This is an optimization exercise on Yosys and OpenROAD, whose aim is a short achievable clock period and few clock cycles, not a production implementation.
Where RTL was checked, it was by simulation tests only, not by an equivalence proof against the original.
Some runs may be left out. An edit can pass the tests and still lose a function that they never use.
For runs 2 to 4, only the layout was checked, not whether the RTL still works.
No activity file was given, so power comes from the tool's default toggle rates.

Figure 1. Track usage over the die (run 1).
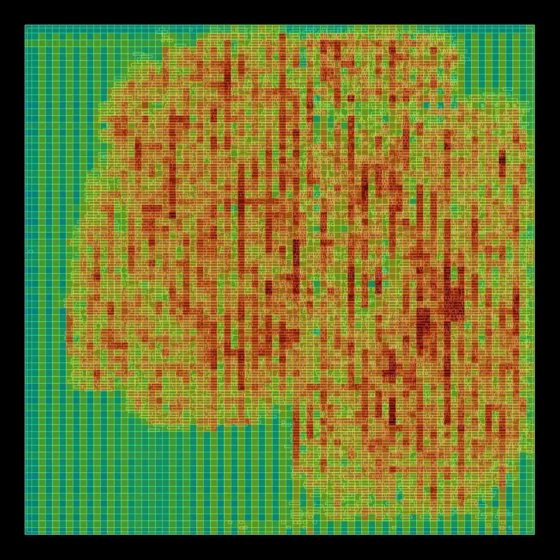
Figure 2. Where the registers sit (run 1).
Other sequential cells in the stronger grey, the rest of the logic in the fainter grey.
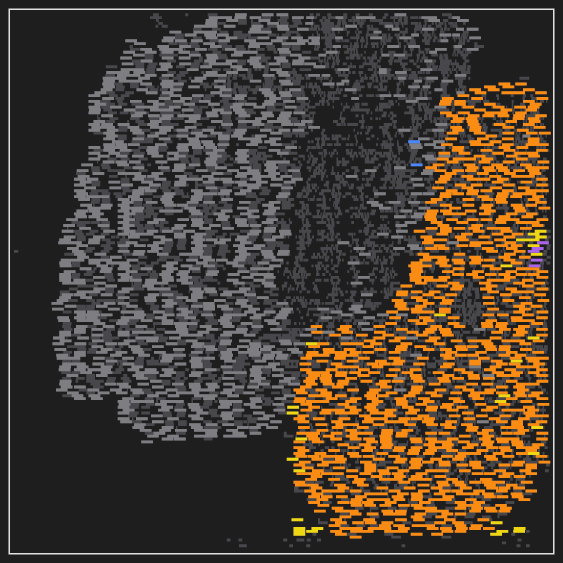
Figure 3. Signal wires by layer (run 1).
Scale bar: 200 um.
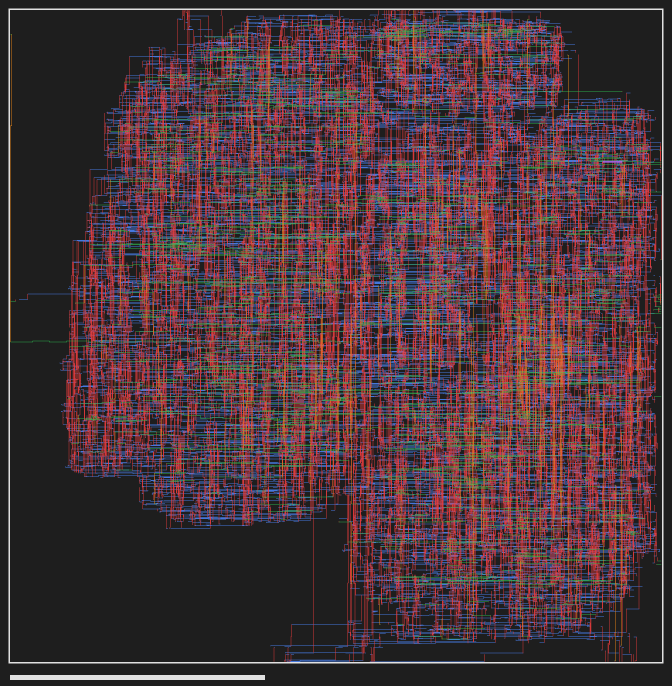
<file path="run.sh">
#!/bin/bash
# synth_recipe.tcl (not shown) runs the flow's synth.tcl, then flattens the netlist and writes it again
# the make line also repeats each setting of config.mk as NAME=value (left out here)
make -C /OpenROAD-flow-scripts/flow DESIGN_CONFIG=/design/flow/config.mk WORK_HOME=/design/flow/orfs CLKGATE_MAP_FILE= SYNTH_SCRIPT=/design/flow/synth_recipe.tcl finish
</file>
<file path="constraint.sdc">
create_clock -name core_clock -period 10.5 [get_ports {CK}]
set_input_delay 2.1000 -clock core_clock [delete_from_list [all_inputs] [get_ports {CK}]]
set_output_delay 2.1000 -clock core_clock [all_outputs]
set_load 0.01 [all_outputs]
</file>
<file path="design.v">
module mips(CK, RESET, DONE, OUTADDR, OUTDATA, OUTVALID, IADDR, INSTR);
	input CK;
	input RESET;
	output DONE;
	output [4:0] OUTADDR;
	output [31:0] OUTDATA;
	output OUTVALID;
	output [31:0] IADDR;
	input [31:0] INSTR;
	reg [31:0] OUTDATA;
	reg DONE;
	reg [4:0] OUTADDR;
	reg OUTVALID;
	reg [31:0] regarray [31:0];
	reg [31:0] dmem [31:0];
	reg [31:0] pc, instruction, pcinc, j_address, simm32, simm32sl2, b_result, readdata1, readdata2, aluout, b_address, nextpc, tempaddress, dataout, writedata;
	reg [27:0] j_shift;
	reg [25:0] j_tempaddress;
	reg [15:0] simm16;
	reg [5:0] opcode, funct;
	reg [4:0] rd, rt, rs, address, writereg;
	reg [1:0] aluop, alucontrol;
	reg outvalidtemp, regdst, jump, branch, memread, memtoreg, memwrite, alusrc, regwrite, aluzero;
	assign IADDR = pc;
	always @ (posedge CK)
	begin
		if (RESET == 1'b1)
		begin
			pc <= 32'd0;
			DONE <= 1'b0;
			OUTVALID <= 1'b0;
		end
		else
		begin
			instruction = INSTR;
			pcinc = pc + 32'h4;
			opcode = instruction[31:26];
			funct = instruction[5:0];
			rd = instruction[15:11];
			rt = instruction[20:16];
			rs = instruction[25:21];
			j_tempaddress = instruction[25:0];
			j_shift = {j_tempaddress,2'b00};
			j_address = {pcinc[31:28],j_shift};
			simm16 = instruction[15:0];
			simm32 = {{16{simm16[15]}},simm16};
			simm32sl2 = simm32 << 2;
			b_result = pcinc + simm32sl2;
			outvalidtemp = 1'b0;
			case(opcode)
			6'h0:  
			begin
				case(funct)
				6'h21:  
				begin
					regdst = 1'b1;
					jump = 1'b0;
					branch = 1'b0;
					memread = 1'b0;
					memtoreg = 1'b0;
					aluop = 2'b10;
					memwrite = 1'b0;
					alusrc = 1'b0;
					regwrite = 1'b1;
				end
				6'h2b:  
				begin
					regdst = 1'b1;
					jump = 1'b0;
					branch = 1'b0;
					memread = 1'b0;
					memtoreg = 1'b0;
					aluop = 2'b10;
					memwrite = 1'b0;
					alusrc = 1'b0;
					regwrite = 1'b1;
				end
				6'h23:  
				begin
					regdst = 1'b1;
					jump = 1'b0;
					branch = 1'b0;
					memread = 1'b0;
					memtoreg = 1'b0;
					aluop = 2'b10;
					memwrite = 1'b0;
					alusrc = 1'b0;
					regwrite = 1'b1;
				end
				6'hc:  
				begin
					regdst = 1'b1;
					jump = 1'b0;
					branch = 1'b0;
					memread = 1'b0;
					memtoreg = 1'b0;
					aluop = 2'b10;
					memwrite = 1'b0;
					alusrc = 1'b0;
					regwrite = 1'b0;
				end
				endcase
			end
			6'h9:  
			begin
				regdst = 1'b0;
				jump = 1'b0;
				branch = 1'b0;
				memread = 1'b0;
				memtoreg = 1'b0;
				aluop = 2'b00;					
				memwrite = 1'b0;					
				alusrc = 1'b1;					
				regwrite = 1'b1;					
			end
			6'h4:  
			begin
				regdst = 1'b0;
				jump = 1'b0;
				branch = 1'b1;
				memread = 1'b0;
				memtoreg = 1'b0;
				aluop = 2'b01;
				memwrite = 1'b0;
				alusrc = 1'b0;  
				regwrite = 1'b0;
			end
			6'h5:  
			begin
				regdst = 1'b0;
				jump = 1'b0;
				branch = 1'b1;
				memread = 1'b0;
				memtoreg = 1'b0;
				aluop = 2'b01;
				memwrite = 1'b0;
				alusrc = 1'b0;  
				regwrite = 1'b0;
			end
			6'h23:  
			begin
				regdst = 1'b0;
				jump = 1'b0;
				branch = 1'b0;
				memread = 1'b1;
				memtoreg = 1'b1;
				aluop = 2'b00;
				memwrite = 1'b0;
				alusrc = 1'b1;
				regwrite = 1'b1;
			end
			6'hb:  
			begin
				regdst = 1'b0;
				jump = 1'b0;
				branch = 1'b0;
				memread = 1'b0;
				memtoreg = 1'b0;
				aluop = 2'b11;
				memwrite = 1'b0;
				alusrc = 1'b1;
				regwrite = 1'b1;
			end
			6'h2b:  
			begin
				regdst = 1'b0;
				jump = 1'b0;
				branch = 1'b0;
				memread = 1'b0;
				memtoreg = 1'b0;
				aluop = 2'b00;
				memwrite = 1'b1;
				alusrc = 1'b1;
				regwrite = 1'b0;
				outvalidtemp = 1'b1;
			end
			6'h2:  
			begin
				regdst = 1'b0;
				jump = 1'b1;
				branch = 1'b0;
				memread = 1'b0;
				memtoreg = 1'b0;
				aluop = 2'b00;
				memwrite = 1'b0;
				alusrc = 1'b0;
				regwrite = 1'b0;
			end
			endcase
			OUTVALID <= outvalidtemp;
			readdata1 = (rs == 5'd0) ? 32'h0 : regarray[rs];
			readdata2 = (rt == 5'd0) ? 32'h0 : regarray[rt];
			case(aluop)
			2'b00:  
			begin
				alucontrol = 2'b00;
			end
			2'b01:  
			begin
				alucontrol = 2'b01;
			end
			2'b10:  
			begin
				case(funct)
				6'h21:  
				begin
					alucontrol = 2'b00;
				end
				6'h2b:  
				begin
					alucontrol = 2'b10;
				end
				6'h23:  
				begin
					alucontrol = 2'b01;
				end
				6'hc:  
				begin
					alucontrol = 2'b00;
				end
				endcase
			end
			2'b11:  
			begin
				alucontrol = 2'b10;
			end
			endcase
			case(alucontrol)
			2'b00:  
			begin
				if (alusrc == 1'b0)
				begin
					aluout = readdata1 + readdata2;
				end
				else
				begin
					aluout = readdata1 + simm32;
				end
			end
			2'b01:  
			begin
				if (alusrc == 1'b0)
				begin
					aluout = readdata1 - readdata2;
				end
				else
				begin
					aluout = readdata1 - simm32;
				end
			end
			2'b10:  
			begin
				if (alusrc == 1'b0)
				begin
				aluout = (readdata1 < readdata2) ? 1 : 0;	
				end
				if (alusrc == 1'b1)
				begin
				aluout = (readdata1 < simm32) ? 1 : 0;
				end
			end
			endcase
			if (aluout == 32'd0)
			begin
				aluzero = 1'b1;
			end
			else
			begin
				aluzero = 1'b0;
			end
			if (opcode == 6'h4)  
			begin
				b_address = (branch == 1'b1 && aluzero == 1'b1) ? b_result : pcinc;
			end
			if (opcode == 6'h5)  
			begin
				b_address = (branch == 1'b1 && aluzero == 1'b0) ? b_result : pcinc;
			end
			if (opcode == 6'h0 && funct == 6'hc)  
			begin
				nextpc = pc;
				DONE <= 1'b1;
			end
			else if (branch == 1'b1)  
			begin
				nextpc = b_address;
			end
			else if (jump == 1'b1)  
			begin
				nextpc = j_address;
			end
			else  
			begin
				nextpc = pcinc;
			end
			pc <= nextpc;
			tempaddress = (aluout >> 2);
			address = tempaddress[4:0];
			if (memwrite == 1'b1)
			begin
				dmem[address] <= readdata2;
				OUTDATA <= readdata2;
				OUTADDR <= address;
			end
			if (memread == 1'b1)
			begin
				dataout = dmem[address];
			end
			writereg = (regdst) ? rd : rt;
			writedata = (memtoreg) ? dataout : aluout;
			if (regwrite == 1'b1)
			begin
				regarray[writereg] <= writedata;
			end
		end
	end
endmodule
</file>
<file path="config.mk">
export PLATFORM = sky130hd
export DESIGN_NAME = mips
export DESIGN_NICKNAME = mips
export VERILOG_FILES = /design/flow/design.v
export SDC_FILE = /design/flow/constraint.sdc
export NUM_CORES = 4
export LEC_CHECK = 0
export CAP_MARGIN = 20
export CORE_MARGIN = 2
export CORE_UTILIZATION = 40
export SLEW_MARGIN = 20
</file>
==> results.yml, run 1 <==
sta:
  setup_viol: 0
  tns_ns: 0
  slew_violations: 0
  hold_ws_ns: 0.483
  worstMarginPinSlew_ns: 1.14
  rsz0062_at_grt: "no"
  min_period_ns: 9.13
cts:
  cts_buffers: 227
  path_clk_slew_ns: 0.06
  clock_path_buffers: 3
  insertion_delay_ns: 0.93
  tritoncts: "yes"
  root_buffer: "clkbuf_16"
  clock-sinks: 2227
  postCtsResizedCells: 0
placed_design:
  dp.final_hpwl_um: 195000
  dpl-instance-area_mm2: 0.110
  numPortBuffers: 104
critical_path:
  cp-startpoint: "INSTR[22]"
  crit_path_top_delay_cell: "buf_8"
  cpMostUsedCell: "buf_4"
  critPathKind: "input pin to flip-flop"
  crit_fanout: 108
  critPathMaxStageDelay_ns: 0.71
  arrival_ns: 9.73
  cp_cell_sequence: "buf_8, buf_4, mux4_2, mux4_2, mux2i_1, nor2_1, ha_1, a21oi_1, o211ai_1, a221oi_1, o211ai_1, o21a_1, a31o_2, a2111oi_0, buf_4, o32ai_1, or4bb_1, nor4_4, buf_4, xor2_4, buf_12, mux2_1, mux2_2"
  required_ns: 11.10
floorplan:
  core_mm2: 0.257
  start_util_pct: 40.2
  rows: 186
  die_h_um: 512
logic_synthesis:
  yosys.area_share.simple_pct: 7.31
  synthXorXnorAreaFrac_pct: 1.12
  synth_compound_area_share_pct: 5.94
  synth_top_family_by_area: "multiplexers"
  synth_edf_count: 2193
  yosysUniqueCellTypes: 91
  synth_async_sr_flop_share_pct: 0
  synth_top_cell_area_share_pct: 63.9
  yosys-top-cells-area: "edfxtp_1, mux4_2, nand2_1"
  yosysSeqAreaShare_pct: 64.5
cells_and_area:
  layout_common_cells: "edfxtp_1, nand2_1, mux4_2, nand3_1, clkbuf_16"
  drive_gt1_share_pct: 22.5
  nFillCells: 21900
pwr:
  p_leak_nw: 38.6
  ir_worst_vdd_mv: 0.170
min_path:
  hp-start: "DONE"
  hold_path_class: "flip-flop to flip-flop"
routing:
  drc: 0
  ant_nets: 0
  drt_iter0_drc: 7975
global_route:
  grt_max_degree: 111
  grt_pass1_vias: 62800
  grt_pass1_wl_um: 459000
outcome:
  status: "no timing/DRC/antenna violations"
Testbench counts for the RTL of run 1, summed over its fixed seeds: cycles 49,047.
Back to the opening pictures, Figure 1:
gr usage total: 24.2%
grt met1 use: 32.7%
Post-Route Utilization: 45.8%
gr busiest metal: met2
average wire per standard cell: 31.3 um

Back to the opening pictures, Figure 2:
legend:
  `alucontrol`:
    colour: blue
    sequential_cells: 2
  `OUTDATA`:
    colour: yellow
    sequential_cells: 32
  `dmem`:
    colour: orange
    sequential_cells: 1,024
  `OUTADDR`:
    colour: purple
    sequential_cells: 5
    where: middle right
P_seq: 10.8 mW
register area: 0.0665 mm2
register share of the cell area: 56.6%

Back to the opening pictures, Figure 3:
legend:
  met4:
    colour: orange
    wire_length: 10,900 um
  met1:
    colour: blue
    wire_length: 127 mm
  met3:
    colour: green
    wire_length: 26.9 mm
  met2:
    colour: red
    wire_length: 156 mm
  met5:
    colour: purple
    wire_length: 13.8 um
Routed WL: 321,000 um
Via Count: 63,700

-- run 1: area by class of cell --
class | count | area (um2) | area share [%]
Clock buffer | 271 | 5890 | 5.01
Multi-Input combinational cell | 3736 | 35300 | 30.0
Antenna cell | 6 | 15.0 | 0.0128
Inverter | 114 | 445 | 0.379
Timing Repair Buffer | 379 | 3910 | 3.32
Sequential cell | 2227 | 66500 | 56.6
Tap cell | 3384 | 4230 | 3.60
Clock inverter | 150 | 1350 | 1.14
-- run 1: path summary, 6_finish.rpt --
path | endpoint | cells after the start | slack [ns]
max | b_address[27] | 23 | 1.37
min | DONE | 2 | 0.48
max reg2reg | b_address[27] | 23 | 2.95
min reg2reg | DONE | 2 | 0.48
-- run 1: synthesized netlist by cell type (all sizes together) (18+ instances only) --
cell	instances
a211oi	27
a21o	45
a21oi	188
a221oi	31
a22oi	21
a311oi	90
a31oi	73
and3	79
buf	147
clkbuf	259
dfxtp	34
edfxtp	2193
ha	127
inv	112
mux2	50
mux2i	85
mux4	738
nand2	880
nand2b	27
nand3	278
nand4	20
nor2	272
nor3	35
o211ai	63
o21a	27
o21ai	151
o21bai	18
o31ai	19
or2	41
xnor2	92
xor2	39
-- run 1: power by group --
| part | leakage [nW] | internal [mW] | switching (mW) | total, mW |
|---|---|---|---|---|
| logic | 14.9 | 2.01 | 4.21 | 6.22 |
| registers | 20.2 | 10.7 | 0.0869 | 10.8 |
| clock network | 3.51 | 4.34 | 3.57 | 7.90 |
-- run 1: metal layers --
metal	vias to the layer above	share of wire (%)	GRT usage (%)
li1	26500	-	-
met1	33500	40	32.7
met2	3201	49	39.9
met3	519	8.4	4.04
met4	2	3.4	7.86
met5	-	0.0040	0
-- run 1: cells by family after synthesis --
kind of cell	Yosys count
flops	2227
simple gates	1711
compound gates	890
mux	873
buf+inv	520
xor+xnor	131
fa+ha+maj	131
-- run 1: stage by stage --
step	power, mW	worst slack [ns]	cells	utilization, %
final	25.0	1.37	10300	45.8
after global placement	17.1	0.523	9833	43.0
after floorplan	14.6	0.251	6483	-
after detailed placement	17.2	0.455	9835	43.0
after CTS	25.0	1.37	10300	45.8
after global routing	25.8	0.981	10300	45.8
## Run 2: files that changed since run 1, shown whole
==> design.v <==
module mips(CK, RESET, DONE, OUTADDR, OUTDATA, OUTVALID, IADDR, INSTR);
	input CK;
	input RESET;
	output DONE;
	output [4:0] OUTADDR;
	output [31:0] OUTDATA;
	output OUTVALID;
	output [31:0] IADDR;
	input [31:0] INSTR;
	reg [31:0] OUTDATA;
	reg DONE;
	reg [4:0] OUTADDR;
	reg OUTVALID;
	reg [31:0] regarray [1:31];
	reg [31:0] dmem [0:31];
	reg [9:0] fpc;
	reg [31:0] id_ir;
	reg [9:0] id_pc1, id_btgt;
	reg id_pred, id_valid;
	reg [31:0] ex_a, ex_b;
	reg ex_fwda, ex_fwdb;
	reg [6:0] ex_imm7;
	reg ex_add, ex_sub, ex_lt, ex_ld, ex_sw, ex_beq, ex_bne, ex_we, ex_pred, ex_offz;
	reg [4:0] ex_wdst;
	reg [9:0] ex_pc1, ex_btgt;
	reg ex_valid;
	reg [31:0] wb_val;
	reg [4:0] wb_rd;
	reg wb_we;
	assign IADDR = {20'd0, fpc, 2'b00};
	wire [5:0] f_op = INSTR[31:26];
	wire f_j = (f_op == 6'h02);
	wire f_beq = (f_op == 6'h04);
	wire f_bne = (f_op == 6'h05);
	wire f_pred = f_bne | (f_beq & INSTR[15]);
	wire [9:0] fpc1 = fpc + 10'd1;
	wire [9:0] f_btgt = fpc1 + INSTR[9:0];
	wire [5:0] d_op = id_ir[31:26];
	wire [5:0] d_fn = id_ir[5:0];
	wire [4:0] d_rs = id_ir[25:21];
	wire [4:0] d_rt = id_ir[20:16];
	wire [4:0] d_rd = id_ir[15:11];
	wire d_r = (d_op == 6'h00);
	wire d_addu = d_r & (d_fn == 6'h21);
	wire d_subu = d_r & (d_fn == 6'h23);
	wire d_sltu = d_r & (d_fn == 6'h2b);
	wire d_sys = d_r & (d_fn == 6'h0c);
	wire d_addiu = (d_op == 6'h09);
	wire d_sltiu = (d_op == 6'h0b);
	wire d_lw = (d_op == 6'h23);
	wire d_sw = (d_op == 6'h2b);
	wire d_beq = (d_op == 6'h04);
	wire d_bne = (d_op == 6'h05);
	wire d_immop = d_addiu | d_sltiu;
	wire [4:0] d_wdst = d_r ? d_rd : d_rt;
	wire d_we = (d_addu | d_subu | d_sltu | d_immop | d_lw) & (d_wdst != 5'd0);
	wire [31:0] d_imm = {{16{id_ir[15]}}, id_ir[15:0]};
	wire [31:0] d_rsv = (d_rs == 5'd0) ? 32'd0 : (wb_we && wb_rd == d_rs) ? wb_val : regarray[d_rs];
	wire [31:0] d_rtv = (d_rt == 5'd0) ? 32'd0 : (wb_we && wb_rd == d_rt) ? wb_val : regarray[d_rt];
	wire [31:0] x_a = ex_fwda ? wb_val : ex_a;
	wire [31:0] x_b = ex_fwdb ? wb_val : ex_b;
	wire [31:0] x_sum = x_a + x_b;
	wire [32:0] x_diff = {1'b0, x_a} - {1'b0, x_b};
	wire [6:0] x_ea = x_a[6:0] + ex_imm7;
	wire [4:0] x_maddr = x_ea[6:2];
	wire [31:0] x_ld = dmem[x_maddr];
	wire [31:0] x_res = ({32{ex_add}} & x_sum) | ({32{ex_sub}} & x_diff[31:0]) |
	                    {31'd0, ex_lt & x_diff[32]} | ({32{ex_ld}} & x_ld);
	wire x_eq = (x_a == x_b);
	wire x_taken = (ex_beq & x_eq) | (ex_bne & ~x_eq);
	wire x_redirect = ex_valid & (ex_beq | ex_bne) & (x_taken != ex_pred) & ~ex_offz;
	wire [9:0] x_rtgt = x_taken ? ex_btgt : ex_pc1;
	wire done_set = id_valid & d_sys & ~x_redirect;
	wire stop = DONE | done_set;
	always @ (posedge CK)
	begin
		if (RESET == 1'b1)
		begin
			fpc <= 10'd0;
			id_valid <= 1'b0;
			ex_valid <= 1'b0;
			wb_we <= 1'b0;
			DONE <= 1'b0;
			OUTVALID <= 1'b0;
		end
		else
		begin
			if (x_redirect)
				fpc <= x_rtgt;
			else if (f_j)
				fpc <= INSTR[9:0];
			else if (f_pred)
				fpc <= f_btgt;
			else
				fpc <= fpc1;
			id_valid <= ~x_redirect & ~stop;
			ex_valid <= id_valid & ~x_redirect & ~stop;
			wb_we <= ex_valid & ex_we;
			DONE <= stop;
			OUTVALID <= ex_valid & ex_sw;
		end
	end
	always @ (posedge CK)
	begin
		id_ir <= INSTR;
		id_pc1 <= fpc1;
		id_btgt <= f_btgt;
		id_pred <= f_pred;
		ex_a <= d_rsv;
		ex_b <= d_immop ? d_imm : d_rtv;
		ex_fwda <= ex_valid & ex_we & (ex_wdst == d_rs);
		ex_fwdb <= ex_valid & ex_we & (ex_wdst == d_rt) & ~d_immop;
		ex_imm7 <= id_ir[6:0];
		ex_add <= d_addu | d_addiu;
		ex_sub <= d_subu;
		ex_lt <= d_sltu | d_sltiu;
		ex_ld <= d_lw;
		ex_sw <= d_sw;
		ex_beq <= d_beq;
		ex_bne <= d_bne;
		ex_we <= d_we;
		ex_wdst <= d_wdst;
		ex_pred <= id_pred;
		ex_offz <= (id_ir[9:0] == 10'd0);
		ex_pc1 <= id_pc1;
		ex_btgt <= id_btgt;
		wb_val <= x_res;
		wb_rd <= ex_wdst;
		if (ex_valid && ex_sw && !RESET)
		begin
			dmem[x_maddr] <= x_b;
			OUTADDR <= x_maddr;
			OUTDATA <= x_b;
		end
		if (wb_we && !RESET)
			regarray[wb_rd] <= wb_val;
	end
endmodule
==> config.mk <==
export PLATFORM = sky130hd
export DESIGN_NAME = mips
export DESIGN_NICKNAME = mips
export VERILOG_FILES = /design/flow/design.v
export SDC_FILE = /design/flow/constraint.sdc
export NUM_CORES = 4
export LEC_CHECK = 0
export ABC_CLOCK_PERIOD_IN_PS = 2500
export CAP_MARGIN = 20
export CORE_MARGIN = 2
export CORE_UTILIZATION = 40
export SETUP_SLACK_MARGIN = 5
export SLEW_MARGIN = 20
==> results.yml, run 2 <==
outcome:
  status: "no timing/DRC/antenna violations"
pwr:
  powerDensity_mw_per_mm2: 201
  pwr-share-comb_pct: 16.0
  switchingPower_mw: 6.19
  switching_share_pct: 27.8
  p_int_mw: 16.0
  p_leak_nw: 36.0
  clkPwrFrac_pct: 37.7
  ir_worst_vdd_mv: 0.187
  power_frac_seq_pct: 46.3
cts:
  cts_buffers: 227
  root_buffer: "clkbuf_16"
  htree_levels: 4
  clock_path_buffers: 3
  path_clk_slew_ns: 0.06
  clock-sinks: 2266
  insertion_delay_ns: 0.93
  tritoncts: "yes"
routing:
  drt_iter0_drc: 8768
  drc: 0
  wl_per_cell_um: 32.9
  ant_nets: 0
placed_design:
  dpl-instance-area_mm2: 0.102
  numPortBuffers: 82
  globalplace.congestion: 0.897
  dp.final_hpwl_um: 182000
  place_ws_ns: 4.04
global_route:
  grt_pass1_vias: 58300
  grt_pass1_wl_um: 434000
  antenna_found_initial: 14
  grt_max_degree: 96
critical_path:
  rr_worst_depth: 13
  crit_path_top_delay_cell: "dfxtp_4"
  cp-startpoint: "ex_fwda"
  path_delay_family: "compound AO/OA/AOI/OAI gates"
  cp_cell_sequence: "mux2_2, ha_2, inv_1, o22ai_1, o21a_1, or2_4, buf_4, nand2_1, a32o_1, a31oi_1, o311ai_0, buf_4, nand3_1"
  arrival_ns: 6.27
  path_depth: 13
  rrSetupSlack_ns: 5.04
  crit_fanout: 44
  required_ns: 11.31
  cpMostUsedCell: "buf_4"
  start_kind: "flip-flop"
  critPathMaxStageDelay_ns: 0.69
  r2r_start: "ex_fwda"
  critPathKind: "flip-flop to flip-flop"
logic_synthesis:
  yosysUniqueCellTypes: 86
  synth_edf_count: 2053
  synth_common_cells: "edfxtp_1, mux4_2, mux2i_1"
  postSynthCellCount: 5829
  synth_top_cell_area_share_pct: 63.5
  yosys-top-cells-area: "edfxtp_1, mux4_2, dfxtp_1"
  yosysSeqAreaShare_pct: 67.9
  synth_async_sr_flop_share_pct: 0
  synth_most_common_cell: "edfxtp_1"
floorplan:
  die_area_mm2: 0.247
  rows: 180
  start_util_pct: 40.3
  die_w_um: 497
  die_h_um: 497
  core_mm2: 0.241
sta:
  rsz0062_at_grt: "yes"
  min_period_ns: 5.46
  setup_ws_ns: 5.04
  worstMarginPinSlew_ns: 1.14
  max_clock_freq_mhz: 183
  slew_violations: 0
  setup_viol: 0
  tns_ns: 0
cells_and_area:
  final_area_mm2: 0.111
  drive_gt1_share_pct: 22.0
  nFillCells: 20500
  biggestRegsByFlops: "dmem: 1024 flops, regarray: 992 flops"
  layout_common_cells: "edfxtp_1, mux4_2, mux2i_1, a21oi_1, nand2_1"
  finalNetCount: 6070
  regMostFlops: "dmem"
min_path:
  hold_path_class: "flip-flop to flip-flop"
  holdPathStages: 0
  hp-start: "id_pc1[3]"
run:
  cap_violations: 0
-- run 2: cell type report --
cell class / instances / area (um2) / area share, %
tap: 3185 / 3990 / 3.60
inverter: 97 / 395 / 0.357
timing repair buffer: 296 / 2800 / 2.53
sequential: 2266 / 66000 / 59.6
antenna: 3 / 7.51 / 0.00678
clock inverter: 134 / 1580 / 1.43
clock buffer: 298 / 6160 / 5.57
multi-input combinational: 3066 / 29800 / 26.9
-- run 2: through the flow --
step                total power [mW]  std cells  hold WS [ns]
floorplan                       12.5       5850         0.310
finish                          22.2       9345         0.300
global route                    22.8       9343         0.329
detailed placement              13.9       8877         0.312
global placement                13.9       8869         0.311
CTS                             22.2       9335         0.309
-- run 2: metal layers --
metal	up-vias	GRT usage, %	share of wire [%]
li1	24000	-	-
met1	31000	35.0	40
met2	3633	37.7	46
met3	539	4.77	10
met4	6	8.61	3.6
met5	-	0	0.013
-- run 2: worst paths after layout --
check          endpoint
max          wb_val[30]
min           ex_pc1[3]
max reg2reg  wb_val[30]
min reg2reg   ex_pc1[3]
-- run 2: kinds of logic after synthesis --
kind of cell	after synthesis	synth area share, %
muxes	923	16.6
DFF	2266	67.9
AOI/OAI and AO/OA	1114	7.66
other	1	0.00386
adders and majority gates	82	1.08
and+or+nand+nor	871	4.06
buffers and inverters	528	2.29
xor gates and xnor gates	44	0.397
-- run 2: power groups by stage --
stage               logic [mW]  clock network [mW]  registers [mW]
finish                    3.56                8.37            10.3
detailed placement        3.43                   0            10.5
floorplan                 1.96                   0            10.5
global route              3.70                8.81            10.3
global placement          3.42                   0            10.5
CTS                       3.47                8.45            10.3
-- run 2: repair_timing --
action	in CTS	in global routing
hold buffers	0	0
endpoints found under the setup margin	657	155
buffers inserted	17	5
pin swaps	15	5
gates cloned	9	2
gates resized for setup	23	10
Figure 4. Track usage over the die (run 2).
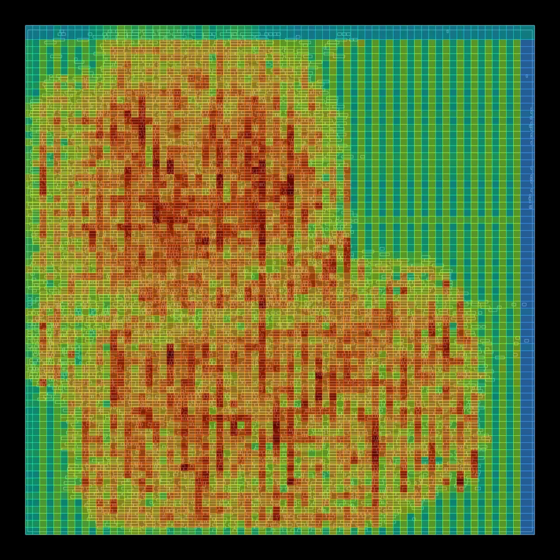
grt met1 use: 35.0%
M2 GR Usage: 37.7%
gr usage total: 24.6%
met3 usage: 4.77%
Post-Route Utilization: 45.9%

Figure 5. Signal wires by layer (run 2).
Scale bar: 100 um.
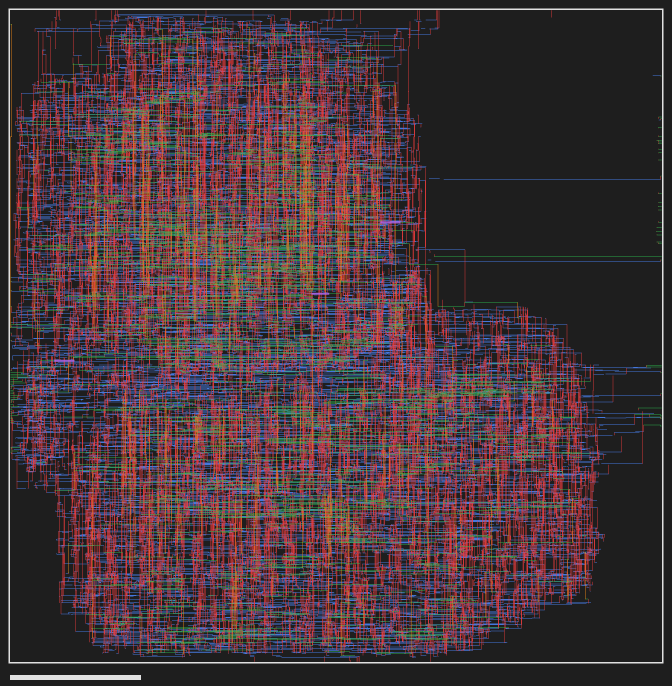
legend:
  met4:
    colour: orange
    wire_length: 11,200 um
  met2:
    colour: red
    wire_length: 141 mm
  met1:
    colour: blue
    wire_length: 124 mm
  met3:
    colour: green
    wire_length: 31.7 mm
  met5:
    colour: purple
    wire_length: 39.6 um
Routed WL: 308,000 um
Via Count: 59,200

Figure 6. Selected gate families (run 2).
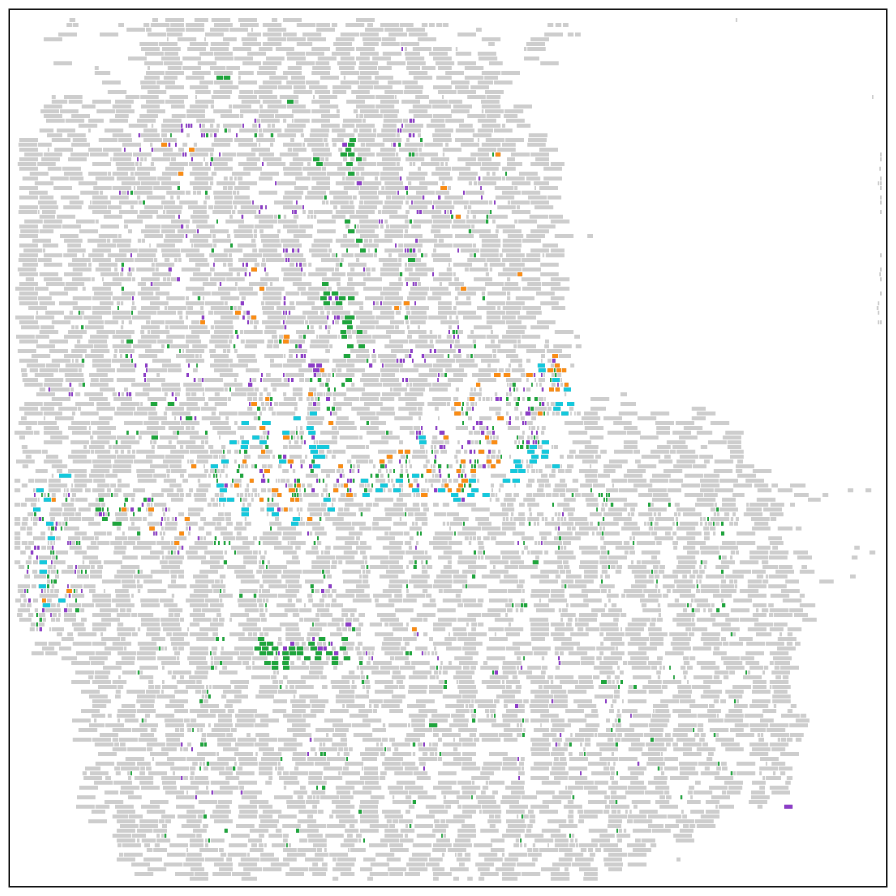
legend:
  AND-OR and OR-AND gates:
    colour: orange
    cells: 93
    most_used: a21o_1
  NOR gates:
    colour: green
    cells: 469
    most_used: nor2_1
  NAND gates:
    colour: purple
    cells: 356
    most_used: nand2_1
  adder and majority cells:
    colour: cyan
    cells: 82
    most_used: ha_1
multi-input gate share of total cell area: 26.9%
Post-Layout Cell Count: 9,345
most common cell after layout, fill and taps aside: edfxtp_1

==> run 3, diff against run 2 <==
--- a/design.v
+++ b/design.v
@@ -128,3 +128,3 @@
 		wb_rd <= ex_wdst;
-		if (ex_valid && ex_sw && !RESET)
+		if (ex_valid && ex_sw)
 		begin
@@ -134,3 +134,3 @@
 		end
-		if (wb_we && !RESET)
+		if (wb_we)
 			regarray[wb_rd] <= wb_val;
==> flow/run.sh (new file) <==
#!/bin/bash
# Standard ORFS flow, with repair aiming for a much shorter period than the
# constraint's (setup margin) so the achieved period comes out short.
set -uo pipefail
bash standard.sh SETUP_SLACK_MARGIN=${MARGIN:-7.2} finish > standard.log 2>&1
==> standard.sh (new file) <==
#!/bin/bash
# synth_recipe.tcl (not shown) runs the flow's synth.tcl, then flattens the netlist and writes it again
# the make line also repeats each setting of config.mk as NAME=value (left out here)
make -C /OpenROAD-flow-scripts/flow DESIGN_CONFIG=/design/flow/config.mk WORK_HOME=/design/flow/orfs CLKGATE_MAP_FILE= SYNTH_SCRIPT=/design/flow/synth_recipe.tcl "${@:-finish}"
--- a/config.mk
+++ b/config.mk
@@ -10,4 +10,3 @@
 export CORE_MARGIN = 2
-export CORE_UTILIZATION = 40
-export SETUP_SLACK_MARGIN = 5
+export CORE_UTILIZATION = 60
 export SLEW_MARGIN = 20
removed: run.sh
==> results.yml, run 3 <==
logic_synthesis:
  synth_top_family_by_area: "multiplexers"
  postSynthCellCount: 6179
  synth-main-ff-cell: "edfxtp_1"
  yosys-top-cells-area: "edfxtp_1, mux4_2, dfxtp_1"
  synth.area.mux_share_pct: 15.5
  ys_ff_latch: 2266
  synth_common_cells: "edfxtp_1, mux4_2, nand2_1"
  yosys.area_share.simple_pct: 5.49
  syn_area_per_cell_um2: 15.8
  ys_warn_count: 1
  synth_edf_count: 2053
  synth_fa_ha_area_share_pct: 1.07
  synth_top_cell_area_share_pct: 63.1
  synth_area_leader_cell: "edfxtp_1"
  synth_most_common_cell: "edfxtp_1"
  yosysUniqueCellTypes: 92
  synth_area_mm2: 0.0977
  yosysSeqAreaShare_pct: 67.5
  synth_compound_area_share_pct: 7.55
  synth_async_sr_flop_share_pct: 0
  synthXorXnorAreaFrac_pct: 0.483
sta:
  min_period_ns: 4.04
  slew_violations: 0
  worstMarginPinSlew_ns: 1.28
  hold_viol_final: 0
  relSlewSlack_pct: 14.1
  setup_viol: 0
  hold_ws_ns: 0.320
  setup_ws_ns: 6.46
  max_clock_freq_mhz: 247
  rsz0062_at_grt: "yes"
  tns_ns: 0
  skew_ns: 0.0885
  period_share_pct: 38.5
cts:
  tritoncts: "yes"
  insertion_delay_ns: 0.94
  htree_levels: 4
  root_buffer: "clkbuf_16"
  cts_buffers: 225
  path_clk_slew_ns: 0.07
  clock-sinks: 2266
  clock_path_buffers: 3
pwr:
  p_leak_nw: 42.4
  power.total_mw: 24.7
  ir_worst_vdd_mv: 0.186
  powerDensity_mw_per_mm2: 199
routing:
  viasPerCell: 7.45
  wl_per_cell_um: 41.7
  drc: 0
  ant_nets: 0
  drt_iter0_drc: 12700
  first_pass_iters: 14
placed_design:
  dpl-instance-area_mm2: 0.102
  dp.final_hpwl_um: 172000
  globalplace.congestion: 0.897
  dpl.cell_count: 8170
  place_ws_ns: 4.80
  numPortBuffers: 82
floorplan:
  die_area_mm2: 0.166
  die_h_um: 407
  start_util_pct: 60.2
  rows: 148
  die_w_um: 407
  ios: 105
  core_mm2: 0.162
cells_and_area:
  finalNetCount: 7037
  layout_common_cells: "edfxtp_1, mux4_2, nand2_1, buf_4, mux2i_1"
  largest_reg_flops: 1024
  synthToLayoutAreaGrowth_pct: 26.8
  drive_gt1_share_pct: 33.6
  final_common_cell: "edfxtp_1"
  final_area_mm2: 0.124
  regMostFlops: "dmem"
  post-route-util_pct: 76.3
  biggestRegsByFlops: "dmem: 1024 flops, regarray: 992 flops"
critical_path:
  end_kind: "flip-flop"
  r2r_start: "ex_fwda"
  required_ns: 11.27
  critPathCapture: "wb_val[6]"
  cp-startpoint: "ex_fwda"
  rr_worst_depth: 21
  arrival_ns: 4.81
  start_kind: "flip-flop"
  crit_fanout: 5
  critPathKind: "flip-flop to flip-flop"
  rrSetupSlack_ns: 6.46
  reg2reg_to: "wb_val[6]"
global_route:
  grt_pass1_wl_um: 494000
  overflow: 0
  grt_pass1_vias: 65300
  grt_max_degree: 65
  antenna_found_initial: 33
min_path:
  hold_path_class: "flip-flop to flip-flop"
  hp-start: "id_pc1[2]"
run:
  cap_violations: 0
outcome:
  status: "no timing/DRC/antenna violations"
-- run 3: cell count changes in the layout (fill, tap and decap cells not counted), moves of 93 or more --
cell / delta
buf_12: +160
buf_16: +115
buf_4: +152
buf_6: +135
nand2_1: +141
nand3_1: +93
o22ai_1: -116
-- run 3: cell type report --
cell class / count / area (um2)
Timing Repair inverter: 20 / 173
Timing Repair Buffer: 918 / 13200
Tap cell: 2175 / 2720
Antenna cell: 16 / 40.0
Clock inverter: 138 / 1440
Sequential cell: 2266 / 66000
Inverter: 83 / 507
Multi-Input combinational cell: 3407 / 33500
Fill cell: 8850 / 38400
Clock buffer: 292 / 6200
-- run 3: worst max-delay path, cell delays in order, from the launching register on --
cell and delay [ns]:
dfxtp_4 0.36, buf_12 0.14, buf_6 0.11, mux2_4 0.32, ha_4 0.32, nand2_4 0.06
o311ai_4 0.30, buf_4 0.18, nor2_4 0.04, xor2_4 0.19, buf_6 0.12, buf_6 0.13
inv_16 0.09, buf_4 0.13, buf_8 0.10, buf_16 0.12, o21ai_1 0.10, nor3_2 0.28
nor2_4 0.11, nor3_2 0.32, a21oi_2 0.17, o22ai_1 0.22
-- run 3: power by group --
group          internal [mW]  switching [mW]  total, mW  leakage [nW]
Combinational           2.12            3.55       5.67          18.2
Sequential              10.2           0.264       10.5          20.5
Clock                   4.82            3.65       8.48          3.75
Total                   17.2            7.46       24.7          42.4
-- run 3: layer usage --
| metal | wire [um] | track usage [%] | part of all wire [%] | vias to the layer above |
|---|---|---|---|---|
| met3 | 57600 | 12.6 | 15 | 2316 |
| met5 | 227 | 0 | 0.058 | - |
| met4 | 41200 | 29.6 | 11 | 18 |
| met2 | 171000 | 65.9 | 44 | 6430 |
| li1 | - | - | - | 26300 |
| met1 | 119000 | 52.0 | 31 | 34300 |
-- run 3: worst min path at each step --
stage	to	cells after the start
floorplan	ex_btgt[0]	0
global placement	ex_pc1[3]	0
detailed placement	ex_btgt[1]	0
CTS	ex_pc1[5]	0
global route	ex_btgt[6]	0
finish	ex_pc1[2]	0
-- run 3: timing repair --
action                      CTS  global route
pin swaps                   183           156
setup endpoints to repair  1186          1309
resized for setup          1175           259
buffers inserted            362           164
gates cloned                140            32
hold buffers                  0             0
Figure 7. Signal wires by layer (run 3).
Scale bar: 100 um.
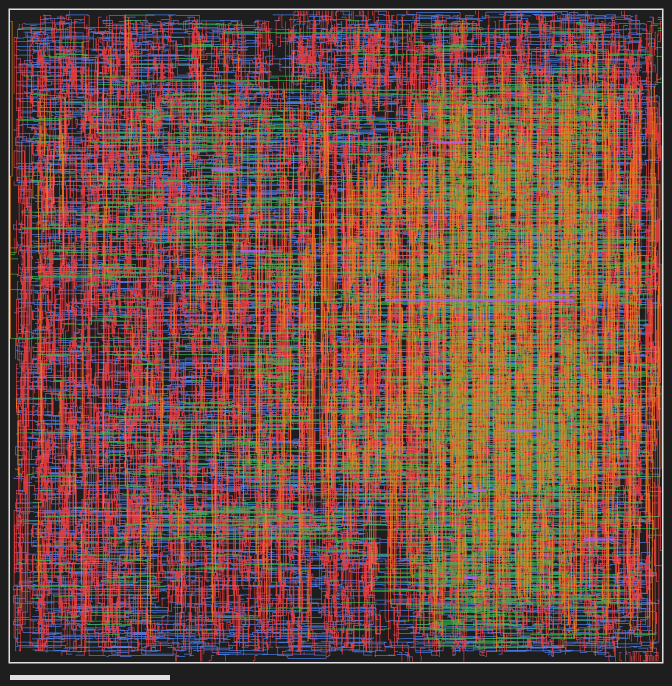
legend:
  met1:
    colour: blue
    wire_length: 119 mm
  met3:
    colour: green
    wire_length: 57.6 mm
  met4:
    colour: orange
    wire_length: 41.2 mm
  met5:
    colour: purple
    wire_length: 228 um
  met2:
    colour: red
    wire_length: 171 mm
Routed WL: 388,000 um
Via Count: 69,400
gr usage total: 42.6%

Figure 8. Where the registers sit (run 3).
Other sequential cells in the stronger grey, the rest of the logic in the fainter grey.
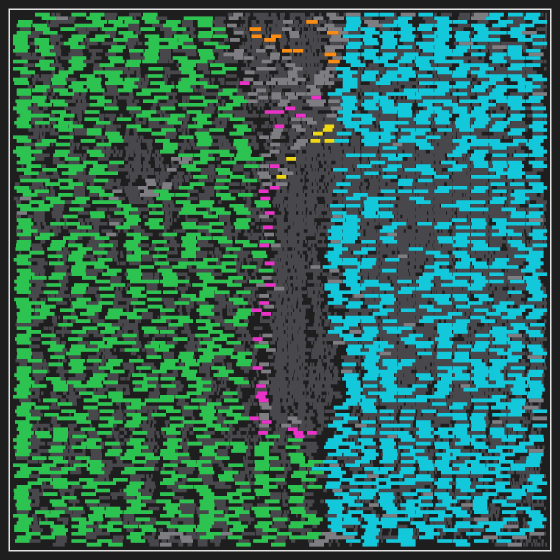
legend:
  `fpc`:
    colour: orange
    sequential_cells: 10
    where: top centre
  `ex_imm7`:
    colour: yellow
    sequential_cells: 7
    where: top centre
  `ex_b`:
    colour: magenta
    sequential_cells: 32
  `dmem`:
    colour: cyan
    sequential_cells: 1,024
  `regarray`:
    colour: green
    sequential_cells: 992
not coloured: 201
P_seq: 10.5 mW
register area: 0.0660 mm2

Figure 9. Selected gate families (run 3).
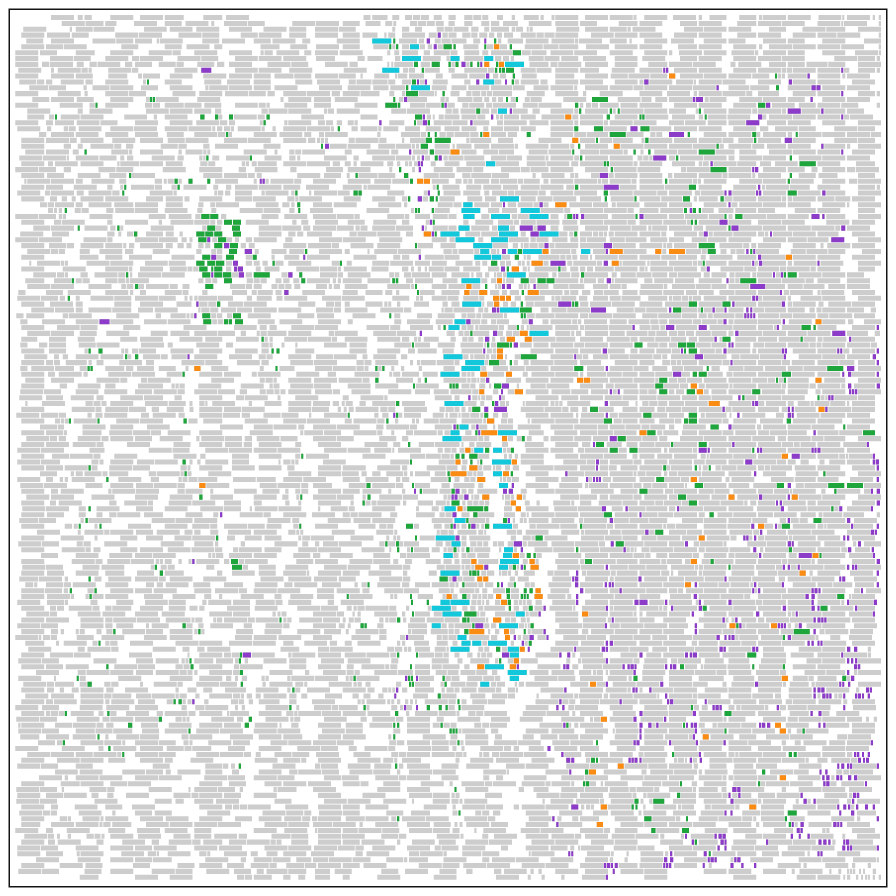
legend:
  AND-OR and OR-AND gates:
    colour: orange
    cells: 110
    most_used: o22a_1
  NAND gates:
    colour: purple
    cells: 628
    most_used: nand2_1
  adder and majority cells:
    colour: cyan
    cells: 82
    most_used: ha_4
    where: a vertical strip down the middle
  NOR gates:
    colour: green
    cells: 545
    most_used: nor2_1
    where: all over the die
Post-Layout Cell Count: 9,315
multi-input gate share of total cell area: 27.1%

==> run 4, diff against run 3 <==
--- a/config.mk
+++ b/config.mk
@@ -10,3 +10,3 @@
 export CORE_MARGIN = 2
-export CORE_UTILIZATION = 60
+export CORE_UTILIZATION = 40
 export SLEW_MARGIN = 20
==> results.yml, run 4 <==
sta:
  hold_viol_final: 0
  max_clock_freq_mhz: 247
  period_share_pct: 38.5
  worstMarginPinSlew_ns: 1.23
  skew_ns: 0.0538
  min_period_ns: 4.04
  slew_violations: 0
  rsz0062_at_grt: "yes"
  hold_ws_ns: 0.325
  relSlewSlack_pct: 17.2
  tns_ns: 0
  setup_viol: 0
  setup_ws_ns: 6.46
cts:
  cts_hold_buffers: 0
  root_buffer: "clkbuf_16"
  clock-sinks: 2266
  tritoncts: "yes"
  htree_levels: 4
  clock_path_buffers: 3
  cts_buffers: 222
  insertion_delay_ns: 0.94
  path_clk_slew_ns: 0.07
routing:
  vias: 67400
  viasPerCell: 6.56
  drt_iter0_drc: 11000
  first_pass_iters: 9
  drc: 0
  ant_nets: 0
critical_path:
  end_kind: "flip-flop"
  critPathMaxStageDelay_ns: 0.55
  rr_worst_depth: 14
  path_buf_inv: 4
  crit_path_top_delay_cell: "or4_1"
  rrSetupSlack_ns: 6.46
  reg2reg_to: "wb_val[30]"
  start_kind: "flip-flop"
  cp_cell_sequence: "buf_12, mux2_4, ha_4, buf_6, nand2_4, o311ai_4, buf_6, o22ai_4, xnor2_4, nand2_4, buf_12, o311ai_2, nor2_2, or4_1"
  r2r_start: "ex_fwda"
  required_ns: 11.28
  arrival_ns: 4.83
  path_delay_family: "simple AND/OR/NAND/NOR gates"
  crit_fanout: 12
  critPathKind: "flip-flop to flip-flop"
outcome:
  status: "no timing/DRC/antenna violations"
min_path:
  hp-start: "id_pc1[5]"
  holdPathStages: 0
  min_to: "ex_pc1[5]"
  hold_path_class: "flip-flop to flip-flop"
floorplan:
  die_w_um: 498
  die_h_um: 498
  start_util_pct: 40.2
  ios: 105
  die_area_mm2: 0.248
  rows: 181
  core_mm2: 0.243
global_route:
  grt_pass1_vias: 64700
  antenna_found_initial: 19
  overflow: 0
  grt_max_degree: 102
  grt_pass1_wl_um: 500000
placed_design:
  globalplace.congestion: 0.856
  dpl.cell_count: 9210
  place_ws_ns: 4.87
  numPortBuffers: 82
  dp.final_hpwl_um: 173000
cells_and_area:
  nFillCells: 19000
  post-route-util_pct: 51.1
  layout_common_cells: "edfxtp_1, mux4_2, nand2_1, mux2i_1, nor2_1"
  finalNetCount: 6977
  regMostFlops: "dmem"
  synthToLayoutAreaGrowth_pct: 27.0
  biggestRegsByFlops: "dmem: 1024 flops, regarray: 992 flops"
  drive_gt1_share_pct: 32.4
  final_common_cell: "edfxtp_1"
  largest_reg_flops: 1024
logic_synthesis:
  synth_area_mm2: 0.0977
  synth_edf_count: 2053
  synth_async_sr_flop_share_pct: 0
  yosys-top-cells-area: "edfxtp_1, mux4_2, dfxtp_1"
  synth_top_cell_area_share_pct: 63.1
  yosysSeqAreaShare_pct: 67.5
  ys_ff_latch: 2266
  ys_warn_count: 1
  yosysUniqueCellTypes: 92
  syn_area_per_cell_um2: 15.8
  synth_most_common_cell: "edfxtp_1"
  postSynthCellCount: 6179
  synth-main-ff-cell: "edfxtp_1"
  synth_common_cells: "edfxtp_1, mux4_2, nand2_1"
  synth_area_leader_cell: "edfxtp_1"
pwr:
  ir_worst_vdd_mv: 0.168
  powerDensity_mw_per_mm2: 196
  p_leak_nw: 41.9
run:
  cap_violations: 0
-- run 4: cell families after synthesis --
| group | after synthesis | share of synthesized area (%) |
|---|---|---|
| other | 1 | 0.00384 |
| AO/OA/AOI/OAI | 1117 | 7.55 |
| adder cells (fa/ha/maj) | 82 | 1.07 |
| XOR/XNOR | 50 | 0.483 |
| multiplexers | 902 | 15.5 |
| buffers and inverters | 537 | 2.39 |
| AND/OR/NAND/NOR | 1224 | 5.49 |
| flip-flops | 2266 | 67.5 |
-- run 4: through the flow --
step	cell area, um2	total power [mW]
3_3_place_gp	103000	14.0
5_1_grt	124000	24.7
3_5_place_dp	103000	14.0
4_1_cts	121000	23.4
6_report	124000	24.3
2_1_floorplan	98700	12.7
-- run 4: metal layers --
| layer | track usage [%] | share of wire [%] |
|---|---|---|
| met3 | 7.99 | 13 |
| met2 | 44.1 | 45 |
| met4 | 16.3 | 8.0 |
| met1 | 35.6 | 34 |
| met5 | 0 | 0.026 |
-- run 4: power breakdown --
group	switching, mW	internal [mW]
Sequential	0.212	10.2
Clock	3.67	4.49
Combinational	3.54	2.12
Total	7.42	16.9
-- run 4: worst max path at each step --
stage | start | to | slack, ns | cells after the start
floorplan | INSTR[0] | fpc[6] | 6.63 | 12
global placement | ex_fwda | wb_val[4] | 3.30 | 14
detailed placement | ex_fwda | wb_val[9] | 4.87 | 15
CTS | OUTDATA[20] | OUTDATA[20] | 6.62 | 1
global route | ex_fwda | wb_val[16] | 6.40 | 17
finish | ex_fwda | wb_val[30] | 6.46 | 14
-- run 4: final cells by class --
class	instances	area (um2)	area share, %
Clock buffer	304	6150	4.96
Tap cell	3202	4010	3.23
Sequential cell	2266	66000	53.2
Timing Repair Buffer	868	13000	10.4
Inverter	83	480	0.387
Timing Repair inverter	14	114	0.0918
Antenna cell	15	37.5	0.0303
Clock inverter	115	1130	0.908
Multi-Input combinational cell	3406	33200	26.7
-- run 4: what timing repair did --
| item | CTS | global route |
|---|---|---|
| cloned | 145 | 34 |
| setup buffers | 357 | 93 |
| pin swaps | 155 | 125 |
| gates resized for setup | 1123 | 259 |
| setup endpoints to repair | 1187 | 1146 |
Figure 10. Signal wires by layer (run 4).
Scale bar: 100 um.
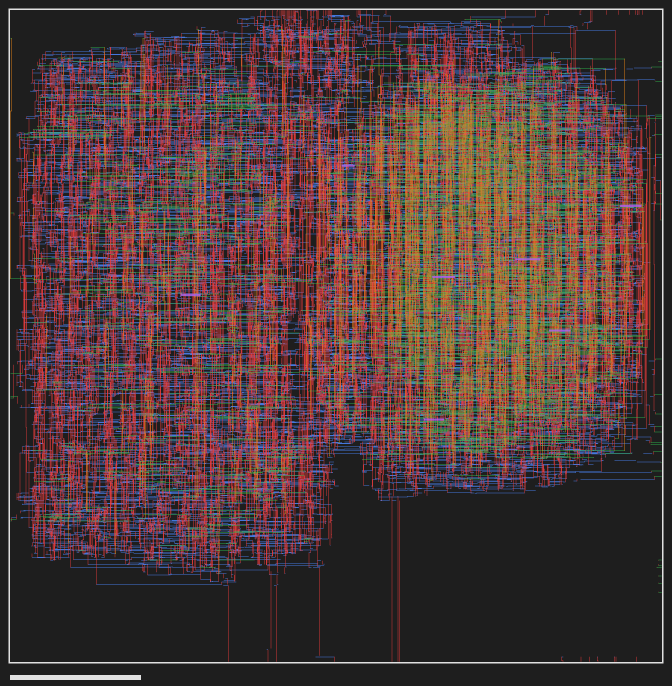
legend:
  met3:
    colour: green
    wire_length: 50.3 mm
  met2:
    colour: red
    wire_length: 169 mm
  met4:
    colour: orange
    wire_length: 30.4 mm
  met1:
    colour: blue
    wire_length: 129 mm
  met5:
    colour: purple
    wire_length: 98.7 um
Routed WL: 378,000 um
average wire per standard cell: 36.8 um
gr usage total: 28.4%

Figure 11. Selected gate families (run 4).
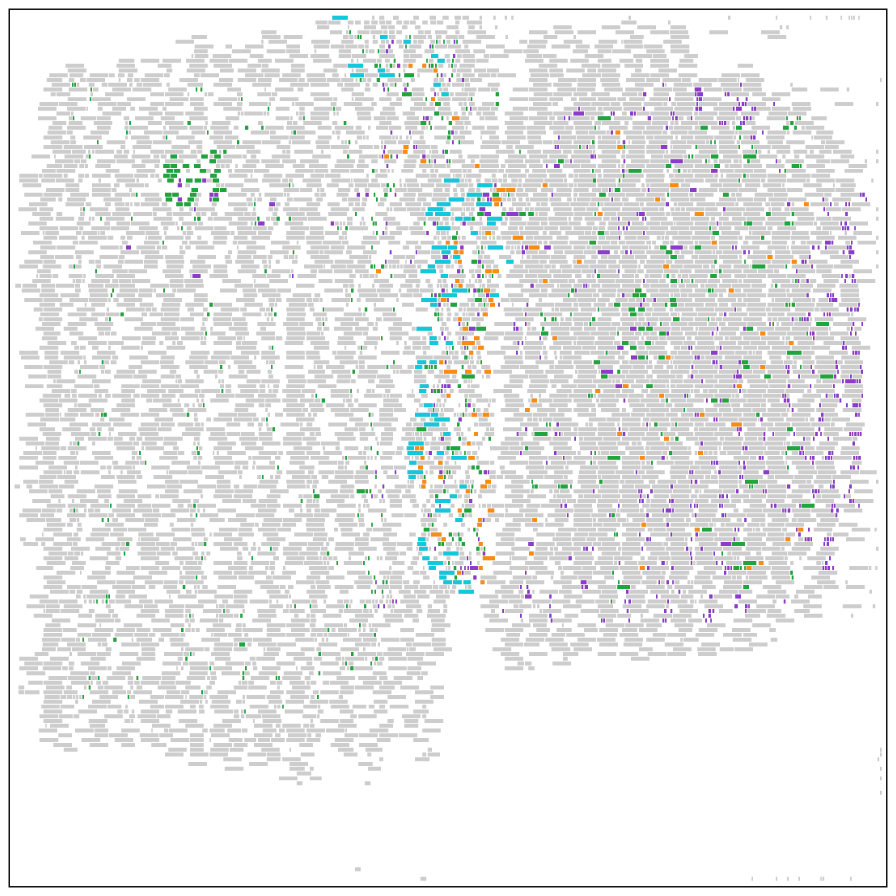
legend:
  adder and majority cells:
    colour: cyan
    cells: 82
    most_used: ha_1
  NOR gates:
    colour: green
    cells: 545
    most_used: nor2_1
  NAND gates:
    colour: purple
    cells: 629
    most_used: nand2_1
  AND-OR and OR-AND gates:
    colour: orange
    cells: 111
    most_used: o22a_1
multi-input gate share of total cell area: 26.7%
Post-Layout Cell Count: 10,300

Figure 12. Clock network drawn from the DEF (run 4).
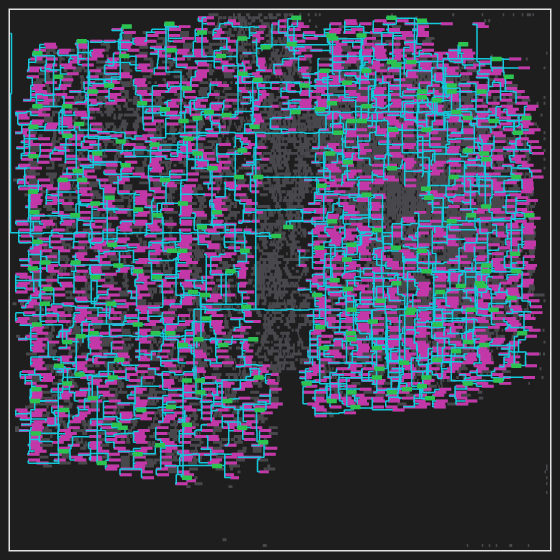
legend:
  cells driving clock nets:
    colour: green
    count: 222
  flip-flops:
    colour: magenta
    count: 2,266
  clock wires:
    colour: cyan
    length: 28.0 mm
routed clock nets: 223
flops lie: all over the die
Clk power: 8.16 mW
Clock Power Share: 33.6%

==> run 5, diff against run 4 <==
--- a/design.v
+++ b/design.v
@@ -20,3 +20,2 @@
 	reg [31:0] ex_a, ex_b;
-	reg ex_fwda, ex_fwdb;
 	reg [6:0] ex_imm7;
@@ -59,7 +58,7 @@
 	wire [31:0] d_rtv = (d_rt == 5'd0) ? 32'd0 : (wb_we && wb_rd == d_rt) ? wb_val : regarray[d_rt];
-	wire [31:0] x_a = ex_fwda ? wb_val : ex_a;
-	wire [31:0] x_b = ex_fwdb ? wb_val : ex_b;
-	wire [31:0] x_sum = x_a + x_b;
-	wire [32:0] x_diff = {1'b0, x_a} - {1'b0, x_b};
-	wire [6:0] x_ea = x_a[6:0] + ex_imm7;
+	wire d_fwda = ex_valid & ex_we & (ex_wdst == d_rs);
+	wire d_fwdb = ex_valid & ex_we & (ex_wdst == d_rt) & ~d_immop;
+	wire [31:0] x_sum = ex_a + ex_b;
+	wire [32:0] x_diff = {1'b0, ex_a} - {1'b0, ex_b};
+	wire [6:0] x_ea = ex_a[6:0] + ex_imm7;
 	wire [4:0] x_maddr = x_ea[6:2];
@@ -68,3 +67,3 @@
 	                    {31'd0, ex_lt & x_diff[32]} | ({32{ex_ld}} & x_ld);
-	wire x_eq = (x_a == x_b);
+	wire x_eq = (ex_a == ex_b);
 	wire x_taken = (ex_beq & x_eq) | (ex_bne & ~x_eq);
@@ -74,2 +73,14 @@
 	wire stop = DONE | done_set;
+	reg [9:0] f_next;
+	always @ (*)
+	begin
+		if (x_redirect)
+			f_next = x_rtgt;
+		else if (f_j)
+			f_next = INSTR[9:0];
+		else if (f_pred)
+			f_next = f_btgt;
+		else
+			f_next = fpc1;
+	end
 	always @ (posedge CK)
@@ -87,10 +98,3 @@
 		begin
-			if (x_redirect)
-				fpc <= x_rtgt;
-			else if (f_j)
-				fpc <= INSTR[9:0];
-			else if (f_pred)
-				fpc <= f_btgt;
-			else
-				fpc <= fpc1;
+			fpc <= f_next;
 			id_valid <= ~x_redirect & ~stop;
@@ -108,6 +112,4 @@
 		id_pred <= f_pred;
-		ex_a <= d_rsv;
-		ex_b <= d_immop ? d_imm : d_rtv;
-		ex_fwda <= ex_valid & ex_we & (ex_wdst == d_rs);
-		ex_fwdb <= ex_valid & ex_we & (ex_wdst == d_rt) & ~d_immop;
+		ex_a <= d_fwda ? x_res : d_rsv;
+		ex_b <= d_fwdb ? x_res : d_immop ? d_imm : d_rtv;
 		ex_imm7 <= id_ir[6:0];
@@ -128,8 +130,6 @@
 		wb_rd <= ex_wdst;
+		OUTADDR <= x_maddr;
+		OUTDATA <= ex_b;
 		if (ex_valid && ex_sw)
-		begin
-			dmem[x_maddr] <= x_b;
-			OUTADDR <= x_maddr;
-			OUTDATA <= x_b;
-		end
+			dmem[x_maddr] <= ex_b;
 		if (wb_we)
--- a/flow/run.sh
+++ b/flow/run.sh
@@ -4,2 +4,2 @@
 set -uo pipefail
-bash standard.sh SETUP_SLACK_MARGIN=${MARGIN:-7.2} finish > standard.log 2>&1
+bash standard.sh SETUP_SLACK_MARGIN=${MARGIN:-7.4} finish > standard.log 2>&1
--- a/config.mk
+++ b/config.mk
@@ -10,3 +10,3 @@
 export CORE_MARGIN = 2
-export CORE_UTILIZATION = 40
+export CORE_UTILIZATION = 70
 export SLEW_MARGIN = 20
==> results.yml, run 5 <==
sta:
  grt-worst-endpoint: "ex_a[4]$_DFF_P_/D"
  endpoint_type: "register data pin"
floorplan:
  rows: 137
  start_util_pct: 70.6
  die_h_um: 379
  die_w_um: 379
  ios: 105
cts:
  root_buffer: "clkbuf_16"
  cts_buffers: 216
  htree_levels: 4
  clock_path_buffers: 3
  clock-sinks: 2264
placed_design:
  place_ws_ns: 4.50
  globalplace.congestion: 0.939
  dp.final_hpwl_um: 174000
  numPortBuffers: 82
  dpl-instance-area_mm2: 0.102
logic_synthesis:
  synth-main-ff-cell: "edfxtp_1"
  synth_common_cells: "edfxtp_1, nand2_1, mux2i_1"
  synth_area_leader_cell: "edfxtp_1"
  synth_most_common_cell: "edfxtp_1"
  yosys-top-cells-area: "edfxtp_1, mux4_2, dfxtp_1"
  syn_area_per_cell_um2: 15.0
  yosysSeqAreaShare_pct: 66.4
  ys_warn_count: 1
  synth_area_mm2: 0.0986
  synth_async_sr_flop_share_pct: 0
  yosysUniqueCellTypes: 85
  ys_ff_latch: 2264
  postSynthCellCount: 6563
  synth_top_cell_area_share_pct: 61.4
  synth_edf_count: 2016
global_route:
  grt_max_degree: 97
  overflow: 236
  antenna_found_initial: 83
  globalRouteTotalUtil_pct: 82.3
outcome:
  lastStage: "global routing"
  stop_error: "[ERROR GRT-0232] Routing congestion too high. Check the congestion heatmap in the GUI."
  status: "did not finish"
Testbench counts for the RTL of run 5, summed over its fixed seeds: cycles 50,245.
==> run 5: power by group through the flow <==
stage	logic [mW]	clock network, mW	registers (mW)
after floorplan	2.17	0	10.6
after global placement	3.25	0	10.8
after detailed placement	3.29	0	10.8
after CTS	4.58	7.88	10.5
==> run 5: worst max-delay path by stage <==
| stage | endpoint | cells past startpoint |
|---|---|---|
| after floorplan | fpc[9] | 10 |
| after global placement | ex_a[4] | 12 |
| after detailed placement | ex_a[4] | 12 |
| after CTS | ex_a[4] | 13 |
==> run 5: kinds of logic after synthesis <==
logic type      count (synthesis)  share of synthesized area, %
mux                           825                          13.4
simple gates                 1252                          5.65
flops                        2264                          66.4
other cells                     1                       0.00380
compound gates               1481                          10.4
fa+ha+maj                      82                          1.06
xor+xnor                       49                         0.450
buf+inv                       609                          2.59
==> run 5: metrics by stage <==
stage / cells / utilization, % / total power [mW]
after floorplan: 6584 / - / 12.8
after global placement: 8203 / 73.0 / 14.1
after detailed placement: 8204 / 73.0 / 14.1
after CTS: 8883 / 82.2 / 23.0
==> run 5: what timing repair did <==
item	in CTS
buffers inserted	233
cloned	48
setup endpoints to repair	1188
pin swaps	109
gates resized for setup	759
hold buffers	0
==> run 5: metal layers <==
metal | GRT overflow | global-route usage [%]
met1 | 28 | 83.3
met5 | 6 | 65.4
met3 | 34 | 76.4
met2 | 76 | 91.9
met4 | 92 | 72.7
==> run 6, diff against run 5 <==
--- a/flow/run.sh
+++ b/flow/run.sh
@@ -4,2 +4,2 @@
 set -uo pipefail
-bash standard.sh SETUP_SLACK_MARGIN=${MARGIN:-7.4} finish > standard.log 2>&1
+bash standard.sh SETUP_SLACK_MARGIN=${MARGIN:-7.2} finish > standard.log 2>&1
--- a/config.mk
+++ b/config.mk
@@ -10,3 +10,5 @@
 export CORE_MARGIN = 2
-export CORE_UTILIZATION = 70
+export CORE_UTILIZATION = 45
+export CTS_CLUSTER_DIAMETER = 80
+export CTS_CLUSTER_SIZE = 20
 export SLEW_MARGIN = 20
==> results.yml, run 6 <==
logic_synthesis:
  synth_area_mm2: 0.0986
  postSynthCellCount: 6563
  yosysUniqueCellTypes: 85
  synth_area_leader_cell: "edfxtp_1"
  synth_async_sr_flop_share_pct: 0
  syn_area_per_cell_um2: 15.0
  synth_most_common_cell: "edfxtp_1"
  ys_ff_latch: 2264
  synth-main-ff-cell: "edfxtp_1"
  synth_edf_count: 2016
  yosysSeqAreaShare_pct: 66.4
  yosys-top-cells-area: "edfxtp_1, mux4_2, dfxtp_1"
  ys_warn_count: 1
  synth_common_cells: "edfxtp_1, nand2_1, mux2i_1"
  synth_top_cell_area_share_pct: 61.4
cells_and_area:
  largest_reg_flops: 1024
  final_common_cell: "edfxtp_1"
  biggestRegsByFlops: "dmem: 1024 flops, regarray: 992 flops"
  stdcell_count: 9859
  synthToLayoutAreaGrowth_pct: 17.7
  layout_common_cells: "edfxtp_1, nand2_1, mux2i_1, mux4_2, buf_4"
  finalNetCount: 7011
  final_area_mm2: 0.116
  regMostFlops: "dmem"
  drive_gt1_share_pct: 25.4
  nFillCells: 17300
placed_design:
  numPortBuffers: 82
  place_ws_ns: 4.76
  dpl.cell_count: 9207
  globalplace.congestion: 0.877
  dpl-instance-area_mm2: 0.103
  dp.final_hpwl_um: 183000
cts:
  htree_levels: 4
  cts_hold_buffers: 0
  path_clk_slew_ns: 0.09
  clock_path_buffers: 3
  tritoncts: "yes"
  root_buffer: "clkbuf_16"
  cts_buffers: 135
  clock-sinks: 2264
pwr:
  powerDensity_mw_per_mm2: 186
  ir_worst_vdd_mv: 0.197
  p_leak_nw: 39.0
  power.total_mw: 21.7
sta:
  setup_viol: 0
  period_share_pct: 33.7
  setup_ws_ns: 6.96
  relSlewSlack_pct: 26.0
  max_clock_freq_mhz: 282
  worstMarginPinSlew_ns: 1.11
  hold_viol_final: 0
  tns_ns: 0
  rsz0062_at_grt: "yes"
  min_period_ns: 3.54
  hold_ws_ns: 0.326
  slew_violations: 0
min_path:
  hp-start: "id_pc1[4]"
  holdPathStages: 0
  min_to: "ex_pc1[4]"
  hold_path_class: "flip-flop to flip-flop"
floorplan:
  ios: 105
  start_util_pct: 45.3
  die_area_mm2: 0.223
  die_h_um: 472
  rows: 171
  core_mm2: 0.218
  die_w_um: 472
global_route:
  grt_max_degree: 81
  overflow: 0
  antenna_found_initial: 19
  grt_pass1_wl_um: 483000
  grt_pass1_vias: 63700
routing:
  first_pass_iters: 8
  drt_iter0_drc: 10600
  ant_nets: 0
  drc: 0
  viasPerCell: 6.80
critical_path:
  r2r_start: "ex_a[2]"
  arrival_ns: 4.31
  start_kind: "flip-flop"
  reg2reg_to: "ex_a[16]"
  end_kind: "flip-flop"
  required_ns: 11.27
  rr_worst_depth: 16
  critPathKind: "flip-flop to flip-flop"
  crit_fanout: 6
  cp-startpoint: "ex_a[2]"
  rrSetupSlack_ns: 6.96
outcome:
  status: "no timing/DRC/antenna violations"
run:
  cap_violations: 0
-- run 6: cell counts after synthesis --
Identical to the previous run, type by type.
-- run 6: worst max-delay path: stages, from the launching register on --
cell       delay, ns
dfxtp_4         0.36
ha_4            0.28
buf_12          0.11
nand4_1         0.12
buf_6           0.16
a21o_4          0.25
nand2_8         0.10
buf_12          0.14
clkinv_16       0.09
buf_6           0.13
buf_8           0.13
mux2i_1         0.12
a221o_1         0.35
o211ai_1        0.25
nand4_1         0.41
o21ai_2         0.27
a22o_1          0.19
-- run 6: kinds of logic (layout without fill, tap and decap cells) --
| group | Yosys count | in the layout | synth area share (%) |
|---|---|---|---|
| adders and majority gates | 82 | 82 | 1.06 |
| buffers and inverters | 609 | 1013 | 2.59 |
| and+or+nand+nor | 1252 | 1262 | 5.65 |
| DFF | 2264 | 2264 | 66.4 |
| xor gates and xnor gates | 49 | 49 | 0.450 |
| AOI/OAI and AO/OA | 1481 | 1482 | 10.4 |
| other | 1 | 28 | 0.00380 |
| muxes | 825 | 825 | 13.4 |
-- run 6: layout make-up --
type | instances | area (um2) | area share (%)
clock buffer | 214 | 3810 | 3.28
multi-input combinational | 3722 | 34100 | 29.3
antenna | 6 | 15.0 | 0.0129
tap | 2854 | 3570 | 3.08
sequential | 2264 | 65700 | 56.6
timing repair buffer | 655 | 7990 | 6.88
clock inverter | 27 | 309 | 0.266
inverter | 110 | 500 | 0.431
timing repair inverter | 7 | 114 | 0.0981
-- run 6: repair_timing --
item / in CTS / in global routing
pin swaps: 131 / 140
resized for setup: 807 / 276
cloned: 51 / 19
buffers inserted: 210 / 125
endpoints found under the setup margin: 1186 / 457
-- run 6: worst max path at each step --
stage | slack (ns) | cells after the start | end
3_3_place_gp | 4.91 | 12 | ex_a[3]
2_1_floorplan | 6.53 | 10 | fpc[9]
4_1_cts | 7.02 | 1 | OUTDATA[22]
6_report | 6.96 | 16 | ex_a[16]
5_1_grt | 6.97 | 13 | ex_a[28]
3_5_place_dp | 4.76 | 12 | ex_a[3]
-- run 6: power by group --
group	switching, mW	internal, mW
logic	3.41	2.12
registers	0.243	10.2
clock network	3.05	2.64
total	6.70	14.9
-- run 6: routing by layer --
metal  up-vias  track usage, %  share of wire (%)
met5         -               0              0.039
met4        12            12.0                4.7
met3       888            6.20                 11
met2      4508            48.5                 47
met1     34500            40.9                 37
li1      27100               -                  -
Figure 13. Signal wires by layer (run 6).
Scale bar: 100 um.
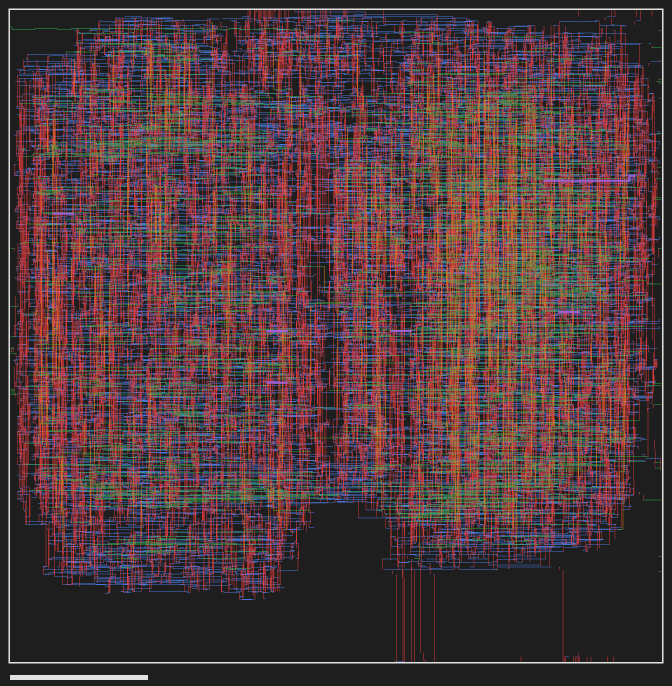
legend:
  met1:
    colour: blue
    wire_length: 131 mm
  met2:
    colour: red
    wire_length: 165 mm
  met3:
    colour: green
    wire_length: 40.5 mm
  met4:
    colour: orange
    wire_length: 16,500 um
  met5:
    colour: purple
    wire_length: 138 um
Routed WL: 353,000 um
Via Count: 67,000
average wire per standard cell: 35.8 um
gr usage total: 30.4%

Figure 14. Where the registers sit (run 6).
Other sequential cells in the stronger grey, the rest of the logic in the fainter grey.
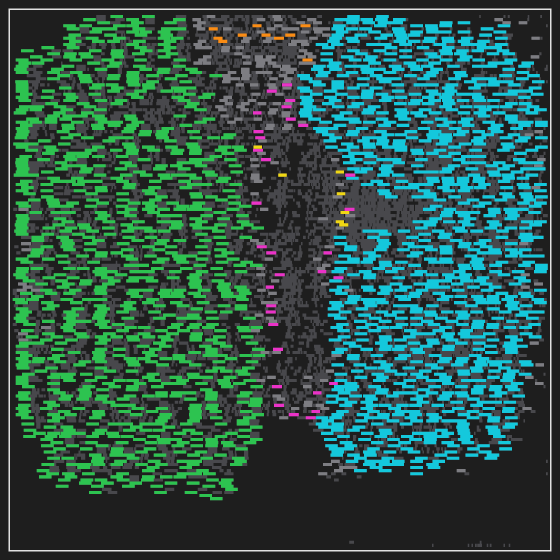
legend:
  `dmem`:
    colour: cyan
    sequential_cells: 1,024
  `ex_imm7`:
    colour: yellow
    sequential_cells: 7
  `fpc`:
    colour: orange
    sequential_cells: 10
    where: top centre
  `ex_b`:
    colour: magenta
    sequential_cells: 32
  `regarray`:
    colour: green
    sequential_cells: 992
not coloured: 199
P_seq: 10.4 mW
register area: 0.0657 mm2
Post-Route Utilization: 53.4%
register share of the cell area: 56.6%

Figure 15. Clock network drawn from the DEF (run 6).
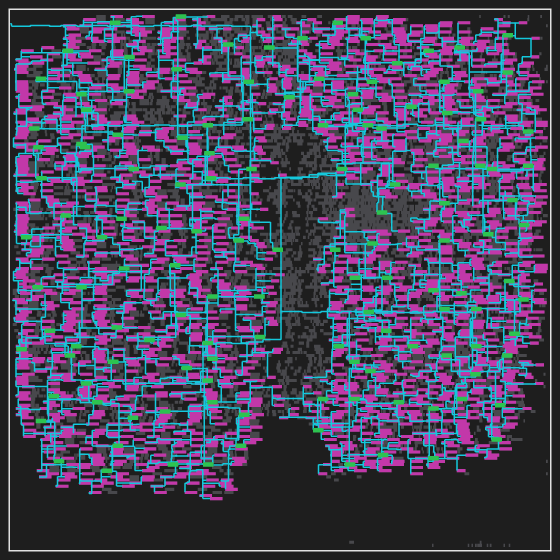
legend:
  cells driving clock nets:
    colour: green
    count: 135
  flip-flops:
    colour: magenta
    count: 2,264
  clock wires:
    colour: cyan
    length: 25.1 mm
flops lie: all over the die
routed clock nets: 136
clock latency (worst-skew pair): 0.83 ns
clk_skew: 0.0311 ns
Clock Power Share: 26.3%
Clk power: 5.69 mW

## Run 7: files that changed since run 6, shown whole
==> design.v <==
module mips(CK, RESET, DONE, OUTADDR, OUTDATA, OUTVALID, IADDR, INSTR);
	input CK;
	input RESET;
	output DONE;
	output [4:0] OUTADDR;
	output [31:0] OUTDATA;
	output OUTVALID;
	output [31:0] IADDR;
	input [31:0] INSTR;
	reg [31:0] OUTDATA;
	reg DONE;
	reg [4:0] OUTADDR;
	reg OUTVALID;
	reg [31:0] regarray [1:31];
	reg [31:0] dmem [0:31];
	reg [9:0] fpc, fpc1;
	reg run;
	reg [31:0] id_ir;
	reg [31:1] id_rs_oh, id_rt_oh;	 
	reg id_bypa, id_bypb;		 
	reg id_fwda, id_fwdb;		 
	reg [9:0] id_pc1, id_btgt, id_btgt1;
	reg id_pred, id_valid;
	reg [31:0] ex_a, ex_b;
	reg [31:0] ex_sd;	 
	reg [31:0] ex_ldsel, ex_stsel;	 
	reg [4:0] ex_maddr;
	reg ex_add, ex_sub, ex_lt, ex_sw, ex_beq, ex_bne, ex_we, ex_pred, ex_offz;
	reg [4:0] ex_wdst;
	reg [9:0] ex_pc1, ex_btgt, ex_pc2, ex_btgt1;
	reg ex_valid;
	reg [31:0] wb_val;
	reg [4:0] wb_rd;
	reg wb_we;
	reg [31:1] wb_wsel;	 
	integer i;
	assign IADDR = {20'd0, fpc, 2'b00};
	wire [5:0] f_op = INSTR[31:26];
	wire f_j = (f_op == 6'h02);
	wire f_beq = (f_op == 6'h04);
	wire f_bne = (f_op == 6'h05);
	wire f_pred = f_bne | (f_beq & INSTR[15]);
	wire [9:0] fpc2 = fpc1 + 10'd1;
	wire [5:0] f_lo = {1'b0, fpc1[4:0]} + {1'b0, INSTR[4:0]};
	wire [5:0] f_lo1 = {1'b0, fpc2[4:0]} + {1'b0, INSTR[4:0]};
	wire [4:0] f_hi = fpc1[9:5] + INSTR[9:5];
	wire [4:0] f_hic = fpc1[9:5] + INSTR[9:5] + 5'd1;
	wire [4:0] f_hi1 = fpc2[9:5] + INSTR[9:5];
	wire [4:0] f_hi1c = fpc2[9:5] + INSTR[9:5] + 5'd1;
	wire [9:0] f_btgt = {f_lo[5] ? f_hic : f_hi, f_lo[4:0]};
	wire [9:0] f_btgt1 = {f_lo1[5] ? f_hi1c : f_hi1, f_lo1[4:0]};
	wire [5:0] d_op = id_ir[31:26];
	wire [5:0] d_fn = id_ir[5:0];
	wire [4:0] d_rs = id_ir[25:21];
	wire [4:0] d_rt = id_ir[20:16];
	wire [4:0] d_rd = id_ir[15:11];
	wire d_r = (d_op == 6'h00);
	wire d_addu = d_r & (d_fn == 6'h21);
	wire d_subu = d_r & (d_fn == 6'h23);
	wire d_sltu = d_r & (d_fn == 6'h2b);
	wire d_sys = d_r & (d_fn == 6'h0c);
	wire d_addiu = (d_op == 6'h09);
	wire d_sltiu = (d_op == 6'h0b);
	wire d_lw = (d_op == 6'h23);
	wire d_sw = (d_op == 6'h2b);
	wire d_beq = (d_op == 6'h04);
	wire d_bne = (d_op == 6'h05);
	wire d_immop = d_addiu | d_sltiu;
	wire [4:0] d_wdst = d_r ? d_rd : d_rt;
	wire d_we = (d_addu | d_subu | d_sltu | d_immop | d_lw) & (d_wdst != 5'd0);
	wire [31:0] d_imm = {{16{id_ir[15]}}, id_ir[15:0]};
	reg [31:0] d_rfa, d_rfb;
	always @ (*)
	begin
		d_rfa = 32'd0;
		d_rfb = 32'd0;
		for (i = 1; i < 32; i = i + 1)
		begin
			d_rfa = d_rfa | ({32{id_rs_oh[i]}} & regarray[i]);
			d_rfb = d_rfb | ({32{id_rt_oh[i]}} & regarray[i]);
		end
	end
	wire [31:0] d_rsv = id_bypa ? wb_val : d_rfa;
	wire [31:0] d_rtv = id_bypb ? wb_val : d_rfb;
	wire d_fwda = id_fwda;
	wire d_fwdb = id_fwdb & ~d_immop;
	wire stall = id_valid & (d_lw | d_sw) & id_fwda;
	wire [6:0] d_ea = d_rsv[6:0] + id_ir[6:0];
	wire [4:0] d_maddr = d_ea[6:2];
	wire [31:0] d_msel = 32'd1 << d_maddr;
	wire [31:0] x_sum = ex_a + ex_b;
	wire [32:0] x_diff = {1'b0, ex_a} - {1'b0, ex_b};
	reg [31:0] x_ld;
	always @ (*)
	begin
		x_ld = 32'd0;
		for (i = 0; i < 32; i = i + 1)
			x_ld = x_ld | ({32{ex_ldsel[i]}} & dmem[i]);
	end
	wire [31:0] x_res = ({32{ex_add}} & x_sum) | ({32{ex_sub}} & x_diff[31:0]) |
	                    {31'd0, ex_lt & x_diff[32]} | x_ld;
	wire x_eq = (ex_a == ex_b);
	wire x_taken = (ex_beq & x_eq) | (ex_bne & ~x_eq);
	wire x_redirect = ex_valid & (ex_beq | ex_bne) & (x_taken != ex_pred) & ~ex_offz;
	wire [9:0] x_rtgt = x_taken ? ex_btgt : ex_pc1;
	wire [9:0] x_rtgt1 = x_taken ? ex_btgt1 : ex_pc2;
	wire done_set = id_valid & d_sys & ~x_redirect;
	wire stop = ~run | done_set;
	reg [9:0] f_next, f_next1;
	always @ (*)
	begin
		if (x_redirect)
		begin
			f_next = x_rtgt;
			f_next1 = x_rtgt1;
		end
		else if (stall)
		begin
			f_next = fpc;
			f_next1 = fpc1;
		end
		else if (f_j)
		begin
			f_next = INSTR[9:0];
			f_next1 = INSTR[9:0] + 10'd1;
		end
		else if (f_pred)
		begin
			f_next = f_btgt;
			f_next1 = f_btgt1;
		end
		else
		begin
			f_next = fpc1;
			f_next1 = fpc2;
		end
	end
	always @ (posedge CK)
	begin
		if (RESET == 1'b1)
		begin
			fpc <= 10'd0;
			fpc1 <= 10'd1;
			run <= 1'b1;
			id_valid <= 1'b0;
			ex_valid <= 1'b0;
			wb_we <= 1'b0;
			wb_wsel <= 31'd0;
			DONE <= 1'b0;
			OUTVALID <= 1'b0;
		end
		else
		begin
			fpc <= f_next;
			fpc1 <= f_next1;
			run <= ~stop;
			if (!stall)
				id_valid <= ~x_redirect & ~stop;
			ex_valid <= id_valid & ~x_redirect & ~stop & ~stall;
			wb_we <= ex_valid & ex_we;
			for (i = 1; i < 32; i = i + 1)
				wb_wsel[i] <= ex_valid & ex_we & (ex_wdst == i);
			DONE <= stop;
			OUTVALID <= ex_valid & ex_sw;
		end
	end
	always @ (posedge CK)
	begin
		if (stall)
		begin
			id_bypa <= id_fwda;
			id_bypb <= id_fwdb;
			id_fwda <= 1'b0;
			id_fwdb <= 1'b0;
		end
		else
		begin
			id_ir <= INSTR;
			for (i = 1; i < 32; i = i + 1)
			begin
				id_rs_oh[i] <= (INSTR[25:21] == i);
				id_rt_oh[i] <= (INSTR[20:16] == i);
			end
			id_bypa <= ex_valid & ex_we & (ex_wdst == INSTR[25:21]);
			id_bypb <= ex_valid & ex_we & (ex_wdst == INSTR[20:16]);
			id_fwda <= id_valid & d_we & (d_wdst == INSTR[25:21]);
			id_fwdb <= id_valid & d_we & (d_wdst == INSTR[20:16]);
			id_pc1 <= fpc1;
			id_btgt <= f_btgt;
			id_btgt1 <= f_btgt1;
			id_pred <= f_pred;
		end
		ex_a <= d_fwda ? x_res : d_rsv;
		ex_b <= d_fwdb ? x_res : d_immop ? d_imm : d_rtv;
		ex_sd <= id_fwdb ? x_res : d_rtv;
		ex_ldsel <= {32{d_lw}} & d_msel;
		ex_stsel <= {32{d_sw}} & d_msel;
		ex_maddr <= d_maddr;
		ex_add <= d_addu | d_addiu;
		ex_sub <= d_subu;
		ex_lt <= d_sltu | d_sltiu;
		ex_sw <= d_sw;
		ex_beq <= d_beq;
		ex_bne <= d_bne;
		ex_we <= d_we;
		ex_wdst <= d_wdst;
		ex_pred <= id_pred;
		ex_offz <= (id_ir[9:0] == 10'd0);
		ex_pc1 <= id_pc1;
		ex_btgt <= id_btgt;
		ex_pc2 <= id_pc1 + 10'd1;
		ex_btgt1 <= id_btgt1;
		wb_val <= x_res;
		wb_rd <= ex_wdst;
		OUTADDR <= ex_maddr;
		OUTDATA <= ex_sd;
		for (i = 0; i < 32; i = i + 1)
			if (ex_valid && ex_stsel[i])
				dmem[i] <= ex_sd;
		for (i = 1; i < 32; i = i + 1)
			if (wb_wsel[i])
				regarray[i] <= wb_val;
	end
endmodule
==> results.yml, run 7 <==
outcome:
  status: "no timing/DRC/antenna violations"
critical_path:
  path_buf_inv: 2
  crit_path_top_delay_cell: "or4_4"
  end_kind: "flip-flop"
  rrSetupSlack_ns: 6.99
  cp-startpoint: "ex_a[0]"
  path_delay_family: "compound AO/OA/AOI/OAI gates"
  cpMostUsedCell: "a21o_1"
floorplan:
  rows: 170
  start_util_pct: 45.3
  die_area_mm2: 0.220
  ios: 105
global_route:
  grt_max_degree: 66
  grt_pass1_vias: 66100
routing:
  wl_per_cell_um: 42.8
  viasPerCell: 7.45
  first_pass_iters: 9
  drc: 0
  drt_wl_total_um: 410000
logic_synthesis:
  synth_edf_count: 2136
  ys_warn_count: 3
  synth-main-ff-cell: "edfxtp_1"
  synth_common_cells: "edfxtp_1, a22oi_1, a221oi_1"
  synth_fa_ha_area_share_pct: 1.31
  synth_top_family_by_area: "compound AO/OA/AOI/OAI gates"
  synthXorXnorAreaFrac_pct: 0.666
  ys_ff_latch: 2484
cts:
  path_clk_slew_ns: 0.08
  insertion_delay_ns: 0.83
  post_cts_buffers: 124
  clock_path_buffers: 3
placed_design:
  dpl.cell_count: 9066
  numPortBuffers: 82
  dp.final_hpwl_um: 211000
  place_ws_ns: 5.42
pwr:
  pwr-share-comb_pct: 11.0
  ir_worst_vdd_mv: 0.194
  powerDensity_mw_per_mm2: 182
cells_and_area:
  multi_input_area_mm2: 0.0268
  finalNetCount: 6731
  drive_gt1_share_pct: 19.8
  final_common_cell: "edfxtp_1"
  biggestRegsByFlops: "dmem: 1024 flops, regarray: 992 flops"
  synthToLayoutAreaGrowth_pct: 15.1
run:
  cap_violations: 0
sta:
  period_share_pct: 33.5
  setup_ws_ns: 6.99
  relSlewSlack_pct: 21.9
Testbench counts for the RTL of run 7, summed over its fixed seeds: cycles 50,371.
## run 7: cell types whose count changed in the layout (fill, tap and decap cells not counted), moves of 146 or more
cell and delta:
a21oi_1 -146, a221oi_1 +357, a22o_1 +366, a22oi_1 +695
mux2i_1 -370, mux4_2 -399, nand2_1 -409, nand4_1 +226
o221ai_1 -234, o22ai_1 -169
## run 7: cell families (layout without fill, tap and decap cells)
group,Yosys count,count (layout)
AOI/OAI and AO/OA,2039,2039
adders and majority gates,98,98
and+or+nand+nor,1006,1012
other,1,42
DFF,2484,2484
buffers and inverters,533,914
muxes,78,79
xor gates and xnor gates,73,73
## run 7: metrics by stage
stage / total power, mW / hold slack (ns)
after floorplan: 12.8 / 0.310
after global placement: 13.7 / 0.317
after detailed placement: 13.7 / 0.317
after CTS: 20.0 / 0.336
after global routing: 20.8 / 0.338
final: 20.4 / 0.332
## run 7: power by group through the flow
| stage | Clock [mW] | Combinational [mW] | Sequential, mW |
|---|---|---|---|
| finish | 6.12 | 2.24 | 12.0 |
| global route | 6.46 | 2.32 | 12.1 |
| CTS | 6.11 | 1.90 | 12.0 |
| detailed placement | 0 | 1.55 | 12.2 |
| global placement | 0 | 1.56 | 12.2 |
| floorplan | 0 | 0.938 | 11.9 |
## run 7: worst reg2reg max path: cells and delay by family, from the launching register on
family | cells | cell delay [ns]
compound gates | 8 | 1.68
simple gates | 1 | 0.52
fa+ha+maj | 2 | 0.48
flops | 1 | 0.33
mux | 1 | 0.29
buf+inv | 2 | 0.09
## run 7: worst paths after layout
check,cells past startpoint,end
setup / recovery,14,ex_b[10]
hold / removal,0,OUTADDR[0]
setup reg to reg,14,ex_b[10]
hold reg to reg,0,OUTADDR[0]
## run 7: layout make-up
cell class | instances | share of cell area [%]
sequential | 2484 | 63.8
tap | 2838 | 3.18
multi-input combinational | 3323 | 24.0
inverter | 113 | 0.393
timing repair buffer | 531 | 4.63
antenna | 20 | 0.0448
clock buffer | 248 | 3.74
clock inverter | 22 | 0.236
## run 7: metal layers
metal / track usage, % / share of wire (%) / vias to the layer above
li1: - / - / 26600
met2: 54.4 / 43 / 7032
met3: 13.3 / 15 / 1923
met1: 45.7 / 34 / 35700
met5: 0.346 / 0.052 / -
met4: 18.7 / 7.3 / 16
Figure 16. Selected gate families (run 7).
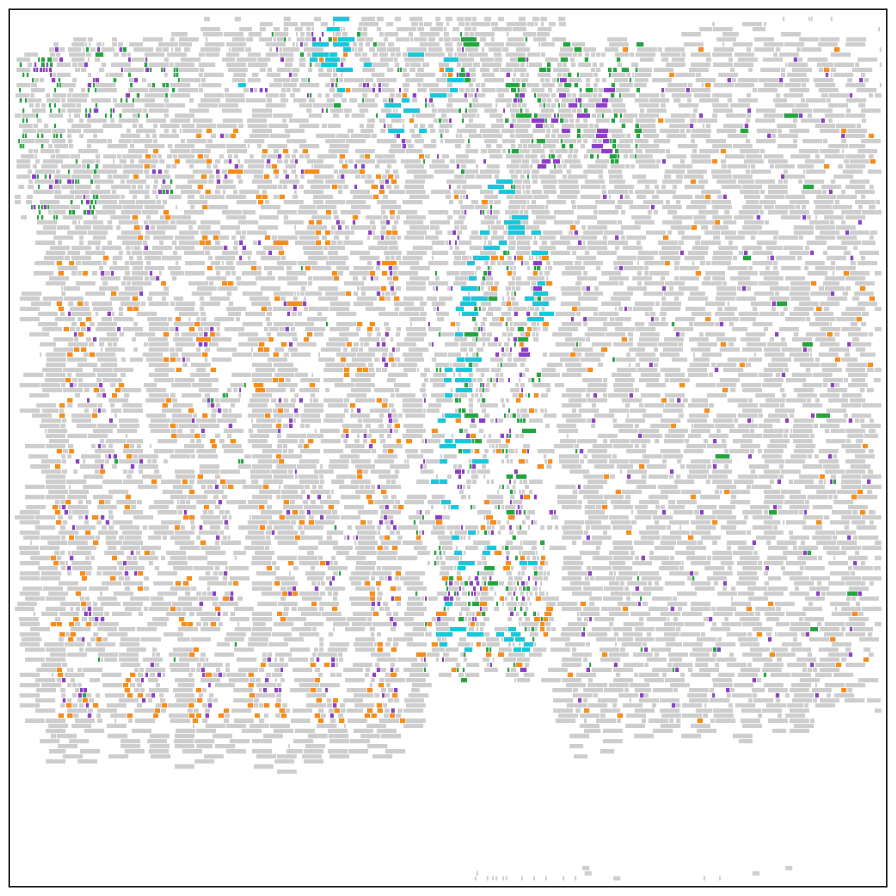
legend:
  NAND gates:
    colour: purple
    cells: 519
    most_used: nand4_1
    where: all over the die
  adder and majority cells:
    colour: cyan
    cells: 98
    where: a vertical strip down the middle
  NOR gates:
    colour: green
    cells: 387
    most_used: nor2_1
  AND-OR and OR-AND gates:
    colour: orange
    cells: 480
    most_used: a22o_1
Post-Layout Cell Count: 9,579
multi-input gate share of total cell area: 24.0%

Figure 17. Track usage over the die (run 7).
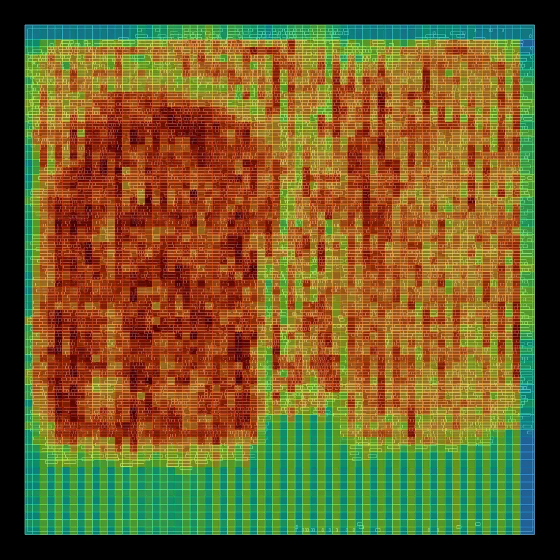
gr usage total: 36.1%
met3 usage: 13.3%
Post-Route Utilization: 52.1%
grt met1 use: 45.7%
M2 GR Usage: 54.4%

Figure 18. Clock network drawn from the DEF (run 7).
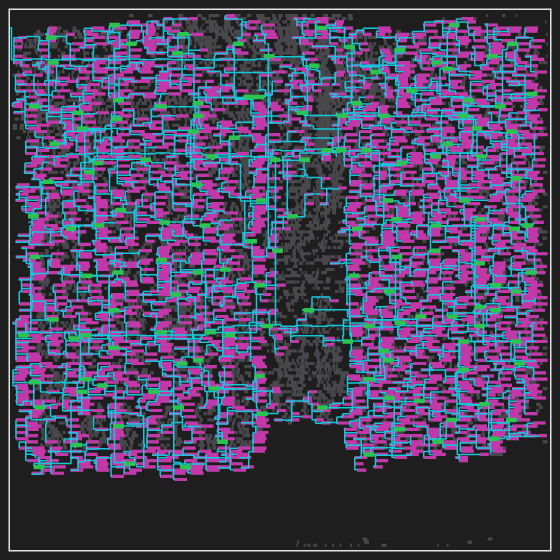
legend:
  flip-flops:
    colour: magenta
    count: 2,484
  cells driving clock nets:
    colour: green
    count: 146
  clock wires:
    colour: cyan
    length: 26.2 mm
routed clock nets: 147
Clock Power Share: 30.1%
Clk power: 6.12 mW
clk_skew: 0.0337 ns

## what the ideal ports hide
The results above use ideal ports. As a check the final layouts listed here were re-extracted and re-timed, cells and wires unchanged. Step 1, drivers: a clkbuf_16 drives CK and a buf_2 each remaining input, both assumed. Step 2 moves the port delays by t, midway between the first and last clock arrival at a register: inputs arrive t later, outputs are due t later. That takes back most of the time a late clock gives input paths. Three values: ideal ports, drivers, drivers and shift; two values: the first two.
run | shift t [ns] | slack for setup (ns) | worst setup path at the end | worst register clock-pin slew, ns | pins driven straight from the clock port
run 1 | 0.970 | 1.369 / 1.413 / 0.443 | input to register | 0.07 / 0.07 | 1
run 2 | 0.980 | 5.037 / 5.037 / 4.166 | input to register | 0.07 / 0.07 | 1
run 3 | 0.977 | 6.457 / 6.457 / 6.043 | input to register | 0.08 / 0.08 | 1
run 4 | 0.994 | 6.455 / 6.455 / 5.953 | input to register | 0.10 / 0.10 | 1
run 6 | 0.915 | 6.959 / 6.959 / 6.219 | input to register | 0.09 / 0.09 | 1
run 7 | 0.917 | 6.987 / 6.950 / 6.240 | input to register | 0.10 / 0.10 | 1
After both steps setup and hold are still met in every run listed. For run 1, which loses most, drivers alone change the setup slack by +0.044 ns; drivers and shift together by -0.926 ns.
